What follows belongs to an exercise in optimizing a design on an open flow for small area and a short achievable clock period; a production flow would make more cautious choices. At most, simulation tests tie the RTL to the original design; equivalence was not proved. Not every run is shown, and edits may drop behaviour that the tests do not exercise. Function not checked in runs 2 to 6, 10 and 11: the RTL went through the layout flow alone.

### Floorplan with the power grid, run 1

Pins as bars on the die edge.
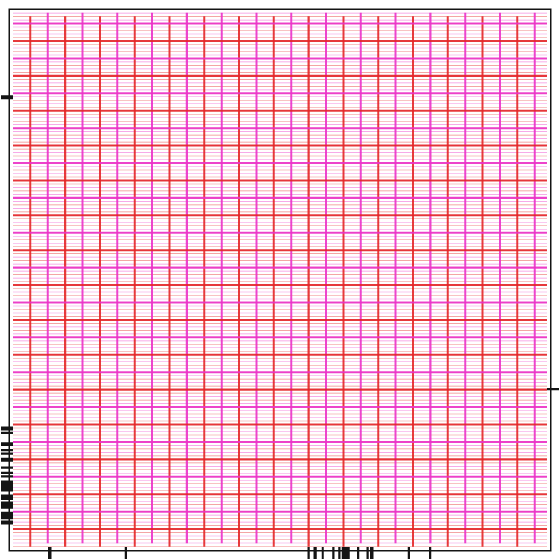
### Cell classes on the final placement, run 1

Fill, decap, tap and diode cells in gray.
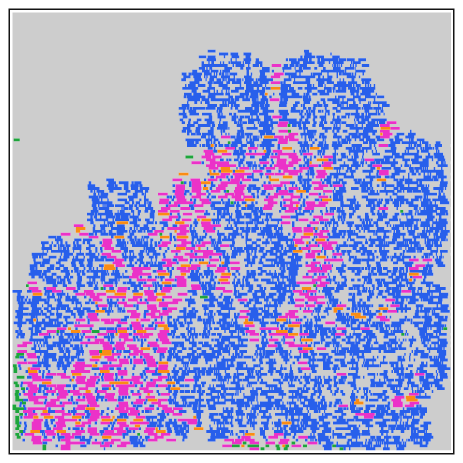
### Routed clock nets over the placement, run 1

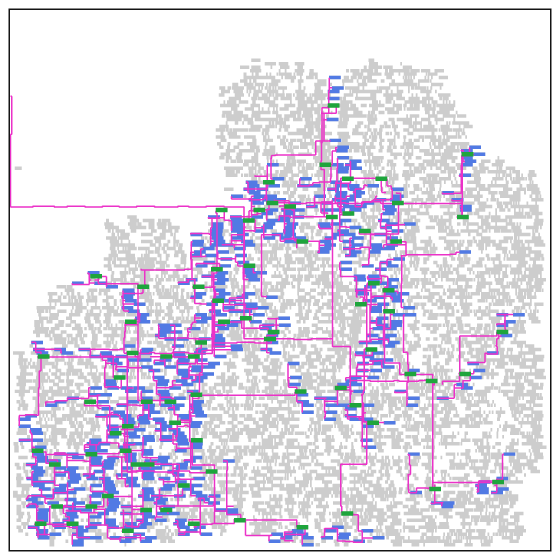
File: design.v
module top (
    input clk,
    input rst_n,
    input vld_in,
    input [31:0] x,
    output reg vld_out,
    output reg [16:0] y
);
    parameter d_width = 32;
    parameter q_width = 16;
    reg     [d_width-1:0] D     [q_width:1]; 
    reg     [q_width-1:0] Q_z   [q_width:1]; 
    reg     [q_width-1:0] Q_q   [q_width:1]; 
    reg     valid_flag          [q_width:1]; 
    always@(posedge clk or negedge  rst_n)begin
        if(!rst_n)begin
            D[q_width] <= 0;
            Q_z[q_width] <= 0;
            Q_q[q_width] <= 0;
            valid_flag[q_width] <= 0;
        end else if(vld_in) begin
            D[q_width] <= x; 
            Q_z[q_width] <= {1'b1,{(q_width-1){1'b0}}}; 
            Q_q[q_width] <= 0; 
            valid_flag[q_width] <= 1;
        end else begin
            D[q_width] <= 0;
            Q_z[q_width] <= 0;
            Q_q[q_width] <= 0;
            valid_flag[q_width] <= 0;
        end 
    end
generate
genvar i; 
    for(i=q_width-1;i>=1;i=i-1)begin:U
        always@(posedge clk or negedge  rst_n)begin
            if(!rst_n)begin
                D[i] <= 0;
                Q_z[i] <= 0;
                Q_q[i] <= 0;
                valid_flag[i] <= 0;
            end else if(valid_flag[i+1])begin
                if(Q_z[i+1]*Q_z[i+1] > D[i+1]) begin
                    Q_z[i] <= {Q_q[i+1][q_width-1:i],1'b1,{{i-1}{1'b0}}};
                    Q_q[i] <= Q_q[i+1];
                end else begin
                    Q_z[i] <= {Q_z[i+1][q_width-1:i],1'b1,{{i-1}{1'b0}}};
                    Q_q[i] <= Q_z[i+1];
                end
                D[i] <= D[i+1];
                valid_flag[i] <= 1;
            end else begin
                valid_flag[i] <= 0;
                D[i] <= 0;
                Q_q[i] <= 0;
                Q_z[i] <= 0;
            end
        end
    end
endgenerate
    always@(posedge clk or negedge  rst_n) begin
        if(!rst_n) begin
            y <= 0;
            vld_out <= 0;
        end else if(valid_flag[1]) begin
            if(Q_z[1]*Q_z[1] > D[1]) begin
                y <= Q_q[1];
                vld_out <= 1;
            end else begin
                y <= {Q_q[1][q_width-1:1],Q_z[1][0]};
                vld_out <= 1;
             end
        end
        else begin
            y <= 0;
            vld_out <= 0;
         end
    end
endmodule
File: run.sh
#!/bin/bash
# synth_recipe.tcl (not shown) runs the flow's synth.tcl, then flattens the netlist and writes it again
# the make line also repeats each setting of config.mk as NAME=value (left out here)
make -C /OpenROAD-flow-scripts/flow DESIGN_CONFIG=/design/flow/config.mk WORK_HOME=/design/flow/orfs CLKGATE_MAP_FILE= SYNTH_SCRIPT=/design/flow/synth_recipe.tcl finish
File: config.mk
export PLATFORM = sky130hd
export DESIGN_NAME = top
export DESIGN_NICKNAME = top
export VERILOG_FILES = /design/flow/design.v
export SDC_FILE = /design/flow/constraint.sdc
export NUM_CORES = 4
export LEC_CHECK = 0
export CAP_MARGIN = 20
export CORE_MARGIN = 2
export CORE_UTILIZATION = 40
export SLEW_MARGIN = 20
File: constraint.sdc
create_clock -name core_clock -period 10.0 [get_ports {clk}]
set_input_delay 2.0000 -clock core_clock [delete_from_list [all_inputs] [get_ports {clk}]]
set_output_delay 2.0000 -clock core_clock [all_outputs]
set_load 0.01 [all_outputs]
==> run_results.csv, run 1 <==
group,metric,value,unit
final_layout,final.clkbuf_count,102,
detailed_routing,met2_length,73.5,mm
final_layout,fillers,16700,
timing,relSlewSlack,28.8,%
critical_path,crit_top_cell,"fa_1",
final_layout,multi_input_area,0.0468,mm²
final_layout,area_dominant_class,"multi-input combinational cells",
final_layout,buf_share,0.913,%
final_layout,buffers,69,
global_route,busiest_layer,"met2",
yosys,syn_area,0.0697,mm²
final_layout,inv_count,1457,
placement,placed_area,0.0725,mm²
floorplanning,n_tap_cell,2325,
floorplanning,initial_core_util,40.2,%
critical_path,crit_path_end_kind,"flop",
critical_path,arrival,8.56,ns
global_route,grt_overflow_total,0,
global_route,gr-usage-met1,23.8,%
yosys,synthCells,7019,
critical_path,cpMaxStageDelayCell,"dfrtp_1",
yosys,yosysMostFrequentCell,"inv_1",
final_layout,design_area,0.0754,mm²
timing,period_share,79.9,%
hold_path,hold_class,"flop to flop",
timing,setup_viol,0,
yosys,yosysTopAreaCell,"dfrtp_1",
timing,rsz0062_at_grt,"false",
placement,hpwl,123,mm
yosys,yosysWarningCount,5,
timing,final.min_clock_period,7.99,ns
final_layout,final_nets,8915,
critical_path,reg2reg_slack,2.01,ns
yosys,synth_seq_cells,665,
floorplanning,die-area,0.178,mm²
critical_path,start_kind,"flop",
global_route,grt_pass1_wl,258,mm
placement,io_buffer_count,51,
clock_tree,cts_tree,"built",
final_layout,clock_area_share,3.73,%
yosys,synth_edf_count,0,
timing,fmax,125,MHz
detailed_routing,dr.pass1.iters,7,
final_layout,areaGrowthSynthToFinish,8.17,%
floorplanning,num_io_pins,53,
detailed_routing,top_layer_used,"met4",
timing,hold_viol_final,0,
run,maxCapViolations,0,
critical_path,cp_max_fo,22,
clock_tree,cts_buffer_depth,3,
final_layout,seq_cell_count,665,
critical_path,crit_type,"flop to flop",
detailed_routing,wirelength,151,mm
final_layout,antenna_cells,0,
clock_tree,clockRootBuffer,"clkbuf_16",
detailed_routing,met3_length,3.83,mm
clock_tree,clock_sinks,665,
clock_tree,path_clk_slew,0.06,ns
yosys,ys_async_sr_fraction,100,%
timing,max_slew.worst_pin.slew,1.07,ns
detailed_routing,met1Wirelength,69.4,mm
yosys,synth.avg_cell_area,9.92,µm²
clock_tree,hold_buffers,0,
global_route,antenna_found_initial,2,
clock_tree,post-cts-setup-buffer-count,0,
critical_path,required,10.57,ns
global_route,grt_max_degree,183,
detailed_routing,first_iter_violations,1989,
yosys,synth_common_cells,"inv_1 (1457), ha_1 (1106), and2_1 (899), fa_1 (796), dfrtp_1 (665)",
yosys,synth.distinct_cells,74,
timing,slew_viol_final,0,
timing,setup_tns,0,ns
global_route,grt_pass1_vias,49700,
yosys,yosys-top-cells-area,"dfrtp_1 (24%), fa_1 (23%), ha_1 (20%)",
detailed_routing,viasPerCell,4.83,
yosys,yosysSeqAreaShare,23.9,%
final_layout,drive_above_1_share,2.70,%
final_layout,num-multi-input-gates,4707,
global_route,track_usage,17.7,%
detailed_routing,postRouteAntennaNets,0,
final_layout,seqCellArea,0.0166,mm²
clock_tree,cts_resized,0,
global_route,use_met2,30.4,%
floorplanning,die_x,421,µm
yosys,synth_top_area_share,23.9,%
placement,gp_congestion,0.868,
yosys,synth-main-ff-cell,"dfrtp_1",
critical_path,cpPeakStageDelay,0.83,ns
global_route,met3_usage,1.78,%
detailed_routing,drcViolationCount,0,
detailed_routing,avgRoutedWirePerCell,16.1,µm
final_layout,multi_input_area_share,62.2,%
status,status,"complete, no violations",
Back to the opening pictures, 'Floorplan with the power grid':
[magenta] VDD
[red] VSS
met4 straps: 30
rows: 153
met1 rails: 154
met5 straps: 30
Core ar.: 0.173 mm²
die height: 421 µm

Back to the opening pictures, 'Cell classes on the final placement':
[orange] clock drivers and dummy loads | cells: 142
[blue] all other logic | cells: 6164
[magenta] flip-flops | cells: 665
[green] other buffers and delay cells | cells: 69
FP Rows: 153
Final Util: 43.4%

Back to the opening pictures, 'Routed clock nets over the placement':
[blue] flip-flops | count: 665
[magenta] clock wires | length: 9440 µm
[green] cells driving clock nets | count: 78
routed clock nets: 79
skew final: 0.0597 ns
clock latency on the worst-skew pair: 0.71 ns

## run 1: cells by family after synthesis
family | after synthesis | share of synthesized area (%)
AND/OR/NAND/NOR | 1843 | 14.7
AO/OA/AOI/OAI | 696 | 6.41
adder cells (fa/ha/maj) | 1903 | 42.8
buffers and inverters | 1648 | 8.89
XOR/XNOR | 247 | 3.11
other | 1 | 0.00538
multiplexers | 16 | 0.253
flip-flops | 665 | 23.9
## run 1: flip-flops by register name (all words and copies together), names as in the netlist
signal,count
y,16
D,512
vld_out,1
Q_q,1
valid_flag,1
Q_z,134
## run 1: stage by stage
step	setup WS [ns]	hold slack, ns	std cells
final	2.01	0.466	9365
after global routing	1.55	0.486	9365
after CTS	1.96	0.463	9365
after detailed placement	1.95	0.472	9223
after global placement	2.07	0.469	9223
after floorplan	2.96	0.399	7020
## run 1: path summary, 6_finish.rpt
kind / to / depth (start not counted) / startpoint
max: Q_z[1][1]$_DFF_PN0_ / 25 / Q_z[2][1]$_DFF_PN0_
max in group asynchronous: y[14]$_DFF_PN0_ / 2 / rst_n
max reg2reg: Q_z[1][1]$_DFF_PN0_ / 25 / Q_z[2][1]$_DFF_PN0_
min reg2reg: D[5][7]$_DFF_PN0_ / 1 / D[6][7]$_DFF_PN0_
min: D[5][7]$_DFF_PN0_ / 1 / D[6][7]$_DFF_PN0_
min in group asynchronous: Q_z[8][15]$_DFF_PN0_ / 1 / rst_n
## run 1: placed cells by master, fill, tap and decap left out, types with 78 or more instances in the layout
cell type	synthesis	routed
inv_1	1457	1457
ha_1	1106	1106
and2_1	899	899
fa_1	796	796
dfrtp_1	665	665
nand2_1	377	377
a21oi_1	221	221
xnor2_1	190	190
a21o_1	157	157
nor2_1	156	156
o21ai_0	124	124
nor2b_1	80	80
clkbuf_16	0	78
## run 1: critical path: cells and delay by family (launching register included)
family	cells	cell delay, ns
AO/OA/AOI/OAI	9	1.72
AND/OR/NAND/NOR	3	0.92
adder cells (fa/ha/maj)	8	4.03
flip-flops	1	0.83
XOR/XNOR	1	0.17
buffers and inverters	4	0.23
==> run 2: a larger rewrite; changed files in full <==
==> design.v <==
module top (
    input clk,
    input rst_n,
    input vld_in,
    input [31:0] x,
    output reg vld_out,
    output reg [16:0] y
);
    wire [2:0] s1_0_sum = {1'b0, x[31:30]} - 3'd1;
    wire [1:0] s1_0_r = s1_0_sum[1:0];
    wire s1_0_q = ~s1_0_sum[2];
    reg v1;
    always @(posedge clk or negedge rst_n)
        if (!rst_n) v1 <= 1'b0;
        else v1 <= vld_in;
    reg [0:0] q1;
    reg [1:0] r1;
    reg [29:0] x1;
    always @(posedge clk) begin
        q1 <= s1_0_q;
        r1 <= s1_0_r;
        x1 <= x[29:0];
    end
    wire s2_1_s = ~q1[0];
    wire [3:0] s2_1_sum = {r1, x1[29:28]} + {~s2_1_s, q1 ^ {1{~s2_1_s}}, 2'b11};
    wire [2:0] s2_1_r = s2_1_sum[2:0];
    wire [1:0] s2_1_q = {q1, ~s2_1_sum[3]};
    reg v2;
    always @(posedge clk or negedge rst_n)
        if (!rst_n) v2 <= 1'b0;
        else v2 <= v1;
    reg [1:0] q2;
    reg [2:0] r2;
    reg [27:0] x2;
    always @(posedge clk) begin
        q2 <= s2_1_q;
        r2 <= s2_1_r;
        x2 <= x1[27:0];
    end
    wire s3_2_s = ~q2[0];
    wire [4:0] s3_2_sum = {r2, x2[27:26]} + {~s3_2_s, q2 ^ {2{~s3_2_s}}, 2'b11};
    wire [3:0] s3_2_r = s3_2_sum[3:0];
    wire [2:0] s3_2_q = {q2, ~s3_2_sum[4]};
    reg v3;
    always @(posedge clk or negedge rst_n)
        if (!rst_n) v3 <= 1'b0;
        else v3 <= v2;
    reg [2:0] q3;
    reg [3:0] r3;
    reg [25:0] x3;
    always @(posedge clk) begin
        q3 <= s3_2_q;
        r3 <= s3_2_r;
        x3 <= x2[25:0];
    end
    wire s4_3_s = ~q3[0];
    wire [5:0] s4_3_sum = {r3, x3[25:24]} + {~s4_3_s, q3 ^ {3{~s4_3_s}}, 2'b11};
    wire [4:0] s4_3_r = s4_3_sum[4:0];
    wire [3:0] s4_3_q = {q3, ~s4_3_sum[5]};
    reg v4;
    always @(posedge clk or negedge rst_n)
        if (!rst_n) v4 <= 1'b0;
        else v4 <= v3;
    reg [3:0] q4;
    reg [4:0] r4;
    reg [23:0] x4;
    always @(posedge clk) begin
        q4 <= s4_3_q;
        r4 <= s4_3_r;
        x4 <= x3[23:0];
    end
    wire s5_4_s = ~q4[0];
    wire [6:0] s5_4_sum = {r4, x4[23:22]} + {~s5_4_s, q4 ^ {4{~s5_4_s}}, 2'b11};
    wire [5:0] s5_4_r = s5_4_sum[5:0];
    wire [4:0] s5_4_q = {q4, ~s5_4_sum[6]};
    reg v5;
    always @(posedge clk or negedge rst_n)
        if (!rst_n) v5 <= 1'b0;
        else v5 <= v4;
    reg [4:0] q5;
    reg [5:0] r5;
    reg [21:0] x5;
    always @(posedge clk) begin
        q5 <= s5_4_q;
        r5 <= s5_4_r;
        x5 <= x4[21:0];
    end
    wire s6_5_s = ~q5[0];
    wire [7:0] s6_5_sum = {r5, x5[21:20]} + {~s6_5_s, q5 ^ {5{~s6_5_s}}, 2'b11};
    wire [6:0] s6_5_r = s6_5_sum[6:0];
    wire [5:0] s6_5_q = {q5, ~s6_5_sum[7]};
    reg v6;
    always @(posedge clk or negedge rst_n)
        if (!rst_n) v6 <= 1'b0;
        else v6 <= v5;
    reg [5:0] q6;
    reg [6:0] r6;
    reg [19:0] x6;
    always @(posedge clk) begin
        q6 <= s6_5_q;
        r6 <= s6_5_r;
        x6 <= x5[19:0];
    end
    wire s7_6_s = ~q6[0];
    wire [8:0] s7_6_sum = {r6, x6[19:18]} + {~s7_6_s, q6 ^ {6{~s7_6_s}}, 2'b11};
    wire [7:0] s7_6_r = s7_6_sum[7:0];
    wire [6:0] s7_6_q = {q6, ~s7_6_sum[8]};
    reg v7;
    always @(posedge clk or negedge rst_n)
        if (!rst_n) v7 <= 1'b0;
        else v7 <= v6;
    reg [6:0] q7;
    reg [7:0] r7;
    reg [17:0] x7;
    always @(posedge clk) begin
        q7 <= s7_6_q;
        r7 <= s7_6_r;
        x7 <= x6[17:0];
    end
    wire s8_7_s = ~q7[0];
    wire [9:0] s8_7_sum = {r7, x7[17:16]} + {~s8_7_s, q7 ^ {7{~s8_7_s}}, 2'b11};
    wire [8:0] s8_7_r = s8_7_sum[8:0];
    wire [7:0] s8_7_q = {q7, ~s8_7_sum[9]};
    reg v8;
    always @(posedge clk or negedge rst_n)
        if (!rst_n) v8 <= 1'b0;
        else v8 <= v7;
    reg [7:0] q8;
    reg [8:0] r8;
    reg [15:0] x8;
    always @(posedge clk) begin
        q8 <= s8_7_q;
        r8 <= s8_7_r;
        x8 <= x7[15:0];
    end
    wire s9_8_s = ~q8[0];
    wire [10:0] s9_8_sum = {r8, x8[15:14]} + {~s9_8_s, q8 ^ {8{~s9_8_s}}, 2'b11};
    wire [9:0] s9_8_r = s9_8_sum[9:0];
    wire [8:0] s9_8_q = {q8, ~s9_8_sum[10]};
    reg v9;
    always @(posedge clk or negedge rst_n)
        if (!rst_n) v9 <= 1'b0;
        else v9 <= v8;
    reg [8:0] q9;
    reg [9:0] r9;
    reg [13:0] x9;
    always @(posedge clk) begin
        q9 <= s9_8_q;
        r9 <= s9_8_r;
        x9 <= x8[13:0];
    end
    wire s10_9_s = ~q9[0];
    wire [11:0] s10_9_sum = {r9, x9[13:12]} + {~s10_9_s, q9 ^ {9{~s10_9_s}}, 2'b11};
    wire [10:0] s10_9_r = s10_9_sum[10:0];
    wire [9:0] s10_9_q = {q9, ~s10_9_sum[11]};
    reg v10;
    always @(posedge clk or negedge rst_n)
        if (!rst_n) v10 <= 1'b0;
        else v10 <= v9;
    reg [9:0] q10;
    reg [10:0] r10;
    reg [11:0] x10;
    always @(posedge clk) begin
        q10 <= s10_9_q;
        r10 <= s10_9_r;
        x10 <= x9[11:0];
    end
    wire s11_10_s = ~q10[0];
    wire [12:0] s11_10_sum = {r10, x10[11:10]} + {~s11_10_s, q10 ^ {10{~s11_10_s}}, 2'b11};
    wire [11:0] s11_10_r = s11_10_sum[11:0];
    wire [10:0] s11_10_q = {q10, ~s11_10_sum[12]};
    reg v11;
    always @(posedge clk or negedge rst_n)
        if (!rst_n) v11 <= 1'b0;
        else v11 <= v10;
    reg [10:0] q11;
    reg [11:0] r11;
    reg [9:0] x11;
    always @(posedge clk) begin
        q11 <= s11_10_q;
        r11 <= s11_10_r;
        x11 <= x10[9:0];
    end
    wire s12_11_s = ~q11[0];
    wire [13:0] s12_11_sum = {r11, x11[9:8]} + {~s12_11_s, q11 ^ {11{~s12_11_s}}, 2'b11};
    wire [12:0] s12_11_r = s12_11_sum[12:0];
    wire [11:0] s12_11_q = {q11, ~s12_11_sum[13]};
    reg v12;
    always @(posedge clk or negedge rst_n)
        if (!rst_n) v12 <= 1'b0;
        else v12 <= v11;
    reg [11:0] q12;
    reg [12:0] r12;
    reg [7:0] x12;
    always @(posedge clk) begin
        q12 <= s12_11_q;
        r12 <= s12_11_r;
        x12 <= x11[7:0];
    end
    wire s13_12_s = ~q12[0];
    wire [14:0] s13_12_sum = {r12, x12[7:6]} + {~s13_12_s, q12 ^ {12{~s13_12_s}}, 2'b11};
    wire [13:0] s13_12_r = s13_12_sum[13:0];
    wire [12:0] s13_12_q = {q12, ~s13_12_sum[14]};
    reg v13;
    always @(posedge clk or negedge rst_n)
        if (!rst_n) v13 <= 1'b0;
        else v13 <= v12;
    reg [12:0] q13;
    reg [13:0] r13;
    reg [5:0] x13;
    always @(posedge clk) begin
        q13 <= s13_12_q;
        r13 <= s13_12_r;
        x13 <= x12[5:0];
    end
    wire s14_13_s = ~q13[0];
    wire [15:0] s14_13_sum = {r13, x13[5:4]} + {~s14_13_s, q13 ^ {13{~s14_13_s}}, 2'b11};
    wire [14:0] s14_13_r = s14_13_sum[14:0];
    wire [13:0] s14_13_q = {q13, ~s14_13_sum[15]};
    reg v14;
    always @(posedge clk or negedge rst_n)
        if (!rst_n) v14 <= 1'b0;
        else v14 <= v13;
    reg [13:0] q14;
    reg [14:0] r14;
    reg [3:0] x14;
    always @(posedge clk) begin
        q14 <= s14_13_q;
        r14 <= s14_13_r;
        x14 <= x13[3:0];
    end
    wire s15_14_s = ~q14[0];
    wire [16:0] s15_14_sum = {r14, x14[3:2]} + {~s15_14_s, q14 ^ {14{~s15_14_s}}, 2'b11};
    wire [15:0] s15_14_r = s15_14_sum[15:0];
    wire [14:0] s15_14_q = {q14, ~s15_14_sum[16]};
    reg v15;
    always @(posedge clk or negedge rst_n)
        if (!rst_n) v15 <= 1'b0;
        else v15 <= v14;
    reg [14:0] q15;
    reg [15:0] r15;
    reg [1:0] x15;
    always @(posedge clk) begin
        q15 <= s15_14_q;
        r15 <= s15_14_r;
        x15 <= x14[1:0];
    end
    wire s16_15_s = ~q15[0];
    wire [17:0] s16_15_sum = {r15, x15[1:0]} + {~s16_15_s, q15 ^ {15{~s16_15_s}}, 2'b11};
    wire [15:0] s16_15_q = {q15, ~s16_15_sum[17]};
    reg v16;
    always @(posedge clk or negedge rst_n)
        if (!rst_n) v16 <= 1'b0;
        else v16 <= v15;
    reg [15:0] q16;
    always @(posedge clk) begin
        q16 <= s16_15_q;
    end
    always @(posedge clk or negedge rst_n)
        if (!rst_n) begin
            vld_out <= 1'b0;
            y <= 17'd0;
        end else begin
            vld_out <= v16;
            y <= {1'b0, q16 & {16{v16}}};
        end
endmodule
==> run 2 against run 1 <==
Effect of this change: utilization increased by 4.3 points; synthesized cell count decreased by 80%; sequential share of layout area increased by 32 points.
==> run_results.csv, run 2 <==
group,metric,value,unit
final_layout,regMostFlops,"x1",
yosys,synth_seq_cells,544,
global_route,track_usage,11.4,%
critical_path,crit_type,"flop to primary output",
clock_tree,clock_latency,0.60,ns
yosys,yosysWarningCount,1,
detailed_routing,avgRoutedWirePerCell,11.5,µm
global_route,antenna_found_initial,0,
critical_path,required,8.00,ns
detailed_routing,wirelength,24.5,mm
clock_tree,cts_resized,0,
timing,hold_viol_final,0,
timing,slew_viol_final,0,
final_layout,seqCellArea,0.0111,mm²
detailed_routing,first_iter_violations,363,
placement,dpl_worst_slack,7.04,ns
placement,gp_congestion,0.830,
final_layout,layout_commonest_cell,"dfxtp_1",
timing,fmax,292,MHz
detailed_routing,postRouteAntennaNets,0,
floorplanning,num_io_pins,53,
clock_tree,post-cts-setup-buffer-count,0,
yosys,synth_common_cells,"dfxtp_1 (511), xor2_1 (132), ha_1 (120), xnor2_1 (91), inv_1 (74)",
timing,rsz0062_at_grt,"false",
yosys,yosys-top-cells-area,"dfxtp_1 (59%), ha_1 (8.6%), xor2_1 (6.6%)",
placement,dp.cells,2024,
floorplanning,initial_core_util,40.5,%
final_layout,multi_input_area,0.00602,mm²
clock_tree,clockRootBuffer,"clkbuf_16",
critical_path,arrival,1.42,ns
yosys,yosysTopAreaCell,"dfxtp_1",
yosys,synth_edf_count,0,
clock_tree,htree_levels,2,
yosys,synth.avg_cell_area,12.4,µm²
final_layout,largest_register_ffs,30,
timing,setup_viol,0,
global_route,grt_overflow_total,0,
run,maxCapViolations,0,
critical_path,cpPeakStageDelay,0.52,ns
floorplanning,die-area,0.0453,mm²
final_layout,final_nets,1649,
clock_tree,cts_tree,"built",
yosys,synth.distinct_cells,63,
yosys,synth-main-ff-cell,"dfxtp_1",
final_layout,drive_above_1_share,6.96,%
detailed_routing,dr.pass1.iters,4,
yosys,synthCells,1407,
yosys,synth_top_area_share,58.7,%
placement,hpwl,17.3,mm
yosys,yosysSeqAreaShare,63.4,%
yosys,yosysMostFrequentCell,"dfxtp_1",
yosys,syn_area,0.0174,mm²
clock_tree,clock_sinks,544,
detailed_routing,met1Wirelength,10.7,mm
timing,period_share,34.2,%
timing,layout_setup_ws,6.58,ns
final_layout,antenna_cells,0,
placement,io_buffer_count,51,
detailed_routing,viasPerCell,4.44,
final_layout,final_cells,2123,
detailed_routing,met2_length,11.9,mm
timing,setup_tns,0,ns
timing,final.min_clock_period,3.42,ns
hold_path,hold_class,"flop to flop",
final_layout,final_cell_mix,"dfxtp_1 (511), xor2_1 (132), ha_1 (120)",
detailed_routing,drcViolationCount,0,
final_layout,top_regs,"x1 x30, x2 x28, x3 x26",
final_layout,areaGrowthSynthToFinish,18.0,%
status,status,"complete, no violations",
clock_tree,path_clk_slew,0.06,ns
critical_path,cpMaxStageDelayCell,"clkdlybuf4s50_1",
timing,fin_skew,0.0219,ns
clock_tree,cts_buffer_depth,3,
critical_path,crit_path_end_kind,"primary output",
final_layout,fillers,3802,
critical_path,cpLargestDelayFamily,"buffers and inverters",
-- run 2: changes by cell type after synthesis, sizes merged, moves of 511 or more --
cell / before / now
and2: 899 / 21
dfrtp: 665 / 33
dfxtp: 0 / 511
fa: 796 / 0
ha: 1106 / 120
inv: 1457 / 74
-- run 2: layer usage --
metal	vias up	track usage [%]
li1	4929	-
met1	4293	12.8
met2	141	19.8
met3	73	2.85
met4	0	6.00
met5	-	0
-- run 2: layout make-up --
cell class	instances	share of cell area [%]
clock buffers	75	7.53
clock inverters	24	2.01
inverters	74	1.35
multi-input cells	769	29.3
flip-flops and latches	544	53.7
well taps	585	3.56
repair buffers	52	2.52
-- run 2: through the flow --
| step | cell area [µm²] | util, % | hold WS, ns |
|---|---|---|---|
| 4_1_cts | 20600 | 47.8 | 0.320 |
| 3_5_place_dp | 18600 | 43.2 | 0.312 |
| 2_1_floorplan | 17400 | - | 0.310 |
| 6_report | 20600 | 47.8 | 0.322 |
| 5_1_grt | 20600 | 47.8 | 0.326 |
| 3_3_place_gp | 18600 | 43.2 | 0.310 |
-- run 2: cell families (layout without fill, tap and decap cells) --
logic type	after synthesis	after routing	synth area share (%)
flops	544	544	63.4
buf+inv	94	225	2.07
compound gates	224	224	8.77
other cells	1	1	0.0215
fa+ha+maj	120	120	8.61
simple gates	201	201	5.93
xor+xnor	223	223	11.2
-- run 2: path summary, 6_finish.rpt --
kind / start / end / slack (ns) / depth (start not counted)
setup / recovery: y[15]$_DFF_PN0_ / y[15] / 6.58 / 1
hold / removal: x4[7]$_DFF_P_ / x5[7]$_DFF_P_ / 0.32 / 0
setup reg to reg: q13[0]$_DFF_P_ / r14[14]$_DFF_P_ / 7.18 / 7
hold reg to reg: x4[7]$_DFF_P_ / x5[7]$_DFF_P_ / 0.32 / 0
max in group asynchronous: rst_n / v6$_DFF_PN0_ / 7.89 / 2
min in group asynchronous: rst_n / y[5]$_DFF_PN0_ / 1.81 / 2
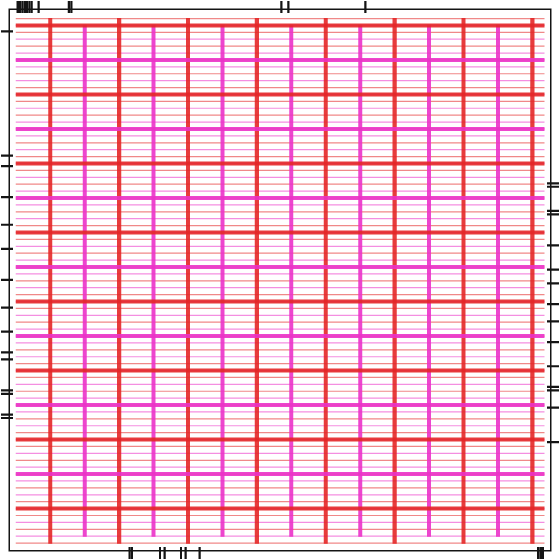
*Floorplan with the power grid, run 2*
Pins as bars on the die edge.
[red] VSS
[magenta] VDD
met5 straps: 15
met1 rails: 77
met4 straps: 15
Core ar.: 0.0431 mm²
die height: 213 µm
Die Span X: 213 µm

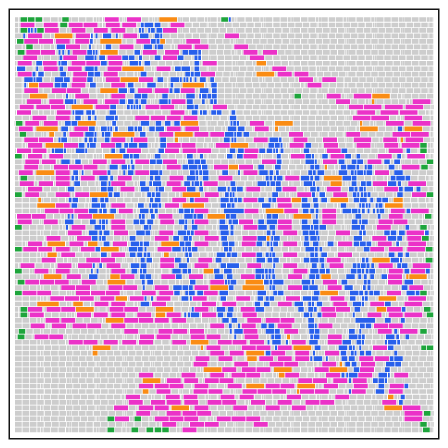
*Cell classes on the final placement, run 2*
Fill, decap, tap and diode cells in gray.
[blue] all other logic | cells: 843
[magenta] flip-flops | cells: 544
[green] other buffers and delay cells | cells: 52
[orange] clock drivers and dummy loads | cells: 99
Final Util: 47.8%
FP Rows: 76
fin area: 0.0206 mm²
fraction of area in registers: 53.7%

==> run 2 -> run 3 <==
--- a/config.mk
+++ b/config.mk
@@ -10,2 +10,5 @@
 export CORE_UTILIZATION = 40
+export CTS_BUF_LIST = sky130_fd_sc_hd__clkbuf_8
+export CTS_CLUSTER_DIAMETER = 50
+export CTS_CLUSTER_SIZE = 16
 export SLEW_MARGIN = 20
==> run 3 against run 2 <==
Effect of this change: still clean; non-clock buffer count did not move; clock skew grew 0.0086 ns; critical path type unchanged; critical endpoint is now y[5]; highest routed layer unchanged.
==> run_results.csv, run 3 <==
group,metric,value,unit
detailed_routing,drcViolationCount,0,
timing,rsz0062_at_grt,"false",
yosys,ys_async_sr_fraction,6.07,%
yosys,synthCells,1407,
floorplanning,die_x,213,µm
yosys,yosys-top-cells-area,"dfxtp_1 (59%), ha_1 (8.6%), xor2_1 (6.6%)",
global_route,grt_max_degree,34,
critical_path,crit_path_end_kind,"primary output",
floorplanning,initial_core_util,40.5,%
final_layout,antenna_cells,0,
clock_tree,cts_buffers,48,
clock_tree,cts_resized,0,
clock_tree,clockRootBuffer,"clkbuf_8",
critical_path,worstPathCellList,"clkdlybuf4s50_1",
yosys,yosysSeqAreaShare,63.4,%
yosys,synth_seq_cells,544,
critical_path,start_kind,"flop",
critical_path,cpLargestDelayFamily,"buffers and inverters",
critical_path,crit_type,"flop to primary output",
final_layout,final_nets,1644,
yosys,synth_edf_count,0,
yosys,synth.avg_cell_area,12.4,µm²
run,maxCapViolations,0,
timing,period_share,34.7,%
timing,setup_tns,0,ns
critical_path,arrival,1.47,ns
global_route,track_usage,11.1,%
clock_tree,post-cts-setup-buffer-count,0,
yosys,yosysWarningCount,1,
placement,hpwl,17.3,mm
timing,relSlewSlack,43.2,%
clock_tree,clock_latency,0.62,ns
status,status,"complete, no violations",
critical_path,cpPeakStageDelay,0.52,ns
timing,setup_viol,0,
detailed_routing,met3_length,935,µm
detailed_routing,postRouteAntennaNets,0,
yosys,yosysMostFrequentCell,"dfxtp_1",
critical_path,cp_num_buf_inv,1,
final_layout,final_cell_mix,"dfxtp_1 (511), xor2_1 (132), ha_1 (120)",
yosys,synth_common_cells,"dfxtp_1 (511), xor2_1 (132), ha_1 (120), xnor2_1 (91), inv_1 (74)",
yosys,yosysTopAreaCell,"dfxtp_1",
timing,hold_viol_final,0,
timing,final.min_clock_period,3.47,ns
final_layout,fillers,3922,
timing,holdWs,0.303,ns
critical_path,cpMaxStageDelayCell,"clkdlybuf4s50_1",
global_route,antenna_found_initial,0,
floorplanning,rows,76,
floorplanning,fp.dieH,213,µm
floorplanning,core_area,0.0431,mm²
detailed_routing,first_iter_violations,373,
final_layout,regMostFlops,"x1",
yosys,syn_area,0.0174,mm²
detailed_routing,viasPerCell,4.46,
final_layout,largest_register_ffs,30,
timing,fmax,288,MHz
clock_tree,cts_tree,"built",
clock_tree,hold_buffers,0,
yosys,synth-main-ff-cell,"dfxtp_1",
detailed_routing,met2_length,11.7,mm
clock_tree,htree_levels,2,
floorplanning,die-area,0.0453,mm²
placement,io_buffer_count,51,
final_layout,areaGrowthSynthToFinish,12.2,%
critical_path,required,8.00,ns
global_route,grt_pass1_vias,9342,
hold_path,hold_class,"flop to flop",
floorplanning,num_io_pins,53,
detailed_routing,dr.pass1.iters,4,
placement,gp_congestion,0.830,
global_route,grt_overflow_total,0,
timing,fin_skew,0.0305,ns
detailed_routing,met1Wirelength,10.6,mm
yosys,synth_top_area_share,58.7,%
detailed_routing,top_layer_used,"met4",
final_layout,top_regs,"x1 x30, x2 x28, x3 x26",
clock_tree,path_clk_slew,0.09,ns
clock_tree,clock_sinks,544,
detailed_routing,vias,9367,
global_route,grt_pass1_wl,41.4,mm
final_layout,layout_commonest_cell,"dfxtp_1",
timing,slew_viol_final,0,
clock_tree,cts_buffer_depth,3,
timing,max_slew.worst_pin.slew,0.851,ns
final_layout,drive_above_1_share,6.07,%
critical_path,cp_max_fo,1,
yosys,synth.distinct_cells,63,
==> run 3: cell count changes in the layout (fill, tap and decap cells not counted), sizes merged <==
cell      change
bufinv        -8
inv           +7
clkinv        -2
clkinvlp      +4
clkbuf       -23
==> run 3: area by class of cell <==
| type | count | area [µm²] | share of cell area [%] |
|---|---|---|---|
| Sequential cell | 544 | 11100 | 56.5 |
| Multi-Input combinational cell | 769 | 6020 | 30.8 |
| Clock buffer | 52 | 716 | 3.66 |
| Clock inverter | 25 | 253 | 1.29 |
| Tap cell | 585 | 732 | 3.74 |
| Timing Repair Buffer | 52 | 518 | 2.65 |
| Inverter | 74 | 278 | 1.42 |
==> run 3: cell families (layout without fill, tap and decap cells) <==
logic type	count (synthesis)	in the layout	share of synthesized area [%]
XOR/XNOR	223	223	11.2
flip-flops	544	544	63.4
adder cells (fa/ha/maj)	120	120	8.61
AO/OA/AOI/OAI	224	224	8.77
AND/OR/NAND/NOR	201	201	5.93
other	1	1	0.0215
buffers and inverters	94	203	2.07
==> run 3: routing by layer <==
layer	global-route usage, %	up-vias
li1	-	4896
met1	12.5	4260
met2	19.6	140
met3	2.53	71
met4	5.79	0
met5	0	-
==> run 3: final timing paths <==
check,to,slack (ns),cells after the start,from
worst max-delay path,y[5],6.53,1,y[5]$_DFF_PN0_
max in group asynchronous,v5$_DFF_PN0_,7.92,2,rst_n
worst min register to register,x2[3]$_DFF_P_,0.30,0,x1[3]$_DFF_P_
worst max register to register,r14[12]$_DFF_P_,7.21,7,q13[0]$_DFF_P_
min in group asynchronous,y[5]$_DFF_PN0_,1.77,2,rst_n
worst min-delay path,x2[3]$_DFF_P_,0.30,0,x1[3]$_DFF_P_
==> run 3: through the flow <==
| stage | instance area [µm²] | cells | setup slack (ns) | util [%] |
|---|---|---|---|---|
| 6_report | 19600 | 2101 | 6.53 | 45.4 |
| 5_1_grt | 19600 | 2101 | 6.42 | 45.4 |
| 4_1_cts | 19600 | 2101 | 6.45 | 45.4 |
| 3_5_place_dp | 18600 | 2024 | 7.04 | 43.2 |
| 3_3_place_gp | 18600 | 2024 | 7.08 | 43.2 |
| 2_1_floorplan | 17400 | 1407 | 7.58 | - |
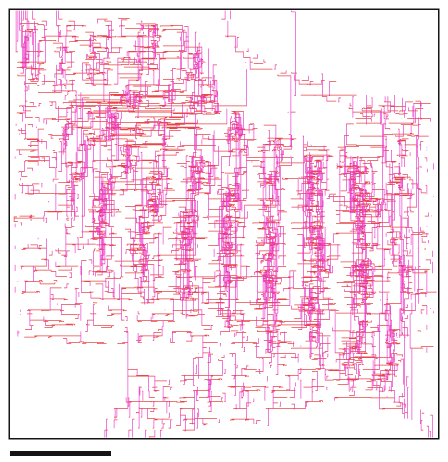
*Routed metal, one color a layer, run 3*
Scale bar: 50 µm. Two of the layers only.
[red] met1 | wire length: 10600 µm
[magenta] met2 | wire length: 11700 µm
final wirelength: 24.1 mm
wire per inst: 11.4 µm

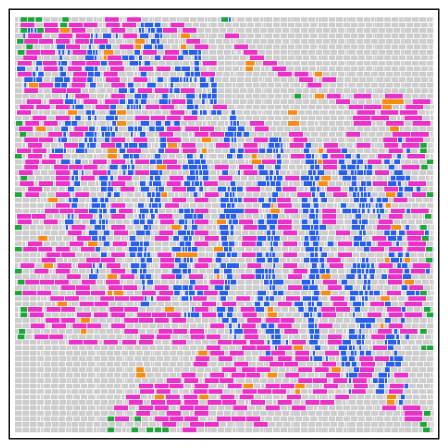
*Cell classes on the final placement, run 3*
Fill, decap, tap and diode cells in gray.
[blue] all other logic | cells: 843
[magenta] flip-flops | cells: 544
[green] other buffers and delay cells | cells: 52
[orange] clock drivers and dummy loads | cells: 77
fin area: 0.0196 mm²
fraction of area in registers: 56.5%
Final Util: 45.4%

==> run 3 -> run 4 <==
--- a/config.mk
+++ b/config.mk
@@ -10,5 +10,5 @@
 export CORE_UTILIZATION = 40
-export CTS_BUF_LIST = sky130_fd_sc_hd__clkbuf_8
-export CTS_CLUSTER_DIAMETER = 50
-export CTS_CLUSTER_SIZE = 16
+export CTS_BUF_LIST = sky130_fd_sc_hd__clkbuf_4
+export CTS_CLUSTER_DIAMETER = 40
+export CTS_CLUSTER_SIZE = 10
 export SLEW_MARGIN = 20
==> run 4 against run 3 <==
Effect of this change: highest routed layer unchanged; fmax shrank 4.1%; clock skew grew 0.034 ns; die area is the same; wire length grew 2.7%; worst setup slack lost 0.15 ns; via count grew 2.6%; sequential cell count is the same; first-iteration DRC count shrank 12%.
==> run_results.csv, run 4 <==
group,metric,value,unit
critical_path,cpLargestDelayFamily,"buffers and inverters",
timing,setup_viol,0,
detailed_routing,postRouteAntennaNets,0,
final_layout,final_nets,1676,
floorplanning,fp.dieH,213,µm
floorplanning,rows,76,
critical_path,start_kind,"flop",
timing,rsz0062_at_grt,"false",
critical_path,arrival,1.62,ns
final_layout,regMostFlops,"x1",
timing,layout_setup_ws,6.38,ns
clock_tree,post-cts-setup-buffer-count,0,
final_layout,largest_register_ffs,30,
critical_path,required,8.00,ns
detailed_routing,first_iter_violations,329,
yosys,synth_edf_count,0,
timing,setup_tns,0,ns
clock_tree,clock_latency,0.80,ns
timing,final.min_clock_period,3.62,ns
critical_path,reg2reg_slack,7.21,ns
yosys,synth_top_area_share,58.7,%
placement,dp.cells,2024,
final_layout,final_cells,2153,
critical_path,cp_max_fo,1,
detailed_routing,viasPerCell,4.47,
global_route,grt_pass1_wl,42.5,mm
yosys,synthCells,1407,
final_layout,areaGrowthSynthToFinish,12.2,%
yosys,synth.avg_cell_area,12.4,µm²
status,status,"complete, no violations",
hold_path,hold_class,"flop to flop",
global_route,grt_pass1_vias,9658,
yosys,yosysSeqAreaShare,63.4,%
clock_tree,cts_buffers,80,
floorplanning,die_x,213,µm
timing,hold_viol_final,0,
clock_tree,clock_sinks,544,
clock_tree,path_clk_slew,0.10,ns
placement,gp_congestion,0.830,
floorplanning,die-area,0.0453,mm²
global_route,grt_overflow_total,0,
floorplanning,initial_core_util,40.5,%
clock_tree,cts_buffer_depth,3,
final_layout,layout_commonest_cell,"dfxtp_1",
critical_path,crit_type,"flop to primary output",
clock_tree,htree_levels,3,
run,maxCapViolations,0,
yosys,yosysWarningCount,1,
yosys,yosysTopAreaCell,"dfxtp_1",
placement,placed_area,0.0186,mm²
timing,holdWs,0.295,ns
final_layout,final_cell_mix,"dfxtp_1 (511), xor2_1 (132), ha_1 (120)",
timing,period_share,36.2,%
final_layout,top_regs,"x1 x30, x2 x28, x3 x26",
global_route,grt_max_degree,34,
detailed_routing,dr.pass1.iters,4,
detailed_routing,vias,9614,
floorplanning,num_io_pins,53,
timing,relSlewSlack,43.4,%
yosys,synth_seq_cells,544,
clock_tree,cts_tree,"built",
yosys,synth-main-ff-cell,"dfxtp_1",
yosys,yosysMostFrequentCell,"dfxtp_1",
clock_tree,clockRootBuffer,"clkbuf_4",
clock_tree,hold_buffers,0,
global_route,track_usage,11.5,%
timing,max_slew.worst_pin.slew,0.848,ns
yosys,synth.distinct_cells,63,
critical_path,worstPathCellList,"clkdlybuf4s50_1",
placement,dpl_worst_slack,7.04,ns
timing,fmax,277,MHz
yosys,ys_async_sr_fraction,6.07,%
detailed_routing,drcViolationCount,0,
clock_tree,cts_resized,0,
yosys,synth_common_cells,"dfxtp_1 (511), xor2_1 (132), ha_1 (120), xnor2_1 (91), inv_1 (74)",
critical_path,cpPeakStageDelay,0.52,ns
floorplanning,core_area,0.0431,mm²
global_route,antenna_found_initial,1,
timing,fin_skew,0.0646,ns
placement,hpwl,17.3,mm
yosys,syn_area,0.0174,mm²
placement,io_buffer_count,51,
final_layout,fillers,3975,
final_layout,drive_above_1_share,8.42,%
timing,slew_viol_final,0,
yosys,yosys-top-cells-area,"dfxtp_1 (59%), ha_1 (8.6%), xor2_1 (6.6%)",
critical_path,cpMaxStageDelayCell,"clkdlybuf4s50_1",
critical_path,crit_path_end_kind,"primary output",
critical_path,cp_num_buf_inv,1,
[run 4: cell counts after synthesis]
Identical to the previous run, type by type.
[run 4: cells by family (layout without fill, tap and decap cells)]
group                      count (synthesis)  count (layout)  synth area share, %
DFF                                      544             544                 63.4
other                                      1               2               0.0215
adders and majority gates                120             120                 8.61
and+or+nand+nor                          201             201                 5.93
xor gates and xnor gates                 223             223                 11.2
AOI/OAI and AO/OA                        224             224                 8.77
buffers and inverters                     94             254                 2.07
[run 4: layout make-up]
| type | count | area, µm² | share of cell area [%] |
|---|---|---|---|
| Tap cell | 585 | 732 | 3.74 |
| Antenna cell | 1 | 2.50 | 0.0128 |
| Sequential cell | 544 | 11100 | 56.5 |
| Clock buffer | 86 | 646 | 3.30 |
| Clock inverter | 42 | 305 | 1.56 |
| Inverter | 74 | 278 | 1.42 |
| Multi-Input combinational cell | 769 | 6020 | 30.8 |
| Timing Repair Buffer | 52 | 518 | 2.65 |
[run 4: routing by layer]
layer / up-vias / share of wire [%] / GRT usage, %
li1: 5003 / - / -
met1: 4341 / 43 / 12.5
met2: 166 / 48 / 19.8
met3: 104 / 4.0 / 3.07
met4: 0 / 4.7 / 7.67
met5: - / 0 / 0
[run 4: worst paths after layout]
check,from,endpoint,depth (start not counted)
setup / recovery,y[5]$_DFF_PN0_,y[5],1
hold / removal,x1[22]$_DFF_P_,x2[22]$_DFF_P_,0
setup reg to reg,q13[0]$_DFF_P_,r14[12]$_DFF_P_,7
hold reg to reg,x1[22]$_DFF_P_,x2[22]$_DFF_P_,0
max in group asynchronous,rst_n,v11$_DFF_PN0_,2
min in group asynchronous,rst_n,y[5]$_DFF_PN0_,2
[run 4: worst reg2reg max path, delay by kind of cell (launching register included)]
family                     cells  cell delay (ns)
AOI/OAI and AO/OA              1             0.65
xor gates and xnor gates       2             0.32
adders and majority gates      1             0.38
DFF                            1             0.79
and+or+nand+nor                3             0.56
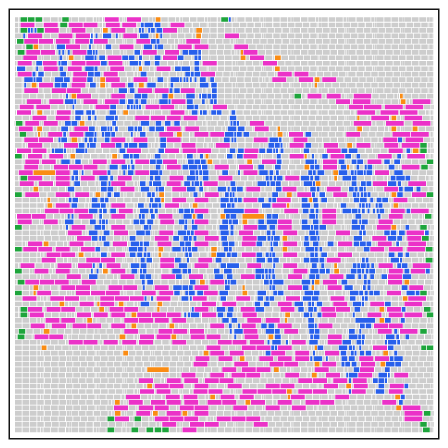
*Cell classes on the final placement, run 4*
Fill, decap, tap and diode cells in gray.
[blue] all other logic | cells: 843
[orange] clock drivers and dummy loads | cells: 128
[magenta] flip-flops | cells: 544
[green] other buffers and delay cells | cells: 52
Final Util: 45.4%
fin area: 0.0196 mm²
fraction of area in registers: 56.5%

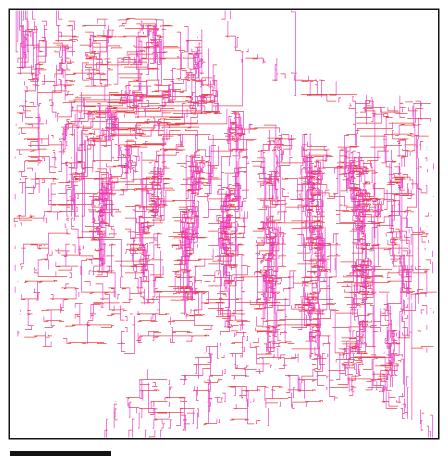
*Routed metal, one color a layer, run 4*
Scale bar: 50 µm. Two of the layers only.
[red] met1 | wire length: 10700 µm
[magenta] met2 | wire length: 11900 µm
wire per inst: 11.5 µm
final wirelength: 24.7 mm

==> run 4 -> run 5 <==
==> flow/run.sh (new file) <==
#!/bin/bash
# Standard ORFS layout, with the port buffers made from buf_2 cells instead of
# the flow's default choice (a slow clkdlybuf4s50_1 delay cell).
set -euo pipefail
export BUFFER_PORTS_ARGS="-buffer_cell sky130_fd_sc_hd__buf_2"
bash standard.sh > standard_flow.log 2>&1
==> standard.sh (new file) <==
#!/bin/bash
# synth_recipe.tcl (not shown) runs the flow's synth.tcl, then flattens the netlist and writes it again
# the make line also repeats each setting of config.mk as NAME=value (left out here)
make -C /OpenROAD-flow-scripts/flow DESIGN_CONFIG=/design/flow/config.mk WORK_HOME=/design/flow/orfs CLKGATE_MAP_FILE= SYNTH_SCRIPT=/design/flow/synth_recipe.tcl "${@:-finish}"
--- a/config.mk
+++ b/config.mk
@@ -10,5 +10,5 @@
 export CORE_UTILIZATION = 40
-export CTS_BUF_LIST = sky130_fd_sc_hd__clkbuf_4
-export CTS_CLUSTER_DIAMETER = 40
-export CTS_CLUSTER_SIZE = 10
+export CTS_BUF_LIST = sky130_fd_sc_hd__clkbuf_8
+export CTS_CLUSTER_DIAMETER = 50
+export CTS_CLUSTER_SIZE = 16
 export SLEW_MARGIN = 20
removed: run.sh
==> run 5 against run 4 <==
Effect of this change: still clean on timing, DRC and antenna; hold slack improved by 0.015 ns; sequential share of layout area increased by 0.89 points; synthesized cell count unchanged; worst setup slack improved by 0.47 ns; cell area decreased by 1.6%; global-route usage decreased by 0.27 points; clock-buffer cell count decreased by 31.
==> run_results.csv, run 5 <==
group,metric,value,unit
final_layout,top_regs,"x1 x30, x2 x28, x3 x26",
timing,layout_setup_ws,6.85,ns
hold_path,hold_class,"flop to flop",
timing,slew_viol_final,0,
critical_path,cp_max_fo,1,
status,status,"complete, no violations",
yosys,synthMuxAreaShare,0,%
yosys,synth.distinct_cells,63,
run,maxCapViolations,0,
yosys,yosysSeqAreaShare,63.4,%
detailed_routing,postRouteAntennaNets,0,
clock_tree,path_clk_slew,0.09,ns
critical_path,cpLargestDelayFamily,"flip-flops",
final_layout,drive_above_1_share,8.92,%
final_layout,multi_input_area,0.00602,mm²
detailed_routing,viasPerCell,4.44,
clock_tree,clock_latency,0.65,ns
global_route,grt_overflow_total,0,
timing,setup_tns,0,ns
timing,holdWs,0.310,ns
timing,rsz0062_at_grt,"false",
timing,final.min_clock_period,3.15,ns
placement,placed_area,0.0183,mm²
yosys,synth_seq_cells,544,
yosys,yosysWarningCount,1,
yosys,synthCells,1407,
yosys,synth.avg_cell_area,12.4,µm²
global_route,antenna_found_initial,0,
yosys,syn_area,0.0174,mm²
floorplanning,initial_core_util,40.5,%
critical_path,arrival,1.15,ns
global_route,grt_pass1_vias,9406,
yosys,synth_top_area_share,58.7,%
critical_path,worst-r2r-cell-count,7,
global_route,grt_max_degree,34,
clock_tree,cts_buffer_depth,3,
clock_tree,cts_resized,0,
critical_path,crit_path_end_kind,"primary output",
placement,dpl_worst_slack,7.33,ns
timing,period_share,31.5,%
critical_path,cp.depth,1,
clock_tree,cts_tree,"built",
timing,relSlewSlack,42.7,%
floorplanning,fp.dieH,213,µm
detailed_routing,dr.pass1.iters,4,
clock_tree,clock_sinks,544,
critical_path,cp_num_buf_inv,1,
critical_path,crit_type,"flop to primary output",
clock_tree,post-cts-setup-buffer-count,0,
floorplanning,die-area,0.0453,mm²
final_layout,final_cell_mix,"dfxtp_1 (511), xor2_1 (132), ha_1 (120)",
timing,fmax,318,MHz
timing,setup_viol,0,
hold_path,holdPathStages,0,
placement,dp.cells,2023,
yosys,ys_async_sr_fraction,6.07,%
placement,hpwl,17.3,mm
floorplanning,rows,76,
final_layout,regMostFlops,"x1",
yosys,yosys-top-cells-area,"dfxtp_1 (59%), ha_1 (8.6%), xor2_1 (6.6%)",
placement,io_buffer_count,51,
yosys,synth_adder_area_share,8.61,%
yosys,synth_compound_area_share,8.77,%
yosys,synth_xor_area_share,11.2,%
clock_tree,hold_buffers,0,
critical_path,cpPeakStageDelay,0.38,ns
final_layout,areaGrowthSynthToFinish,10.4,%
placement,gp_congestion,0.816,
final_layout,largest_register_ffs,30,
yosys,yosysMostFrequentCell,"dfxtp_1",
timing,max_slew.worst_pin.slew,0.858,ns
floorplanning,die_x,213,µm
final_layout,seqCellArea,0.0111,mm²
final_layout,fillers,3963,
yosys,yosys.area_share.simple,5.93,%
clock_tree,htree_levels,2,
yosys,synth_edf_count,0,
critical_path,cpMaxStageDelayCell,"dfrtp_1",
## run 5: final timing paths
path,from,to,slack (ns)
worst max-delay path,y[2]$_DFF_PN0_,y[2],6.85
worst min-delay path,x13[0]$_DFF_P_,x14[0]$_DFF_P_,0.31
worst max register to register,q13[0]$_DFF_P_,q14[0]$_DFF_P_,7.26
worst min register to register,x13[0]$_DFF_P_,x14[0]$_DFF_P_,0.31
max in group asynchronous,rst_n,v3$_DFF_PN0_,8.15
min in group asynchronous,rst_n,v12$_DFF_PN0_,1.39
## run 5: cell families (layout without fill, tap and decap cells)
| kind of cell | Yosys count | after routing |
|---|---|---|
| flip-flops | 544 | 544 |
| AO/OA/AOI/OAI | 224 | 224 |
| XOR/XNOR | 223 | 223 |
| AND/OR/NAND/NOR | 201 | 201 |
| adder cells (fa/ha/maj) | 120 | 120 |
| buffers and inverters | 94 | 200 |
| other | 1 | 1 |
## run 5: final cells by class
| class | count | share of cell area (%) |
|---|---|---|
| clock buffers | 55 | 3.93 |
| inverters | 74 | 1.44 |
| multi-input cells | 769 | 31.3 |
| repair buffers | 51 | 1.33 |
| clock inverters | 20 | 0.806 |
| well taps | 585 | 3.80 |
| flip-flops and latches | 544 | 57.4 |
## run 5: layer usage
metal / part of all wire, % / vias up / track usage [%]
li1: - / 4885 / -
met1: 45 / 4229 / 13.0
met2: 46 / 138 / 19.4
met3: 4.6 / 64 / 2.84
met4: 3.5 / 0 / 5.67
met5: 0 / - / 0
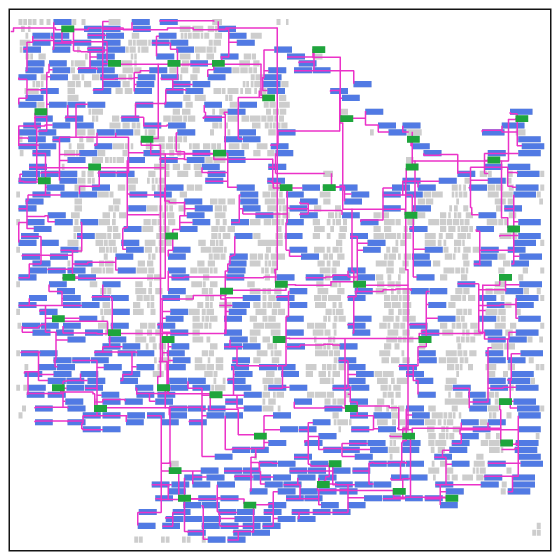
*Routed clock nets over the placement, run 5*
[magenta] clock wires | length: 5790 µm
[green] cells driving clock nets | count: 47
[blue] flip-flops | count: 544
routed clock nets: 48
skew final: 0.0450 ns

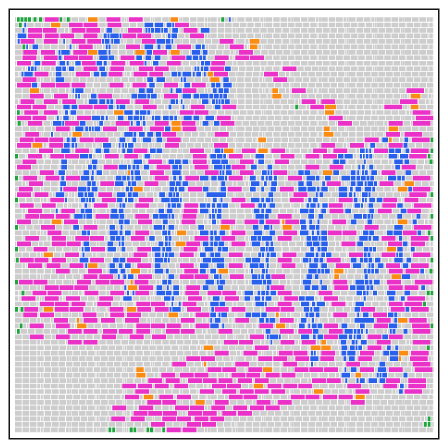
*Cell classes on the final placement, run 5*
Fill, decap, tap and diode cells in gray.
[blue] all other logic | cells: 843
[orange] clock drivers and dummy loads | cells: 75
[green] other buffers and delay cells | cells: 51
[magenta] flip-flops | cells: 544
fin area: 0.0193 mm²
Final Util: 44.7%
fraction of area in registers: 57.4%

==> run 6: a larger rewrite; changed files in full <==
removed: flow/run.sh
removed: standard.sh
==> design.v <==
module top (
    input clk,
    input rst_n,
    input vld_in,
    input [31:0] x,
    output reg vld_out,
    output reg [16:0] y
);
    wire [2:0] s1_0_sum = {1'b0, x[31:30]} - 3'd1;
    wire [1:0] s1_0_r = s1_0_sum[1:0];
    wire [0:0] s1_0_q = ~s1_0_sum[2];
    wire s1_1_s = ~s1_0_q[0];
    wire [3:0] s1_1_sum = {s1_0_r, x[29:28]} + {~s1_1_s, s1_0_q ^ {1{~s1_1_s}}, 2'b11};
    wire [2:0] s1_1_r = s1_1_sum[2:0];
    wire [1:0] s1_1_q = {s1_0_q, ~s1_1_sum[3]};
    reg v1;
    always @(posedge clk or negedge rst_n)
        if (!rst_n) v1 <= 1'b0;
        else v1 <= vld_in;
    reg [1:0] q1;
    reg [2:0] r1;
    reg [27:0] x1;
    always @(posedge clk) begin
        q1 <= s1_1_q;
        r1 <= s1_1_r;
        x1 <= x[27:0];
    end
    wire s2_2_s = ~q1[0];
    wire [4:0] s2_2_sum = {r1, x1[27:26]} + {~s2_2_s, q1 ^ {2{~s2_2_s}}, 2'b11};
    wire [3:0] s2_2_r = s2_2_sum[3:0];
    wire [2:0] s2_2_q = {q1, ~s2_2_sum[4]};
    wire s2_3_s = ~s2_2_q[0];
    wire [5:0] s2_3_sum = {s2_2_r, x1[25:24]} + {~s2_3_s, s2_2_q ^ {3{~s2_3_s}}, 2'b11};
    wire [4:0] s2_3_r = s2_3_sum[4:0];
    wire [3:0] s2_3_q = {s2_2_q, ~s2_3_sum[5]};
    reg v2;
    always @(posedge clk or negedge rst_n)
        if (!rst_n) v2 <= 1'b0;
        else v2 <= v1;
    reg [3:0] q2;
    reg [4:0] r2;
    reg [23:0] x2;
    always @(posedge clk) begin
        q2 <= s2_3_q;
        r2 <= s2_3_r;
        x2 <= x1[23:0];
    end
    wire s3_4_s = ~q2[0];
    wire [6:0] s3_4_sum = {r2, x2[23:22]} + {~s3_4_s, q2 ^ {4{~s3_4_s}}, 2'b11};
    wire [5:0] s3_4_r = s3_4_sum[5:0];
    wire [4:0] s3_4_q = {q2, ~s3_4_sum[6]};
    wire s3_5_s = ~s3_4_q[0];
    wire [7:0] s3_5_sum = {s3_4_r, x2[21:20]} + {~s3_5_s, s3_4_q ^ {5{~s3_5_s}}, 2'b11};
    wire [6:0] s3_5_r = s3_5_sum[6:0];
    wire [5:0] s3_5_q = {s3_4_q, ~s3_5_sum[7]};
    reg v3;
    always @(posedge clk or negedge rst_n)
        if (!rst_n) v3 <= 1'b0;
        else v3 <= v2;
    reg [5:0] q3;
    reg [6:0] r3;
    reg [19:0] x3;
    always @(posedge clk) begin
        q3 <= s3_5_q;
        r3 <= s3_5_r;
        x3 <= x2[19:0];
    end
    wire s4_6_s = ~q3[0];
    wire [8:0] s4_6_sum = {r3, x3[19:18]} + {~s4_6_s, q3 ^ {6{~s4_6_s}}, 2'b11};
    wire [7:0] s4_6_r = s4_6_sum[7:0];
    wire [6:0] s4_6_q = {q3, ~s4_6_sum[8]};
    reg v4;
    always @(posedge clk or negedge rst_n)
        if (!rst_n) v4 <= 1'b0;
        else v4 <= v3;
    reg [6:0] q4;
    reg [7:0] r4;
    reg [17:0] x4;
    always @(posedge clk) begin
        q4 <= s4_6_q;
        r4 <= s4_6_r;
        x4 <= x3[17:0];
    end
    wire s5_7_s = ~q4[0];
    wire [9:0] s5_7_sum = {r4, x4[17:16]} + {~s5_7_s, q4 ^ {7{~s5_7_s}}, 2'b11};
    wire [8:0] s5_7_r = s5_7_sum[8:0];
    wire [7:0] s5_7_q = {q4, ~s5_7_sum[9]};
    reg v5;
    always @(posedge clk or negedge rst_n)
        if (!rst_n) v5 <= 1'b0;
        else v5 <= v4;
    reg [7:0] q5;
    reg [8:0] r5;
    reg [15:0] x5;
    always @(posedge clk) begin
        q5 <= s5_7_q;
        r5 <= s5_7_r;
        x5 <= x4[15:0];
    end
    wire s6_8_s = ~q5[0];
    wire [10:0] s6_8_sum = {r5, x5[15:14]} + {~s6_8_s, q5 ^ {8{~s6_8_s}}, 2'b11};
    wire [9:0] s6_8_r = s6_8_sum[9:0];
    wire [8:0] s6_8_q = {q5, ~s6_8_sum[10]};
    reg v6;
    always @(posedge clk or negedge rst_n)
        if (!rst_n) v6 <= 1'b0;
        else v6 <= v5;
    reg [8:0] q6;
    reg [9:0] r6;
    reg [13:0] x6;
    always @(posedge clk) begin
        q6 <= s6_8_q;
        r6 <= s6_8_r;
        x6 <= x5[13:0];
    end
    wire s7_9_s = ~q6[0];
    wire [11:0] s7_9_sum = {r6, x6[13:12]} + {~s7_9_s, q6 ^ {9{~s7_9_s}}, 2'b11};
    wire [10:0] s7_9_r = s7_9_sum[10:0];
    wire [9:0] s7_9_q = {q6, ~s7_9_sum[11]};
    reg v7;
    always @(posedge clk or negedge rst_n)
        if (!rst_n) v7 <= 1'b0;
        else v7 <= v6;
    reg [9:0] q7;
    reg [10:0] r7;
    reg [11:0] x7;
    always @(posedge clk) begin
        q7 <= s7_9_q;
        r7 <= s7_9_r;
        x7 <= x6[11:0];
    end
    wire s8_10_s = ~q7[0];
    wire [12:0] s8_10_sum = {r7, x7[11:10]} + {~s8_10_s, q7 ^ {10{~s8_10_s}}, 2'b11};
    wire [11:0] s8_10_r = s8_10_sum[11:0];
    wire [10:0] s8_10_q = {q7, ~s8_10_sum[12]};
    reg v8;
    always @(posedge clk or negedge rst_n)
        if (!rst_n) v8 <= 1'b0;
        else v8 <= v7;
    reg [10:0] q8;
    reg [11:0] r8;
    reg [9:0] x8;
    always @(posedge clk) begin
        q8 <= s8_10_q;
        r8 <= s8_10_r;
        x8 <= x7[9:0];
    end
    wire s9_11_s = ~q8[0];
    wire [13:0] s9_11_sum = {r8, x8[9:8]} + {~s9_11_s, q8 ^ {11{~s9_11_s}}, 2'b11};
    wire [12:0] s9_11_r = s9_11_sum[12:0];
    wire [11:0] s9_11_q = {q8, ~s9_11_sum[13]};
    reg v9;
    always @(posedge clk or negedge rst_n)
        if (!rst_n) v9 <= 1'b0;
        else v9 <= v8;
    reg [11:0] q9;
    reg [12:0] r9;
    reg [7:0] x9;
    always @(posedge clk) begin
        q9 <= s9_11_q;
        r9 <= s9_11_r;
        x9 <= x8[7:0];
    end
    wire s10_12_s = ~q9[0];
    wire [14:0] s10_12_sum = {r9, x9[7:6]} + {~s10_12_s, q9 ^ {12{~s10_12_s}}, 2'b11};
    wire [13:0] s10_12_r = s10_12_sum[13:0];
    wire [12:0] s10_12_q = {q9, ~s10_12_sum[14]};
    reg v10;
    always @(posedge clk or negedge rst_n)
        if (!rst_n) v10 <= 1'b0;
        else v10 <= v9;
    reg [12:0] q10;
    reg [13:0] r10;
    reg [5:0] x10;
    always @(posedge clk) begin
        q10 <= s10_12_q;
        r10 <= s10_12_r;
        x10 <= x9[5:0];
    end
    wire s11_13_s = ~q10[0];
    wire [15:0] s11_13_sum = {r10, x10[5:4]} + {~s11_13_s, q10 ^ {13{~s11_13_s}}, 2'b11};
    wire [14:0] s11_13_r = s11_13_sum[14:0];
    wire [13:0] s11_13_q = {q10, ~s11_13_sum[15]};
    reg v11;
    always @(posedge clk or negedge rst_n)
        if (!rst_n) v11 <= 1'b0;
        else v11 <= v10;
    reg [13:0] q11;
    reg [14:0] r11;
    reg [3:0] x11;
    always @(posedge clk) begin
        q11 <= s11_13_q;
        r11 <= s11_13_r;
        x11 <= x10[3:0];
    end
    wire s12_14_s = ~q11[0];
    wire [16:0] s12_14_sum = {r11, x11[3:2]} + {~s12_14_s, q11 ^ {14{~s12_14_s}}, 2'b11};
    wire [15:0] s12_14_r = s12_14_sum[15:0];
    wire [14:0] s12_14_q = {q11, ~s12_14_sum[16]};
    reg v12;
    always @(posedge clk or negedge rst_n)
        if (!rst_n) v12 <= 1'b0;
        else v12 <= v11;
    reg [14:0] q12;
    reg [15:0] r12;
    reg [1:0] x12;
    always @(posedge clk) begin
        q12 <= s12_14_q;
        r12 <= s12_14_r;
        x12 <= x11[1:0];
    end
    wire s13_15_s = ~q12[0];
    wire [17:0] s13_15_sum = {r12, x12[1:0]} + {~s13_15_s, q12 ^ {15{~s13_15_s}}, 2'b11};
    wire [15:0] s13_15_q = {q12, ~s13_15_sum[17]};
    reg v13;
    always @(posedge clk or negedge rst_n)
        if (!rst_n) v13 <= 1'b0;
        else v13 <= v12;
    reg [15:0] q13;
    always @(posedge clk) begin
        q13 <= s13_15_q;
    end
    reg v14;
    always @(posedge clk or negedge rst_n)
        if (!rst_n) v14 <= 1'b0;
        else v14 <= v13;
    reg [15:0] q14;
    always @(posedge clk) begin
        q14 <= q13;
    end
    reg v15;
    always @(posedge clk or negedge rst_n)
        if (!rst_n) v15 <= 1'b0;
        else v15 <= v14;
    reg [15:0] q15;
    always @(posedge clk) begin
        q15 <= q14;
    end
    reg v16;
    always @(posedge clk or negedge rst_n)
        if (!rst_n) v16 <= 1'b0;
        else v16 <= v15;
    reg [15:0] q16;
    always @(posedge clk) begin
        q16 <= q15;
    end
    always @(posedge clk or negedge rst_n)
        if (!rst_n) begin
            vld_out <= 1'b0;
            y <= 17'd0;
        end else begin
            vld_out <= v16;
            y <= {1'b0, q16 & {16{v16}}};
        end
endmodule
==> run.sh <==
#!/bin/bash
# synth_recipe.tcl (not shown) runs the flow's synth.tcl, then flattens the netlist and writes it again
# the make line also repeats each setting of config.mk as NAME=value (left out here)
make -C /OpenROAD-flow-scripts/flow DESIGN_CONFIG=/design/flow/config.mk WORK_HOME=/design/flow/orfs CLKGATE_MAP_FILE= SYNTH_SCRIPT=/design/flow/synth_recipe.tcl finish
==> run 6 against run 5 <==
Effect of this change: die area is 6.2% lower; clock skew shrank 0.014 ns; clock-buffer cell count down 6; wire length decreased by 2.9%; synthesized area decreased by 6.3%; utilization up 0.64 points.
==> run_results.csv, run 6 <==
group,metric,value,unit
clock_tree,cts_resized,0,
global_route,antenna_found_initial,0,
timing,setup_viol,0,
critical_path,cpLargestDelayFamily,"buffers and inverters",
detailed_routing,viasPerCell,4.54,
yosys,yosysTopAreaCell,"dfxtp_1",
status,status,"complete, no violations",
timing,fmax,288,MHz
timing,layout_setup_ws,6.52,ns
yosys,synth_edf_count,0,
yosys,yosysWarningCount,1,
timing,rsz0062_at_grt,"false",
placement,dp.cells,1915,
critical_path,required,8.00,ns
placement,gp_congestion,0.851,
run,maxCapViolations,0,
critical_path,worstPathCellList,"clkdlybuf4s50_1",
critical_path,cpMaxStageDelayCell,"clkdlybuf4s50_1",
timing,setup_tns,0,ns
critical_path,arrival,1.48,ns
critical_path,reg2reg_slack,6.88,ns
hold_path,holdPathStages,0,
global_route,grt_pass1_wl,40.0,mm
yosys,synth_seq_cells,493,
detailed_routing,dr.pass1.iters,6,
floorplanning,num_io_pins,53,
yosys,syn_area,0.0163,mm²
yosys,synth.distinct_cells,66,
final_layout,antenna_cells,0,
clock_tree,post-cts-setup-buffer-count,0,
final_layout,layout_commonest_cell,"dfxtp_1",
clock_tree,cts_buffer_depth,3,
hold_path,hold_class,"flop to flop",
detailed_routing,first_iter_violations,338,
clock_tree,cts_buffers,45,
final_layout,areaGrowthSynthToFinish,12.5,%
timing,slew_viol_final,0,
timing,max_slew.worst_pin.slew,0.888,ns
final_layout,final_nets,1584,
critical_path,cpPeakStageDelay,0.53,ns
global_route,grt_max_degree,34,
final_layout,regMostFlops,"x1",
yosys,synthCells,1349,
timing,hold_viol_final,0,
final_layout,drive_above_1_share,5.82,%
final_layout,fillers,3734,
placement,io_buffer_count,51,
critical_path,cp.depth,1,
critical_path,crit_type,"flop to primary output",
global_route,grt_overflow_total,0,
clock_tree,hold_buffers,0,
yosys,yosys-top-cells-area,"dfxtp_1 (56%), ha_1 (9.1%), xor2_1 (7.0%)",
timing,fin_skew,0.0312,ns
yosys,ys_async_sr_fraction,6.69,%
yosys,synth.avg_cell_area,12.1,µm²
detailed_routing,postRouteAntennaNets,0,
yosys,synth-main-ff-cell,"dfxtp_1",
yosys,synth_common_cells,"dfxtp_1 (460), xor2_1 (130), ha_1 (119), xnor2_1 (75), inv_1 (69)",
final_layout,final_cells,1992,
timing,period_share,34.8,%
final_layout,top_regs,"x1 x28, x2 x24, x3 x20",
clock_tree,cts_tree,"built",
timing,final.min_clock_period,3.48,ns
placement,hpwl,16.9,mm
critical_path,cp_num_buf_inv,1,
yosys,yosysMostFrequentCell,"dfxtp_1",
yosys,synth_top_area_share,56.3,%
critical_path,cp_max_fo,1,
detailed_routing,drcViolationCount,0,
final_layout,final_cell_mix,"dfxtp_1 (460), xor2_1 (130), ha_1 (119)",
critical_path,crit_path_end_kind,"primary output",
floorplanning,die-area,0.0425,mm²
global_route,grt_pass1_vias,8879,
placement,dpl_worst_slack,6.88,ns
yosys,yosysSeqAreaShare,61.4,%
floorplanning,die_x,206,µm
clock_tree,path_clk_slew,0.09,ns
clock_tree,clock_latency,0.61,ns
clock_tree,htree_levels,2,
critical_path,worst-r2r-cell-count,14,
final_layout,largest_register_ffs,28,
clock_tree,clock_sinks,493,
floorplanning,core_area,0.0406,mm²
timing,relSlewSlack,40.7,%
floorplanning,fp.dieH,206,µm
clock_tree,clockRootBuffer,"clkbuf_8",
critical_path,start_kind,"flop",
floorplanning,initial_core_util,40.3,%
[run 6: changes by cell type after synthesis, moves of 11 or more]
cell / change
nand3_1: -15
o21a_1: +17
nor2_1: +12
xnor2_1: -16
o21ai_0: +11
dfxtp_1: -51
[run 6: logic make-up after synthesis]
| kind of cell | Yosys count | share of synthesized area [%] |
|---|---|---|
| mux | 2 | 0.122 |
| other cells | 1 | 0.0229 |
| simple gates | 199 | 6.22 |
| flops | 493 | 61.4 |
| xor+xnor | 208 | 11.4 |
| compound gates | 240 | 9.68 |
| fa+ha+maj | 119 | 9.11 |
| buf+inv | 87 | 2.06 |
[run 6: area by class of cell]
cell class,instances,area (µm²),share of cell area [%]
clock inverter,28,260,1.42
sequential,493,10000,54.6
clock buffer,49,674,3.67
tap,532,666,3.62
multi-input combinational,769,5970,32.5
inverter,69,259,1.41
timing repair buffer,52,518,2.82
[run 6: layer usage]
layer / routed length (µm) / part of all wire, % / track usage [%]
met5: 0 / 0 / 0
met4: 1090 / 4.6 / 7.02
met3: 919 / 3.9 / 2.52
met2: 11300 / 48 / 19.9
met1: 10300 / 44 / 12.9
[run 6: path summary, 6_finish.rpt]
| check | start | endpoint |
|---|---|---|
| max | y[8]$_DFF_PN0_ | y[8] |
| min | x7[0]$_DFF_P_ | x8[0]$_DFF_P_ |
| max reg2reg | q2[0]$_DFF_P_ | q3[0]$_DFF_P_ |
| min reg2reg | x7[0]$_DFF_P_ | x8[0]$_DFF_P_ |
| max in group asynchronous | rst_n | v6$_DFF_PN0_ |
| min in group asynchronous | rst_n | v15$_DFF_PN0_ |
[run 6: through the flow]
stage / util, % / instance area (µm²) / hold WS, ns
after global placement: 43.0 / 17500 / 0.310
after detailed placement: 43.0 / 17500 / 0.312
after floorplan: - / 16300 / 0.310
after global routing: 45.3 / 18400 / 0.317
after CTS: 45.3 / 18400 / 0.314
final: 45.3 / 18400 / 0.314
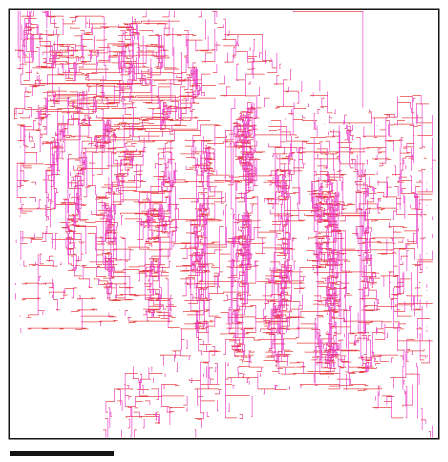
*Routed metal, one color a layer, run 6*
Scale bar: 50 µm. Two of the layers only.
[magenta] met2 | wire length: 11300 µm
[red] met1 | wire length: 10300 µm
final wirelength: 23.6 mm
All-Layer GR Usage: 11.5%
wire per inst: 11.9 µm
via count: 9035

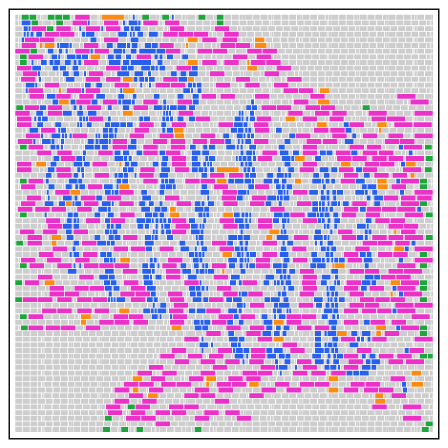
*Cell classes on the final placement, run 6*
Fill, decap, tap and diode cells in gray.
[blue] all other logic | cells: 838
[green] other buffers and delay cells | cells: 52
[orange] clock drivers and dummy loads | cells: 77
[magenta] flip-flops | cells: 493
Final Util: 45.3%
FP Rows: 74
fraction of area in registers: 54.6%

==> run 6 -> run 7 <==
--- a/design.v
+++ b/design.v
@@ -15,2 +15,6 @@
     wire [1:0] s1_1_q = {s1_0_q, ~s1_1_sum[3]};
+    wire s1_2_s = ~s1_1_q[0];
+    wire [4:0] s1_2_sum = {s1_1_r, x[27:26]} + {~s1_2_s, s1_1_q ^ {2{~s1_2_s}}, 2'b11};
+    wire [3:0] s1_2_r = s1_2_sum[3:0];
+    wire [2:0] s1_2_q = {s1_1_q, ~s1_2_sum[4]};
     reg v1;
@@ -19,18 +23,18 @@
         else v1 <= vld_in;
-    reg [1:0] q1;
-    reg [2:0] r1;
-    reg [27:0] x1;
-    always @(posedge clk) begin
-        q1 <= s1_1_q;
-        r1 <= s1_1_r;
-        x1 <= x[27:0];
-    end
-    wire s2_2_s = ~q1[0];
-    wire [4:0] s2_2_sum = {r1, x1[27:26]} + {~s2_2_s, q1 ^ {2{~s2_2_s}}, 2'b11};
-    wire [3:0] s2_2_r = s2_2_sum[3:0];
-    wire [2:0] s2_2_q = {q1, ~s2_2_sum[4]};
-    wire s2_3_s = ~s2_2_q[0];
-    wire [5:0] s2_3_sum = {s2_2_r, x1[25:24]} + {~s2_3_s, s2_2_q ^ {3{~s2_3_s}}, 2'b11};
+    reg [2:0] q1;
+    reg [3:0] r1;
+    reg [25:0] x1;
+    always @(posedge clk) begin
+        q1 <= s1_2_q;
+        r1 <= s1_2_r;
+        x1 <= x[25:0];
+    end
+    wire s2_3_s = ~q1[0];
+    wire [5:0] s2_3_sum = {r1, x1[25:24]} + {~s2_3_s, q1 ^ {3{~s2_3_s}}, 2'b11};
     wire [4:0] s2_3_r = s2_3_sum[4:0];
-    wire [3:0] s2_3_q = {s2_2_q, ~s2_3_sum[5]};
+    wire [3:0] s2_3_q = {q1, ~s2_3_sum[5]};
+    wire s2_4_s = ~s2_3_q[0];
+    wire [6:0] s2_4_sum = {s2_3_r, x1[23:22]} + {~s2_4_s, s2_3_q ^ {4{~s2_4_s}}, 2'b11};
+    wire [5:0] s2_4_r = s2_4_sum[5:0];
+    wire [4:0] s2_4_q = {s2_3_q, ~s2_4_sum[6]};
     reg v2;
@@ -39,18 +43,14 @@
         else v2 <= v1;
-    reg [3:0] q2;
-    reg [4:0] r2;
-    reg [23:0] x2;
-    always @(posedge clk) begin
-        q2 <= s2_3_q;
-        r2 <= s2_3_r;
-        x2 <= x1[23:0];
-    end
-    wire s3_4_s = ~q2[0];
-    wire [6:0] s3_4_sum = {r2, x2[23:22]} + {~s3_4_s, q2 ^ {4{~s3_4_s}}, 2'b11};
-    wire [5:0] s3_4_r = s3_4_sum[5:0];
-    wire [4:0] s3_4_q = {q2, ~s3_4_sum[6]};
-    wire s3_5_s = ~s3_4_q[0];
-    wire [7:0] s3_5_sum = {s3_4_r, x2[21:20]} + {~s3_5_s, s3_4_q ^ {5{~s3_5_s}}, 2'b11};
+    reg [4:0] q2;
+    reg [5:0] r2;
+    reg [21:0] x2;
+    always @(posedge clk) begin
+        q2 <= s2_4_q;
+        r2 <= s2_4_r;
+        x2 <= x1[21:0];
+    end
+    wire s3_5_s = ~q2[0];
+    wire [7:0] s3_5_sum = {r2, x2[21:20]} + {~s3_5_s, q2 ^ {5{~s3_5_s}}, 2'b11};
     wire [6:0] s3_5_r = s3_5_sum[6:0];
-    wire [5:0] s3_5_q = {s3_4_q, ~s3_5_sum[7]};
+    wire [5:0] s3_5_q = {q2, ~s3_5_sum[7]};
     reg v3;
==> flow/run.sh (new file) <==
#!/bin/bash
# Standard ORFS layout, with the port buffers made from buf_2 cells instead of
# the flow's default choice (a slow clkdlybuf4s50_1 delay cell).
set -euo pipefail
export BUFFER_PORTS_ARGS="-buffer_cell sky130_fd_sc_hd__buf_2"
bash standard.sh > standard_flow.log 2>&1
==> standard.sh (new file) <==
#!/bin/bash
# synth_recipe.tcl (not shown) runs the flow's synth.tcl, then flattens the netlist and writes it again
# the make line also repeats each setting of config.mk as NAME=value (left out here)
make -C /OpenROAD-flow-scripts/flow DESIGN_CONFIG=/design/flow/config.mk WORK_HOME=/design/flow/orfs CLKGATE_MAP_FILE= SYNTH_SCRIPT=/design/flow/synth_recipe.tcl "${@:-finish}"
--- a/config.mk
+++ b/config.mk
@@ -9,4 +9,4 @@
 export CORE_MARGIN = 2
-export CORE_UTILIZATION = 40
-export CTS_BUF_LIST = sky130_fd_sc_hd__clkbuf_8
+export CORE_UTILIZATION = 60
+export CTS_BUF_LIST = sky130_fd_sc_hd__clkbuf_8 sky130_fd_sc_hd__clkbuf_16
 export CTS_CLUSTER_DIAMETER = 50
removed: run.sh
==> run 7 against run 6 <==
Effect of this change: largest cell class unchanged; die area fell by 33%; utilization rose by 22 points; still clean; critical path type unchanged; non-clock buffer count fell by 1; synthesized area rose by 0.12%; cell area fell by 1.1%.
==> run_results.csv, run 7 <==
group,metric,value,unit
yosys,syn_area,0.0164,mm²
timing,max_slew.worst_pin.slew,0.865,ns
timing,period_share,30.2,%
critical_path,worst-r2r-cell-count,8,
placement,gp_congestion,0.830,
final_layout,largest_register_ffs,26,
yosys,synth.avg_cell_area,12.1,µm²
final_layout,areaGrowthSynthToFinish,11.1,%
detailed_routing,drcViolationCount,0,
global_route,track_usage,16.8,%
final_layout,final_nets,1573,
critical_path,cpLargestDelayFamily,"flip-flops",
hold_path,hold_start,"x4[8]$_DFF_P_",
run,maxCapViolations,0,
critical_path,reg2reg_from,"q11[0]$_DFF_P_",
clock_tree,clock_sinks,493,
detailed_routing,viasPerCell,5.04,
final_layout,seqCellArea,0.0100,mm²
critical_path,arrival,1.02,ns
floorplanning,die-area,0.0286,mm²
final_layout,antenna_cells,0,
final_layout,regMostFlops,"x1",
detailed_routing,postRouteAntennaNets,0,
hold_path,worstHoldEndpoint,"x5[8]$_DFF_P_",
yosys,yosys-top-cells-area,"dfxtp_1 (56%), ha_1 (9.1%), xor2_1 (7.1%)",
yosys,yosysTopAreaCell,"dfxtp_1",
detailed_routing,vias,8999,
clock_tree,post-cts-setup-buffer-count,0,
yosys,synth_seq_cells,493,
clock_tree,clock_latency,0.52,ns
detailed_routing,avgRoutedWirePerCell,13.2,µm
final_layout,multi_input_area,0.00604,mm²
clock_tree,cts_resized,0,
global_route,grt_pass1_wl,39.6,mm
timing,fmax,332,MHz
yosys,synth_top_area_share,56.3,%
detailed_routing,wirelength,23.5,mm
final_layout,fillers,2040,
placement,io_buffer_count,51,
timing,relSlewSlack,42.2,%
yosys,yosysSeqAreaShare,61.3,%
timing,fin_skew,0.0143,ns
yosys,synth_common_cells,"dfxtp_1 (460), xor2_1 (132), ha_1 (119), xnor2_1 (86), nor2_1 (67)",
yosys,synth_edf_count,0,
timing,slew_viol_final,0,
timing,hold_viol_final,0,
critical_path,required,8.00,ns
critical_path,cp_num_buf_inv,1,
critical_path,reg2reg_slack,7.29,ns
clock_tree,clockRootBuffer,"clkbuf_16",
final_layout,layout_commonest_cell,"dfxtp_1",
timing,rsz0062_at_grt,"false",
detailed_routing,first_iter_violations,364,
final_layout,final_cell_mix,"dfxtp_1 (460), xor2_1 (132), ha_1 (119)",
detailed_routing,dr.pass1.iters,4,
critical_path,cp_max_fo,1,
yosys,ys_async_sr_fraction,6.69,%
global_route,grt_pass1_vias,8747,
timing,final.min_clock_period,3.02,ns
critical_path,worstPathCellList,"buf_2",
global_route,antenna_found_initial,0,
final_layout,top_regs,"x1 x26, x2 x22, x3 x20",
critical_path,cpMaxStageDelayCell,"dfrtp_1",
hold_path,holdPathStages,0,
placement,hpwl,16.8,mm
floorplanning,num_io_pins,53,
critical_path,start_kind,"flop",
critical_path,crit_type,"flop to primary output",
global_route,grt_max_degree,34,
hold_path,hold_class,"flop to flop",
yosys,synth.distinct_cells,69,
yosys,yosysWarningCount,1,
timing,holdWs,0.322,ns
timing,setup_viol,0,
floorplanning,initial_core_util,60.9,%
yosys,synthCells,1347,
status,status,"complete, no violations",
clock_tree,cts_tree,"built",
critical_path,cpPeakStageDelay,0.37,ns
clock_tree,htree_levels,2,
timing,setup_tns,0,ns
clock_tree,cts_buffers,40,
critical_path,r2r-end,"r12[15]$_DFF_P_",
clock_tree,cts_buffer_depth,3,
critical_path,crit_path_end_kind,"primary output",
global_route,grt_overflow_total,0,
yosys,synth-main-ff-cell,"dfxtp_1",
yosys,yosysMostFrequentCell,"dfxtp_1",
clock_tree,hold_buffers,0,
clock_tree,path_clk_slew,0.06,ns
final_layout,drive_above_1_share,8.73,%
## run 7: cells by family after synthesis
| group | synth area share, % |
|---|---|
| mux | 0.245 |
| other cells | 0.0229 |
| fa+ha+maj | 9.10 |
| flops | 61.3 |
| buf+inv | 1.78 |
| xor+xnor | 11.7 |
| compound gates | 9.27 |
| simple gates | 6.60 |
## run 7: area by class of cell
cell class | instances | area share [%]
multi-input combinational | 779 | 33.2
tap | 341 | 2.35
clock inverter | 23 | 0.874
clock buffer | 44 | 5.87
timing repair buffer | 51 | 1.40
sequential | 493 | 55.2
inverter | 54 | 1.11
## run 7: metal layers
layer | share of wire [%] | GRT usage, % | vias to the layer above
met5 | 0 | 0 | -
met4 | 2.6 | 6.06 | 0
met3 | 3.2 | 3.08 | 50
met2 | 49 | 30.2 | 125
met1 | 45 | 20.2 | 4140
li1 | - | - | 4684
## run 7: through the flow
step | area, µm² | worst slack, ns | std cells
2_1_floorplan | 16400 | 6.74 | 1347
3_3_place_gp | 17000 | 6.56 | 1718
3_5_place_dp | 17000 | 6.50 | 1718
4_1_cts | 18200 | 6.95 | 1785
5_1_grt | 18200 | 6.92 | 1785
6_report | 18200 | 6.98 | 1785
## run 7: worst max path at each step
| stage | cells after the start | slack, ns | end | start |
|---|---|---|---|---|
| floorplan | 6 | 6.74 | q1[0]$_DFF_P_ | x[28] |
| global placement | 7 | 6.56 | q1[0]$_DFF_P_ | x[28] |
| detailed placement | 7 | 6.50 | q1[0]$_DFF_P_ | x[28] |
| CTS | 1 | 6.95 | y[14] | y[14]$_DFF_PN0_ |
| global route | 7 | 6.92 | q1[0]$_DFF_P_ | x[28] |
| finish | 1 | 6.98 | y[14] | y[14]$_DFF_PN0_ |
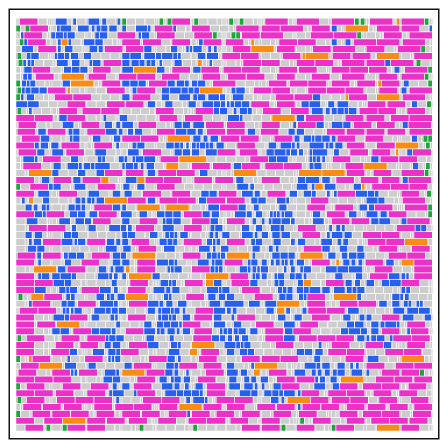
*Cell classes on the final placement, run 7*
Fill, decap, tap and diode cells in gray.
[orange] clock drivers and dummy loads | cells: 67
[green] other buffers and delay cells | cells: 51
[blue] all other logic | cells: 833
[magenta] flip-flops | cells: 493
FP Rows: 60
fraction of area in registers: 55.2%
Core ar.: 0.0269 mm²
Final Util: 67.7%

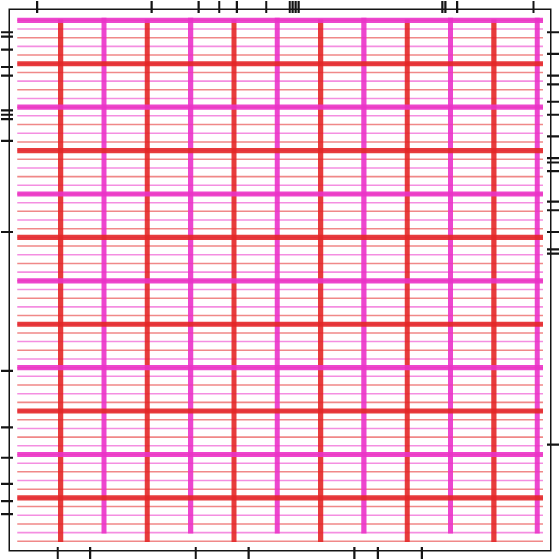
*Floorplan with the power grid, run 7*
Pins as bars on the die edge.
[magenta] VDD
[red] VSS
signal pins: 53
met1 rails: 61
met5 straps: 12
rows: 60
met4 straps: 12
die height: 169 µm
Die Span X: 169 µm

==> run 7 -> run 8 <==
--- a/config.mk
+++ b/config.mk
@@ -10,3 +10,3 @@
 export CORE_UTILIZATION = 60
-export CTS_BUF_LIST = sky130_fd_sc_hd__clkbuf_8 sky130_fd_sc_hd__clkbuf_16
+export CTS_BUF_LIST = sky130_fd_sc_hd__clkbuf_8
 export CTS_CLUSTER_DIAMETER = 50
==> run 8 against run 7 <==
Effect of this change: still clean; global-route usage is 0.28 points lower; critical endpoint unchanged; non-clock buffer count did not move; cell area fell by 2.6%; clock-buffer cell count is the same.
==> run_results.csv, run 8 <==
group,metric,value,unit
clock_tree,cts_resized,0,
timing,final.min_clock_period,3.06,ns
timing,rsz0062_at_grt,"false",
clock_tree,cts_buffer_depth,3,
global_route,grt_pass1_wl,39.1,mm
floorplanning,die_x,169,µm
timing,setup_viol,0,
critical_path,worst-r2r-cell-count,8,
yosys,synth_top_area_share,56.3,%
timing,hold_viol_final,0,
critical_path,worstPathCellList,"buf_2",
critical_path,crit_path_end_kind,"primary output",
final_layout,top_regs,"x1 x26, x2 x22, x3 x20",
timing,setup_tns,0,ns
detailed_routing,avgRoutedWirePerCell,13.1,µm
yosys,yosysWarningCount,1,
critical_path,reg2reg_slack,7.29,ns
floorplanning,rows,60,
yosys,synthCells,1347,
hold_path,hold_start,"x1[14]$_DFF_P_",
floorplanning,die-area,0.0286,mm²
detailed_routing,wirelength,23.3,mm
yosys,synth.distinct_cells,69,
final_layout,layout_commonest_cell,"dfxtp_1",
final_layout,final_nets,1573,
final_layout,regMostFlops,"x1",
yosys,yosysTopAreaCell,"dfxtp_1",
yosys,synth_edf_count,0,
placement,io_buffer_count,51,
yosys,yosysSeqAreaShare,61.3,%
yosys,syn_area,0.0164,mm²
clock_tree,cts_buffers,40,
timing,period_share,30.6,%
final_layout,largest_register_ffs,26,
yosys,synth_seq_cells,493,
critical_path,required,8.00,ns
final_layout,fillers,2098,
critical_path,cp_max_fo,1,
global_route,met3_usage,2.96,%
global_route,antenna_found_initial,0,
clock_tree,hold_buffers,0,
placement,hpwl,16.8,mm
global_route,track_usage,16.5,%
final_layout,drive_above_1_share,8.73,%
final_layout,final_cell_mix,"dfxtp_1 (460), xor2_1 (132), ha_1 (119)",
critical_path,start_kind,"flop",
clock_tree,post-cts-setup-buffer-count,0,
hold_path,holdPathStages,0,
floorplanning,core_area,0.0269,mm²
detailed_routing,viasPerCell,5.02,
global_route,use_met2,29.5,%
floorplanning,num_io_pins,53,
status,status,"complete, no violations",
run,maxCapViolations,0,
global_route,grt_overflow_total,0,
critical_path,cpMaxStageDelayCell,"dfrtp_1",
critical_path,reg2reg_from,"q11[0]$_DFF_P_",
critical_path,cpLargestDelayFamily,"flip-flops",
timing,relSlewSlack,41.7,%
critical_path,arrival,1.06,ns
detailed_routing,drcViolationCount,0,
timing,fmax,327,MHz
timing,slew_viol_final,0,
critical_path,r2r-end,"r12[15]$_DFF_P_",
critical_path,cp_num_buf_inv,1,
clock_tree,cts_tree,"built",
timing,holdWs,0.324,ns
hold_path,worstHoldEndpoint,"x2[14]$_DFF_P_",
[run 8: cell counts after synthesis]
No cell type changed its count.
[run 8: area by class of cell]
type                    instances  area, µm²  area share [%]
flip-flops and latches        493      10000            56.6
multi-input cells             779       6040            34.1
clock buffers                  44        606            3.42
well taps                     341        427            2.41
repair buffers                 51        255            1.44
inverters                      54        203            1.14
clock inverters                23        156           0.883
[run 8: cell families (layout without fill, tap and decap cells)]
kind of cell / count (synthesis) / in the layout / share of synthesized area, %
muxes: 4 / 4 / 0.245
and+or+nand+nor: 214 / 214 / 6.60
DFF: 493 / 493 / 61.3
xor gates and xnor gates: 218 / 218 / 11.7
other: 1 / 1 / 0.0229
buffers and inverters: 75 / 172 / 1.78
adders and majority gates: 119 / 119 / 9.10
AOI/OAI and AO/OA: 223 / 223 / 9.27
[run 8: stage by stage]
step                setup slack [ns]  area (µm²)
global placement                6.56       17000
detailed placement              6.50       17000
global route                    6.88       17700
floorplan                       6.74       16400
CTS                             6.90       17700
finish                          6.94       17700
[run 8: metal layers]
layer  share of wire, %  vias to the layer above
met5                  0                        -
met4                2.8                        0
met3                3.2                       56
met2                 48                      113
met1                 46                     4113
li1                   -                     4676
[run 8: worst max-delay path by stage]
stage / from / end / slack [ns] / cells past startpoint
2_1_floorplan: x[28] / q1[0]$_DFF_P_ / 6.74 / 6
6_report: y[14]$_DFF_PN0_ / y[14] / 6.94 / 1
4_1_cts: y[14]$_DFF_PN0_ / y[14] / 6.90 / 1
3_5_place_dp: x[28] / q1[0]$_DFF_P_ / 6.50 / 7
3_3_place_gp: x[28] / q1[0]$_DFF_P_ / 6.56 / 7
5_1_grt: y[1]$_DFF_PN0_ / y[1] / 6.88 / 1
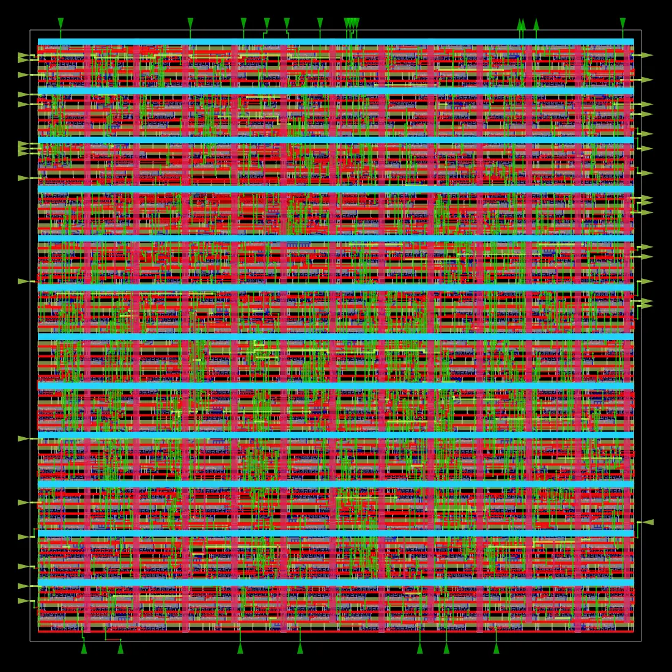
*Full-chip view from the flow's report step, run 8*
fin area: 0.0177 mm²
Final Util: 65.9%
Layout Cells excl Fill: 1785

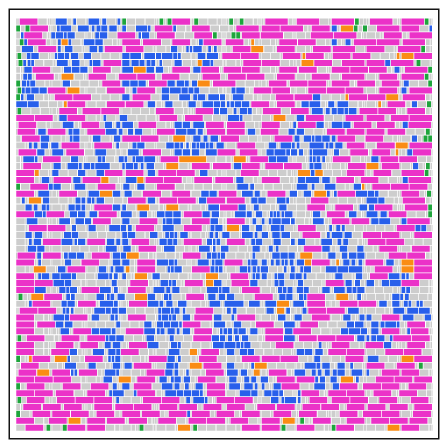
*Cell classes on the final placement, run 8*
Fill, decap, tap and diode cells in gray.
[orange] clock drivers and dummy loads | cells: 67
[green] other buffers and delay cells | cells: 51
[blue] all other logic | cells: 833
[magenta] flip-flops | cells: 493
fraction of area in registers: 56.6%

==> run 8 -> run 9 <==
--- a/config.mk
+++ b/config.mk
@@ -9,3 +9,3 @@
 export CORE_MARGIN = 2
-export CORE_UTILIZATION = 60
+export CORE_UTILIZATION = 40
 export CTS_BUF_LIST = sky130_fd_sc_hd__clkbuf_8
==> run 9 against run 8 <==
Effect of this change: synthesized cell count unchanged; global-route usage decreased by 5.1 points; die area increased by 49%; clock-buffer cell count increased by 4; synthesized area unchanged; still clean on timing, DRC and antenna; first-iteration DRC count decreased by 16%; cell count increased by 11%; non-clock buffer count unchanged; worst setup slack got worse by 0.055 ns; highest routed layer unchanged.
==> run_results.csv, run 9 <==
group,metric,value,unit
status,status,"complete, no violations",
timing,slew_viol_final,0,
placement,hpwl,17.0,mm
detailed_routing,drcViolationCount,0,
critical_path,crit_type,"flop to primary output",
final_layout,top_regs,"x1 x26, x2 x22, x3 x20",
final_layout,layout_commonest_cell,"dfxtp_1",
global_route,grt_max_degree,34,
timing,relSlewSlack,43.8,%
critical_path,start_kind,"flop",
yosys,synth_edf_count,0,
yosys,yosys-top-cells-area,"dfxtp_1 (56%), ha_1 (9.1%), xor2_1 (7.1%)",
detailed_routing,viasPerCell,4.53,
global_route,grt_pass1_vias,9090,
yosys,synth-main-ff-cell,"dfxtp_1",
yosys,yosysTopAreaCell,"dfxtp_1",
global_route,grt_pass1_wl,40.0,mm
timing,rsz0062_at_grt,"false",
clock_tree,cts_buffers,44,
detailed_routing,dr.pass1.iters,6,
floorplanning,num_io_pins,53,
placement,io_buffer_count,51,
clock_tree,cts_tree,"built",
critical_path,cp_max_fo,1,
yosys,yosysWarningCount,1,
final_layout,largest_register_ffs,26,
placement,gp_congestion,0.841,
hold_path,hold_class,"flop to flop",
critical_path,worstPathCellList,"buf_2",
yosys,synthCells,1347,
critical_path,cpMaxStageDelayCell,"dfrtp_1",
critical_path,crit_path_end_kind,"primary output",
timing,final.min_clock_period,3.11,ns
floorplanning,die-area,0.0425,mm²
critical_path,cp_num_buf_inv,1,
global_route,antenna_found_initial,0,
timing,fin_skew,0.0160,ns
timing,fmax,322,MHz
critical_path,cpLargestDelayFamily,"flip-flops",
critical_path,arrival,1.11,ns
placement,dpl_worst_slack,6.47,ns
yosys,yosysSeqAreaShare,61.3,%
clock_tree,clock_latency,0.61,ns
yosys,synth_common_cells,"dfxtp_1 (460), xor2_1 (132), ha_1 (119), xnor2_1 (86), nor2_1 (67)",
timing,holdWs,0.320,ns
global_route,grt_overflow_total,0,
yosys,synth_top_area_share,56.3,%
timing,max_slew.worst_pin.slew,0.842,ns
final_layout,fillers,3779,
timing,setup_viol,0,
yosys,yosysMostFrequentCell,"dfxtp_1",
timing,layout_setup_ws,6.89,ns
clock_tree,clock_sinks,493,
clock_tree,htree_levels,2,
clock_tree,cts_buffer_depth,3,
final_layout,regMostFlops,"x1",
final_layout,drive_above_1_share,9.30,%
final_layout,antenna_cells,0,
clock_tree,hold_buffers,0,
detailed_routing,postRouteAntennaNets,0,
final_layout,final_nets,1577,
placement,dp.cells,1909,
critical_path,cpPeakStageDelay,0.37,ns
final_layout,final_cell_mix,"dfxtp_1 (460), xor2_1 (132), ha_1 (119)",
detailed_routing,first_iter_violations,264,
yosys,synth_seq_cells,493,
floorplanning,initial_core_util,40.3,%
final_layout,final_cells,1983,
clock_tree,cts_resized,0,
timing,period_share,31.1,%
timing,hold_viol_final,0,
yosys,ys_async_sr_fraction,6.69,%
yosys,synth.avg_cell_area,12.1,µm²
critical_path,required,8.00,ns
clock_tree,post-cts-setup-buffer-count,0,
timing,setup_tns,0,ns
final_layout,areaGrowthSynthToFinish,10.6,%
clock_tree,path_clk_slew,0.09,ns
floorplanning,rows,74,
run,maxCapViolations,0,
clock_tree,clockRootBuffer,"clkbuf_8",
yosys,synth.distinct_cells,69,
yosys,syn_area,0.0164,mm²
-- run 9: path summary, 6_finish.rpt --
| path | startpoint | end | slack, ns | cells after the start |
|---|---|---|---|---|
| max | y[8]$_DFF_PN0_ | y[8] | 6.89 | 1 |
| min in group asynchronous | rst_n | y[6]$_DFF_PN0_ | 1.43 | 1 |
| min reg2reg | x4[5]$_DFF_P_ | x5[5]$_DFF_P_ | 0.32 | 0 |
| min | x4[5]$_DFF_P_ | x5[5]$_DFF_P_ | 0.32 | 0 |
| max reg2reg | q11[0]$_DFF_P_ | r12[15]$_DFF_P_ | 7.31 | 8 |
| max in group asynchronous | rst_n | v3$_DFF_PN0_ | 8.08 | 1 |
-- run 9: cell type report --
| class | instances | area (µm²) | share of cell area [%] |
|---|---|---|---|
| multi-input cells | 779 | 6040 | 33.4 |
| clock buffers | 48 | 661 | 3.65 |
| clock inverters | 26 | 244 | 1.35 |
| repair buffers | 51 | 255 | 1.41 |
| flip-flops and latches | 493 | 10000 | 55.4 |
| inverters | 54 | 203 | 1.12 |
| well taps | 532 | 666 | 3.68 |
-- run 9: kinds of logic after synthesis --
logic type / Yosys count / synth area share, %
DFF: 493 / 61.3
buffers and inverters: 75 / 1.78
adders and majority gates: 119 / 9.10
muxes: 4 / 0.245
AOI/OAI and AO/OA: 223 / 9.27
and+or+nand+nor: 214 / 6.60
other: 1 / 0.0229
xor gates and xnor gates: 218 / 11.7
-- run 9: stage by stage --
step / utilization, % / instance area [µm²]
4_1_cts: 44.5 / 18100
3_3_place_gp: 42.3 / 17200
2_1_floorplan: - / 16400
3_5_place_dp: 42.3 / 17200
5_1_grt: 44.5 / 18100
6_report: 44.5 / 18100
-- run 9: routing by layer --
layer | wire length, µm | global-route usage (%)
met1 | 9330 | 11.5
met3 | 988 | 2.87
met5 | 0 | 0
met2 | 12200 | 21.5
met4 | 933 | 6.38
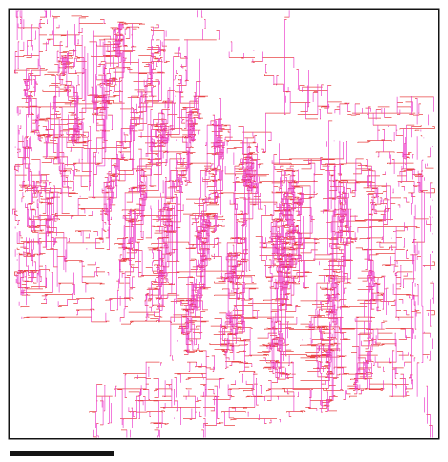
*Routed metal, one color a layer, run 9*
Scale bar: 50 µm. Two of the layers only.
[red] met1 | wire length: 9330 µm
[magenta] met2 | wire length: 12200 µm
final wirelength: 23.4 mm
All-Layer GR Usage: 11.5%
via count: 8982
wire per inst: 11.8 µm

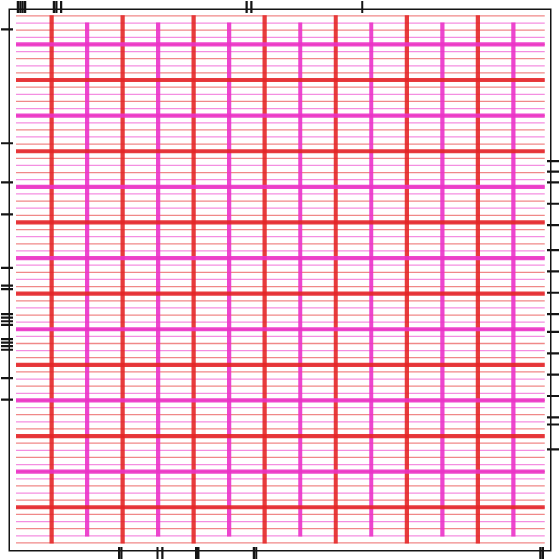
*Floorplan with the power grid, run 9*
Pins as bars on the die edge.
[magenta] VDD
[red] VSS
met4 straps: 14
met5 straps: 14
signal pins: 53
met1 rails: 75
die height: 206 µm
Die Span X: 206 µm
Core ar.: 0.0406 mm²

## Run 10: files that changed since run 9, shown whole
==> design.v <==
module top (
    input clk,
    input rst_n,
    input vld_in,
    input [31:0] x,
    output reg vld_out,
    output reg [16:0] y
);
    wire [2:0] s1_0_sum = {1'b0, x[31:30]} - 3'd1;
    wire [1:0] s1_0_r = s1_0_sum[1:0];
    wire [0:0] s1_0_q = ~s1_0_sum[2];
    wire s1_1_s = ~s1_0_q[0];
    wire [3:0] s1_1_sum = {s1_0_r, x[29:28]} + {~s1_1_s, s1_0_q ^ {1{~s1_1_s}}, 2'b11};
    wire [2:0] s1_1_r = s1_1_sum[2:0];
    wire [1:0] s1_1_q = {s1_0_q, ~s1_1_sum[3]};
    wire s1_2_s = ~s1_1_q[0];
    wire [4:0] s1_2_sum = {s1_1_r, x[27:26]} + {~s1_2_s, s1_1_q ^ {2{~s1_2_s}}, 2'b11};
    wire [3:0] s1_2_r = s1_2_sum[3:0];
    wire [2:0] s1_2_q = {s1_1_q, ~s1_2_sum[4]};
    wire s1_3_s = ~s1_2_q[0];
    wire [5:0] s1_3_sum = {s1_2_r, x[25:24]} + {~s1_3_s, s1_2_q ^ {3{~s1_3_s}}, 2'b11};
    wire [4:0] s1_3_r = s1_3_sum[4:0];
    wire [3:0] s1_3_q = {s1_2_q, ~s1_3_sum[5]};
    reg v1;
    always @(posedge clk or negedge rst_n)
        if (!rst_n) v1 <= 1'b0;
        else v1 <= vld_in;
    reg [3:0] q1;
    reg [4:0] r1;
    reg [23:0] x1;
    always @(posedge clk) begin
        q1 <= s1_3_q;
        r1 <= s1_3_r;
        x1 <= x[23:0];
    end
    wire s2_4_s = ~q1[0];
    wire [6:0] s2_4_sum = {r1, x1[23:22]} + {~s2_4_s, q1 ^ {4{~s2_4_s}}, 2'b11};
    wire [5:0] s2_4_r = s2_4_sum[5:0];
    wire [4:0] s2_4_q = {q1, ~s2_4_sum[6]};
    wire s2_5_s = ~s2_4_q[0];
    wire [7:0] s2_5_sum = {s2_4_r, x1[21:20]} + {~s2_5_s, s2_4_q ^ {5{~s2_5_s}}, 2'b11};
    wire [6:0] s2_5_r = s2_5_sum[6:0];
    wire [5:0] s2_5_q = {s2_4_q, ~s2_5_sum[7]};
    reg v2;
    always @(posedge clk or negedge rst_n)
        if (!rst_n) v2 <= 1'b0;
        else v2 <= v1;
    reg [5:0] q2;
    reg [6:0] r2;
    reg [19:0] x2;
    always @(posedge clk) begin
        q2 <= s2_5_q;
        r2 <= s2_5_r;
        x2 <= x1[19:0];
    end
    wire s3_6_s = ~q2[0];
    wire [8:0] s3_6_sum = {r2, x2[19:18]} + {~s3_6_s, q2 ^ {6{~s3_6_s}}, 2'b11};
    wire [7:0] s3_6_r = s3_6_sum[7:0];
    wire [6:0] s3_6_q = {q2, ~s3_6_sum[8]};
    reg v3;
    always @(posedge clk or negedge rst_n)
        if (!rst_n) v3 <= 1'b0;
        else v3 <= v2;
    reg [6:0] q3;
    reg [7:0] r3;
    reg [17:0] x3;
    always @(posedge clk) begin
        q3 <= s3_6_q;
        r3 <= s3_6_r;
        x3 <= x2[17:0];
    end
    wire s4_7_s = ~q3[0];
    wire [9:0] s4_7_sum = {r3, x3[17:16]} + {~s4_7_s, q3 ^ {7{~s4_7_s}}, 2'b11};
    wire [8:0] s4_7_r = s4_7_sum[8:0];
    wire [7:0] s4_7_q = {q3, ~s4_7_sum[9]};
    reg v4;
    always @(posedge clk or negedge rst_n)
        if (!rst_n) v4 <= 1'b0;
        else v4 <= v3;
    reg [7:0] q4;
    reg [8:0] r4;
    reg [15:0] x4;
    always @(posedge clk) begin
        q4 <= s4_7_q;
        r4 <= s4_7_r;
        x4 <= x3[15:0];
    end
    wire s5_8_s = ~q4[0];
    wire [10:0] s5_8_sum = {r4, x4[15:14]} + {~s5_8_s, q4 ^ {8{~s5_8_s}}, 2'b11};
    wire [9:0] s5_8_r = s5_8_sum[9:0];
    wire [8:0] s5_8_q = {q4, ~s5_8_sum[10]};
    reg v5;
    always @(posedge clk or negedge rst_n)
        if (!rst_n) v5 <= 1'b0;
        else v5 <= v4;
    reg [8:0] q5;
    reg [9:0] r5;
    reg [13:0] x5;
    always @(posedge clk) begin
        q5 <= s5_8_q;
        r5 <= s5_8_r;
        x5 <= x4[13:0];
    end
    wire s6_9_s = ~q5[0];
    wire [11:0] s6_9_sum = {r5, x5[13:12]} + {~s6_9_s, q5 ^ {9{~s6_9_s}}, 2'b11};
    wire [10:0] s6_9_r = s6_9_sum[10:0];
    wire [9:0] s6_9_q = {q5, ~s6_9_sum[11]};
    reg v6;
    always @(posedge clk or negedge rst_n)
        if (!rst_n) v6 <= 1'b0;
        else v6 <= v5;
    reg [9:0] q6;
    reg [10:0] r6;
    reg [11:0] x6;
    always @(posedge clk) begin
        q6 <= s6_9_q;
        r6 <= s6_9_r;
        x6 <= x5[11:0];
    end
    wire s7_10_s = ~q6[0];
    wire [12:0] s7_10_sum = {r6, x6[11:10]} + {~s7_10_s, q6 ^ {10{~s7_10_s}}, 2'b11};
    wire [11:0] s7_10_r = s7_10_sum[11:0];
    wire [10:0] s7_10_q = {q6, ~s7_10_sum[12]};
    reg v7;
    always @(posedge clk or negedge rst_n)
        if (!rst_n) v7 <= 1'b0;
        else v7 <= v6;
    reg [10:0] q7;
    reg [11:0] r7;
    reg [9:0] x7;
    always @(posedge clk) begin
        q7 <= s7_10_q;
        r7 <= s7_10_r;
        x7 <= x6[9:0];
    end
    wire s8_11_s = ~q7[0];
    wire [13:0] s8_11_sum = {r7, x7[9:8]} + {~s8_11_s, q7 ^ {11{~s8_11_s}}, 2'b11};
    wire [12:0] s8_11_r = s8_11_sum[12:0];
    wire [11:0] s8_11_q = {q7, ~s8_11_sum[13]};
    reg v8;
    always @(posedge clk or negedge rst_n)
        if (!rst_n) v8 <= 1'b0;
        else v8 <= v7;
    reg [11:0] q8;
    reg [12:0] r8;
    reg [7:0] x8;
    always @(posedge clk) begin
        q8 <= s8_11_q;
        r8 <= s8_11_r;
        x8 <= x7[7:0];
    end
    wire s9_12_s = ~q8[0];
    wire [14:0] s9_12_sum = {r8, x8[7:6]} + {~s9_12_s, q8 ^ {12{~s9_12_s}}, 2'b11};
    wire [13:0] s9_12_r = s9_12_sum[13:0];
    wire [12:0] s9_12_q = {q8, ~s9_12_sum[14]};
    reg v9;
    always @(posedge clk or negedge rst_n)
        if (!rst_n) v9 <= 1'b0;
        else v9 <= v8;
    reg [12:0] q9;
    reg [13:0] r9;
    reg [5:0] x9;
    always @(posedge clk) begin
        q9 <= s9_12_q;
        r9 <= s9_12_r;
        x9 <= x8[5:0];
    end
    wire s10_13_s = ~q9[0];
    wire [15:0] s10_13_sum = {r9, x9[5:4]} + {~s10_13_s, q9 ^ {13{~s10_13_s}}, 2'b11};
    wire [14:0] s10_13_r = s10_13_sum[14:0];
    wire [13:0] s10_13_q = {q9, ~s10_13_sum[15]};
    reg v10;
    always @(posedge clk or negedge rst_n)
        if (!rst_n) v10 <= 1'b0;
        else v10 <= v9;
    reg [13:0] q10;
    reg [14:0] r10;
    reg [3:0] x10;
    always @(posedge clk) begin
        q10 <= s10_13_q;
        r10 <= s10_13_r;
        x10 <= x9[3:0];
    end
    wire s11_14_s = ~q10[0];
    wire [16:0] s11_14_sum = {r10, x10[3:2]} + {~s11_14_s, q10 ^ {14{~s11_14_s}}, 2'b11};
    wire [15:0] s11_14_r = s11_14_sum[15:0];
    wire [14:0] s11_14_q = {q10, ~s11_14_sum[16]};
    reg v11;
    always @(posedge clk or negedge rst_n)
        if (!rst_n) v11 <= 1'b0;
        else v11 <= v10;
    reg [14:0] q11;
    reg [15:0] r11;
    reg [1:0] x11;
    always @(posedge clk) begin
        q11 <= s11_14_q;
        r11 <= s11_14_r;
        x11 <= x10[1:0];
    end
    wire s12_15_s = ~q11[0];
    wire [17:0] s12_15_sum = {r11, x11[1:0]} + {~s12_15_s, q11 ^ {15{~s12_15_s}}, 2'b11};
    wire [15:0] s12_15_q = {q11, ~s12_15_sum[17]};
    reg v12;
    always @(posedge clk or negedge rst_n)
        if (!rst_n) v12 <= 1'b0;
        else v12 <= v11;
    reg [15:0] q12;
    always @(posedge clk) begin
        q12 <= s12_15_q;
    end
    reg v13;
    always @(posedge clk or negedge rst_n)
        if (!rst_n) v13 <= 1'b0;
        else v13 <= v12;
    reg [15:0] q13;
    always @(posedge clk) begin
        q13 <= q12;
    end
    reg v14;
    always @(posedge clk or negedge rst_n)
        if (!rst_n) v14 <= 1'b0;
        else v14 <= v13;
    reg [15:0] q14;
    always @(posedge clk) begin
        q14 <= q13;
    end
    reg v15;
    always @(posedge clk or negedge rst_n)
        if (!rst_n) v15 <= 1'b0;
        else v15 <= v14;
    reg [15:0] q15;
    always @(posedge clk) begin
        q15 <= q14;
    end
    reg v16;
    always @(posedge clk or negedge rst_n)
        if (!rst_n) v16 <= 1'b0;
        else v16 <= v15;
    reg [15:0] q16;
    always @(posedge clk) begin
        q16 <= q15;
    end
    always @(posedge clk or negedge rst_n)
        if (!rst_n) begin
            vld_out <= 1'b0;
            y <= 17'd0;
        end else begin
            vld_out <= v16;
            y <= {1'b0, q16 & {16{v16}}};
        end
endmodule
==> run 10 against run 9 <==
Effect of this change: register-to-register slack worse by 0.12 ns; utilization is 0.70 points higher; clock-buffer cell count is 4 lower; non-clock buffer count is 1 higher; worst setup slack worse by 1.1 ns; fmax is 27% lower.
==> run_results.csv, run 10 <==
group,metric,value,unit
detailed_routing,vias,8659,
critical_path,cpLargestDelayFamily,"XOR/XNOR gates",
yosys,synthCells,1302,
timing,max_slew.worst_pin.slew,0.770,ns
global_route,grt_pass1_vias,8855,
critical_path,worstPathCellList,"buf_2 -> nor3_1 -> xnor2_1 -> ha_1 -> a31oi_1 -> xor2_1 -> xnor2_1 -> xnor2_1 -> ha_1 -> nand2_1 -> o21bai_1 -> a21oi_1 -> xnor2_1 -> xnor2_1",
floorplanning,initial_core_util,40.7,%
global_route,antenna_found_initial,0,
global_route,grt_overflow_total,0,
clock_tree,cts_buffer_depth,3,
hold_path,hold_start,"x6[5]$_DFF_P_",
placement,io_buffer_count,51,
floorplanning,num_io_pins,53,
yosys,synth.avg_cell_area,12.2,µm²
placement,dp.cells,1857,
clock_tree,hold_buffers,0,
timing,setup_viol,0,
final_layout,fillers,3629,
yosys,yosys-top-cells-area,"dfxtp_1 (56%), ha_1 (9.4%), xor2_1 (7.0%)",
final_layout,areaGrowthSynthToFinish,11.1,%
placement,gp_congestion,0.766,
critical_path,cpPeakStageDelay,0.39,ns
critical_path,arrival,4.72,ns
detailed_routing,postRouteAntennaNets,0,
clock_tree,cts_buffers,43,
status,status,"complete, no violations",
detailed_routing,avgRoutedWirePerCell,11.9,µm
detailed_routing,wirelength,23.0,mm
timing,final.min_clock_period,4.24,ns
critical_path,cp_num_buf_inv,1,
timing,fmax,236,MHz
clock_tree,path_clk_slew,0.09,ns
critical_path,crit_path_end_kind,"flop",
yosys,synth_top_area_share,55.9,%
clock_tree,htree_levels,2,
timing,period_share,42.4,%
yosys,ys_async_sr_fraction,6.93,%
critical_path,required,10.48,ns
detailed_routing,first_iter_violations,294,
global_route,track_usage,11.7,%
final_layout,top_regs,"x1 x24, x2 x20, x3 x18",
clock_tree,cts_resized,0,
yosys,yosysSeqAreaShare,61.2,%
final_layout,final_cells,1933,
yosys,synth_common_cells,"dfxtp_1 (443), xor2_1 (127), ha_1 (119), xnor2_1 (95), inv_1 (68)",
critical_path,start_kind,"primary input",
critical_path,crit_path_start,"x[28]",
final_layout,final_nets,1538,
critical_path,crit_top_cell,"xnor2_1",
clock_tree,post-cts-setup-buffer-count,0,
yosys,synth_seq_cells,476,
yosys,synth-main-ff-cell,"dfxtp_1",
yosys,yosysTopAreaCell,"dfxtp_1",
detailed_routing,met1Wirelength,10.1,mm
yosys,yosysMostFrequentCell,"dfxtp_1",
final_layout,drive_above_1_share,9.33,%
timing,rsz0062_at_grt,"false",
==> run 10: kinds of logic after synthesis <==
family	share of synthesized area [%]
flip-flops	61.2
XOR/XNOR	12.4
AO/OA/AOI/OAI	8.86
AND/OR/NAND/NOR	6.13
adder cells (fa/ha/maj)	9.39
buffers and inverters	2.01
other	0.0237
multiplexers	0.0631
==> run 10: worst paths after layout <==
kind / endpoint / slack (ns) / cells past startpoint
max in group asynchronous: v6$_DFF_PN0_ / 8.08 / 1
setup / recovery: q1[0]$_DFF_P_ / 5.76 / 14
hold reg to reg: x7[5]$_DFF_P_ / 0.30 / 0
setup reg to reg: r11[15]$_DFF_P_ / 7.19 / 8
hold / removal: x7[5]$_DFF_P_ / 0.30 / 0
min in group asynchronous: y[4]$_DFF_PN0_ / 1.41 / 1
==> run 10: metal layers <==
layer / global-route usage [%] / vias up
li1: - / 4529
met1: 13.2 / 3972
met2: 20.9 / 110
met3: 2.68 / 48
met4: 5.60 / 0
met5: 0 / -
==> run 10: through the flow <==
step                      worst slack (ns)  utilization (%)
after CTS                             5.83             45.2
after floorplan                       5.55                -
after detailed placement              5.14             42.9
after global placement                5.26             42.9
final                                 5.76             45.2
after global routing                  5.52             45.2
==> run 10: layout make-up <==
| cell class | count | area, µm² | area share (%) |
|---|---|---|---|
| Inverter | 69 | 259 | 1.47 |
| Multi-Input combinational cell | 742 | 5840 | 33.2 |
| Clock buffer | 44 | 606 | 3.44 |
| Clock inverter | 32 | 298 | 1.69 |
| Timing Repair Buffer | 52 | 263 | 1.49 |
| Sequential cell | 476 | 9690 | 55.1 |
| Tap cell | 518 | 648 | 3.68 |
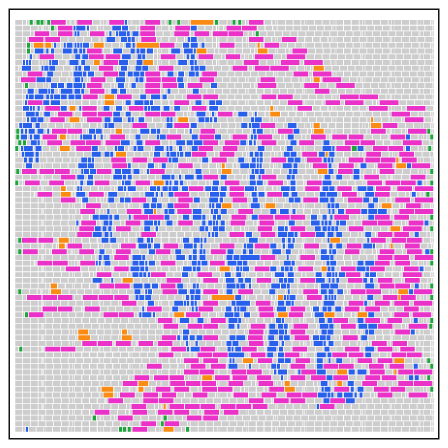
*Cell classes on the final placement, run 10*
Fill, decap, tap and diode cells in gray.
[green] other buffers and delay cells | cells: 52
[magenta] flip-flops | cells: 476
[blue] all other logic | cells: 811
[orange] clock drivers and dummy loads | cells: 76
fraction of area in registers: 55.1%
FP Rows: 72
Core ar.: 0.0389 mm²

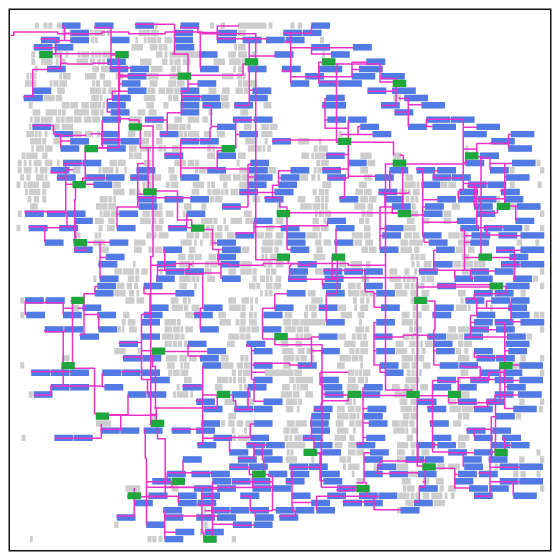
*Routed clock nets over the placement, run 10*
[green] cells driving clock nets | count: 43
[magenta] clock wires | length: 5250 µm
[blue] flip-flops | count: 476
flops lie: all over the die
skew final: 0.0401 ns
clock latency on the worst-skew pair: 0.63 ns

--- run 11: outline of the changes from run 10 ---
design.v: 251 -> 964 lines; modules unchanged: 0
  top: edited, 251 -> 964 lines
==> flow/run.sh (replaced) <==
#!/bin/bash
# Standard ORFS layout with two changes: the port buffers are buf_2 cells
# instead of the flow's default choice (a slow clkdlybuf4s50_1 delay cell), and
# clock tree synthesis inserts no dummy balancing loads; timing repair aims
# for 7 ns of setup slack.
set -euo pipefail
export BUFFER_PORTS_ARGS="-buffer_cell sky130_fd_sc_hd__buf_2"
export CTS_ARGS="-sink_clustering_enable -repair_clock_nets -sink_clustering_size 16 -sink_clustering_max_diameter 50 -buf_list sky130_fd_sc_hd__clkbuf_8 -dont_use_dummy_load"
export SETUP_SLACK_MARGIN=7.0
bash standard.sh > standard_flow.log 2>&1
--- a/config.mk
+++ b/config.mk
@@ -8,7 +8,4 @@
 export CAP_MARGIN = 20
 export CORE_MARGIN = 2
-export CORE_UTILIZATION = 40
-export CTS_BUF_LIST = sky130_fd_sc_hd__clkbuf_8
-export CTS_CLUSTER_DIAMETER = 50
-export CTS_CLUSTER_SIZE = 16
+export CORE_UTILIZATION = 60
 export SLEW_MARGIN = 20
==> run 11 against run 10 <==
Effect of this change: largest cell class unchanged; clock-buffer cell count decreased by 3; global-route usage increased by 4.1 points; critical path depth decreased by 13; clock skew increased by 0.030 ns; synthesized area decreased by 2.5%; sequential share of layout area increased by 2.8 points; non-clock buffer count increased by 3; fmax increased by 38%; still clean on timing, DRC and antenna; first-iteration DRC count decreased by 4.4%.
==> run_results.csv, run 11 <==
group,metric,value,unit
critical_path,cpPeakStageDelay,0.39,ns
final_layout,regMostFlops,"x1",
final_layout,final_cell_mix,"dfxtp_1 (438), xor2_1 (133), ha_1 (128)",
critical_path,cpMaxStageDelayCell,"dfrtp_1",
clock_tree,cts_buffer_depth,3,
final_layout,antenna_cells,0,
floorplanning,initial_core_util,61.2,%
final_layout,postLayoutCoreUtil,66.4,%
clock_tree,htree_levels,2,
yosys,yosysWarningCount,1,
global_route,grt_overflow_total,0,
final_layout,top_regs,"x1 x26, x2 x22, x3 x18",
timing,rsz0062_at_grt,"true",
final_layout,fillers,1935,
critical_path,cp_num_buf_inv,1,
critical_path,reg2reg_from,"q2[0]$_DFF_P_",
timing,fin_skew,0.0700,ns
clock_tree,clockRootBuffer,"clkbuf_8",
timing,hold_viol_final,0,
critical_path,cp.depth,1,
detailed_routing,avgRoutedWirePerCell,12.6,µm
critical_path,required,8.00,ns
hold_path,holdPathStages,0,
yosys,synth.avg_cell_area,12.8,µm²
final_layout,final_cells,1618,
yosys,synth_edf_count,0,
clock_tree,clock_latency,0.56,ns
clock_tree,cts_buffers,41,
yosys,synth_seq_cells,476,
timing,setup_viol,0,
clock_tree,clock_sinks,476,
yosys,synth.distinct_cells,58,
critical_path,worst-r2r-cell-count,14,
status,status,"complete, no violations",
yosys,yosysSeqAreaShare,62.8,%
hold_path,hold_class,"flop to flop",
final_layout,layout_commonest_cell,"dfxtp_1",
detailed_routing,vias,7794,
hold_path,hold_start,"x3[3]$_DFF_P_",
detailed_routing,postRouteAntennaNets,0,
yosys,synth-main-ff-cell,"dfxtp_1",
critical_path,crit_type,"flop to primary output",
timing,max_slew.worst_pin.slew,0.893,ns
timing,slew_viol_final,0,
final_layout,final_nets,1472,
placement,io_buffer_count,51,
yosys,synth_top_area_share,57.4,%
global_route,antenna_found_initial,0,
yosys,yosysTopAreaCell,"dfxtp_1",
global_route,grt_pass1_vias,7862,
timing,relSlewSlack,40.4,%
critical_path,arrival,1.06,ns
critical_path,start_kind,"flop",
detailed_routing,wirelength,20.4,mm
timing,period_share,30.6,%
detailed_routing,first_iter_violations,281,
clock_tree,cts_tree,"built",
critical_path,r2r-end,"q3[0]$_DFF_P_",
yosys,syn_area,0.0154,mm²
detailed_routing,drcViolationCount,0,
run,maxCapViolations,0,
placement,dp.cells,1573,
detailed_routing,dr.pass1.iters,4,
timing,holdWs,0.290,ns
timing,layout_setup_ws,6.94,ns
final_layout,areaGrowthSynthToFinish,8.59,%
yosys,ys_async_sr_fraction,6.93,%
clock_tree,path_clk_slew,0.09,ns
yosys,yosys-top-cells-area,"dfxtp_1 (57%), ha_1 (10%), xor2_1 (7.7%)",
placement,placed_area,0.0161,mm²
timing,fmax,326,MHz
critical_path,reg2reg_slack,7.00,ns
clock_tree,hold_buffers,0,
final_layout,largest_register_ffs,26,
yosys,synthCells,1207,
yosys,synth_common_cells,"dfxtp_1 (443), xor2_1 (135), ha_1 (129), inv_1 (114), xnor2_1 (65)",
critical_path,cpLargestDelayFamily,"flip-flops",
placement,hpwl,14.9,mm
final_layout,drive_above_1_share,9.86,%
yosys,yosysMostFrequentCell,"dfxtp_1",
critical_path,cp_max_fo,1,
timing,final.min_clock_period,3.06,ns
global_route,grt_pass1_wl,34.6,mm
placement,gp_congestion,0.805,
global_route,grt_max_degree,34,
critical_path,crit_path_end_kind,"primary output",
hold_path,worstHoldEndpoint,"x4[3]$_DFF_P_",
timing,setup_tns,0,ns
placement,dpl_worst_slack,6.59,ns
global_route,track_usage,15.8,%
critical_path,worstPathCellList,"buf_6",
detailed_routing,viasPerCell,4.82,
-- run 11: cell count changes after synthesis, moves of 7 or more --
| cell | before | now |
|---|---|---|
| ha_1 | 119 | 129 |
| o21ai_1 | 15 | 0 |
| a21o_1 | 23 | 16 |
| inv_1 | 68 | 114 |
| xor2_1 | 127 | 135 |
| nor2_1 | 60 | 37 |
| o21a_1 | 17 | 8 |
| xnor2_1 | 95 | 65 |
| fa_1 | 0 | 18 |
| o21ai_0 | 26 | 9 |
| a21oi_1 | 59 | 43 |
| nand2b_1 | 13 | 3 |
-- run 11: worst max-delay path by stage --
stage	start	endpoint	slack, ns
after floorplan	x[28]	q1[0]$_DFF_P_	6.90
after global placement	q2[0]$_DFF_P_	q3[0]$_DFF_P_	6.68
after detailed placement	q2[0]$_DFF_P_	q3[0]$_DFF_P_	6.59
after CTS	y[3]$_DFF_PN0_	y[3]	6.88
after global routing	q2[0]$_DFF_P_	q3[0]$_DFF_P_	6.86
final	y[3]$_DFF_PN0_	y[3]	6.94
-- run 11: layer usage --
layer,global-route usage (%),part of all wire [%]
met1,18.0,43
met2,29.5,51
met5,0,0
met4,5.53,2.8
met3,3.14,3.3
-- run 11: worst reg2reg max path: cells and delay by family, from the launching register on --
kind,cells,cell delay [ns]
AOI/OAI and AO/OA,7,1.15
and+or+nand+nor,1,0.14
DFF,1,0.38
adders and majority gates,2,0.63
xor gates and xnor gates,4,0.62
-- run 11: area by class of cell --
cell class,count,area (µm²),area share [%]
Timing Repair Buffer,55,323,1.92
Tap cell,330,413,2.46
Clock buffer,41,564,3.36
Sequential cell,476,9700,57.8
Inverter,114,448,2.67
Multi-Input combinational cell,602,5320,31.7
-- run 11: cell families (layout without fill, tap and decap cells) --
kind of cell | Yosys count | count (layout) | synth area share (%)
flops | 476 | 476 | 62.8
xor+xnor | 201 | 201 | 11.5
fa+ha+maj | 147 | 147 | 12.8
simple gates | 136 | 136 | 4.48
buf+inv | 129 | 210 | 3.18
compound gates | 117 | 117 | 5.26
other cells | 1 | 1 | 0.0243
-- run 11: repair_timing --
item	CTS	global route
pin swaps	3	10
buffers inserted	3	1
gates resized for setup	3	15
endpoints found under the hold margin	0	0
setup endpoints to repair	20	29
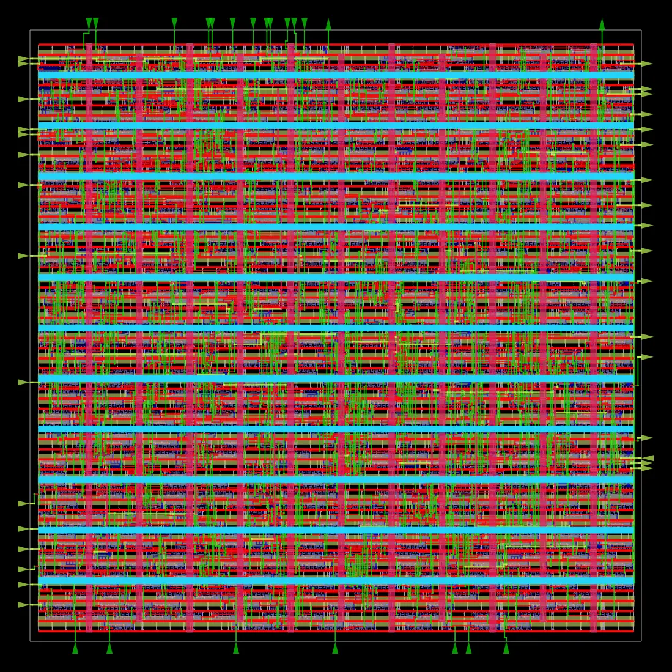
*Full-chip view from the flow's report step, run 11*
fin area: 0.0168 mm²
die area: 0.0270 mm²
io pins: 53
FP Rows: 58
die height: 164 µm

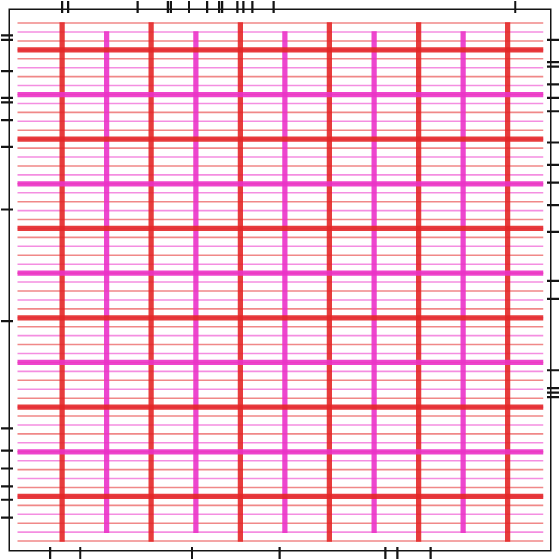
*Floorplan with the power grid, run 11*
Pins as bars on the die edge.
[magenta] VDD
[red] VSS
met1 rails: 59
met4 straps: 11
met5 straps: 11
Core ar.: 0.0253 mm²
Die Span X: 164 µm

## re-timing with driven ports
The flow's constraints put no driver on any port. The routed layouts listed below were extracted and timed again, unchanged, in two steps.
Step 1: set_driving_cell puts a clkbuf_16 on clk and a buf_2 on each other input, an assumption about the parent block.
Step 2 also shifts input and output timing later by t, the mid clock arrival at the registers, as if the neighbouring blocks saw the same clock.
Three values: ideal, step 1, step 2; two values: the first two.
| run | t, ns | setup slack, ns | worst hold slack (ns) | latest minus earliest clock arrival (ns) | worst data-port slew with drivers (ns) |
|---|---|---|---|---|---|
| run 1 | 0.754 | 2.012 / 2.012 / 2.012 | 0.466 / 0.466 / 0.466 | 0.061 / 0.061 | 0.08 |
| run 2 | 0.642 | 6.576 / 6.522 / 7.029 | 0.322 / 0.322 / 0.322 | 0.025 / 0.024 | 0.04 |
| run 3 | 0.655 | 6.532 / 6.480 / 7.031 | 0.303 / 0.303 / 0.303 | 0.036 / 0.037 | 0.04 |
| run 4 | 0.803 | 6.385 / 6.339 / 7.032 | 0.295 / 0.295 / 0.295 | 0.079 / 0.079 | 0.04 |
| run 5 | 0.677 | 6.852 / 6.800 / 7.261 | 0.310 / 0.310 / 0.310 | 0.057 / 0.057 | 0.04 |
| run 6 | 0.645 | 6.523 / 6.475 / 6.876 | 0.314 / 0.314 / 0.314 | 0.039 / 0.039 | 0.06 |
| run 7 | 0.569 | 6.984 / 6.933 / 6.494 | 0.322 / 0.322 / 0.322 | 0.015 / 0.014 | 0.03 |
| run 8 | 0.596 | 6.944 / 6.898 / 6.492 | 0.324 / 0.324 / 0.324 | 0.020 / 0.020 | 0.03 |
| run 9 | 0.643 | 6.890 / 6.840 / 6.489 | 0.320 / 0.320 / 0.320 | 0.025 / 0.026 | 0.03 |
| run 10 | 0.657 | 5.758 / 5.790 / 5.134 | 0.303 / 0.303 / 0.303 | 0.052 / 0.053 | 0.04 |
| run 11 | 0.565 | 6.936 / 6.894 / 6.607 | 0.290 / 0.290 / 0.290 | 0.070 / 0.070 | 0.03 |
After both steps setup and hold are still met in every run listed. The setup slack of run 10, which loses most, moves by +0.032 ns with the drivers and by -0.624 ns with both steps.
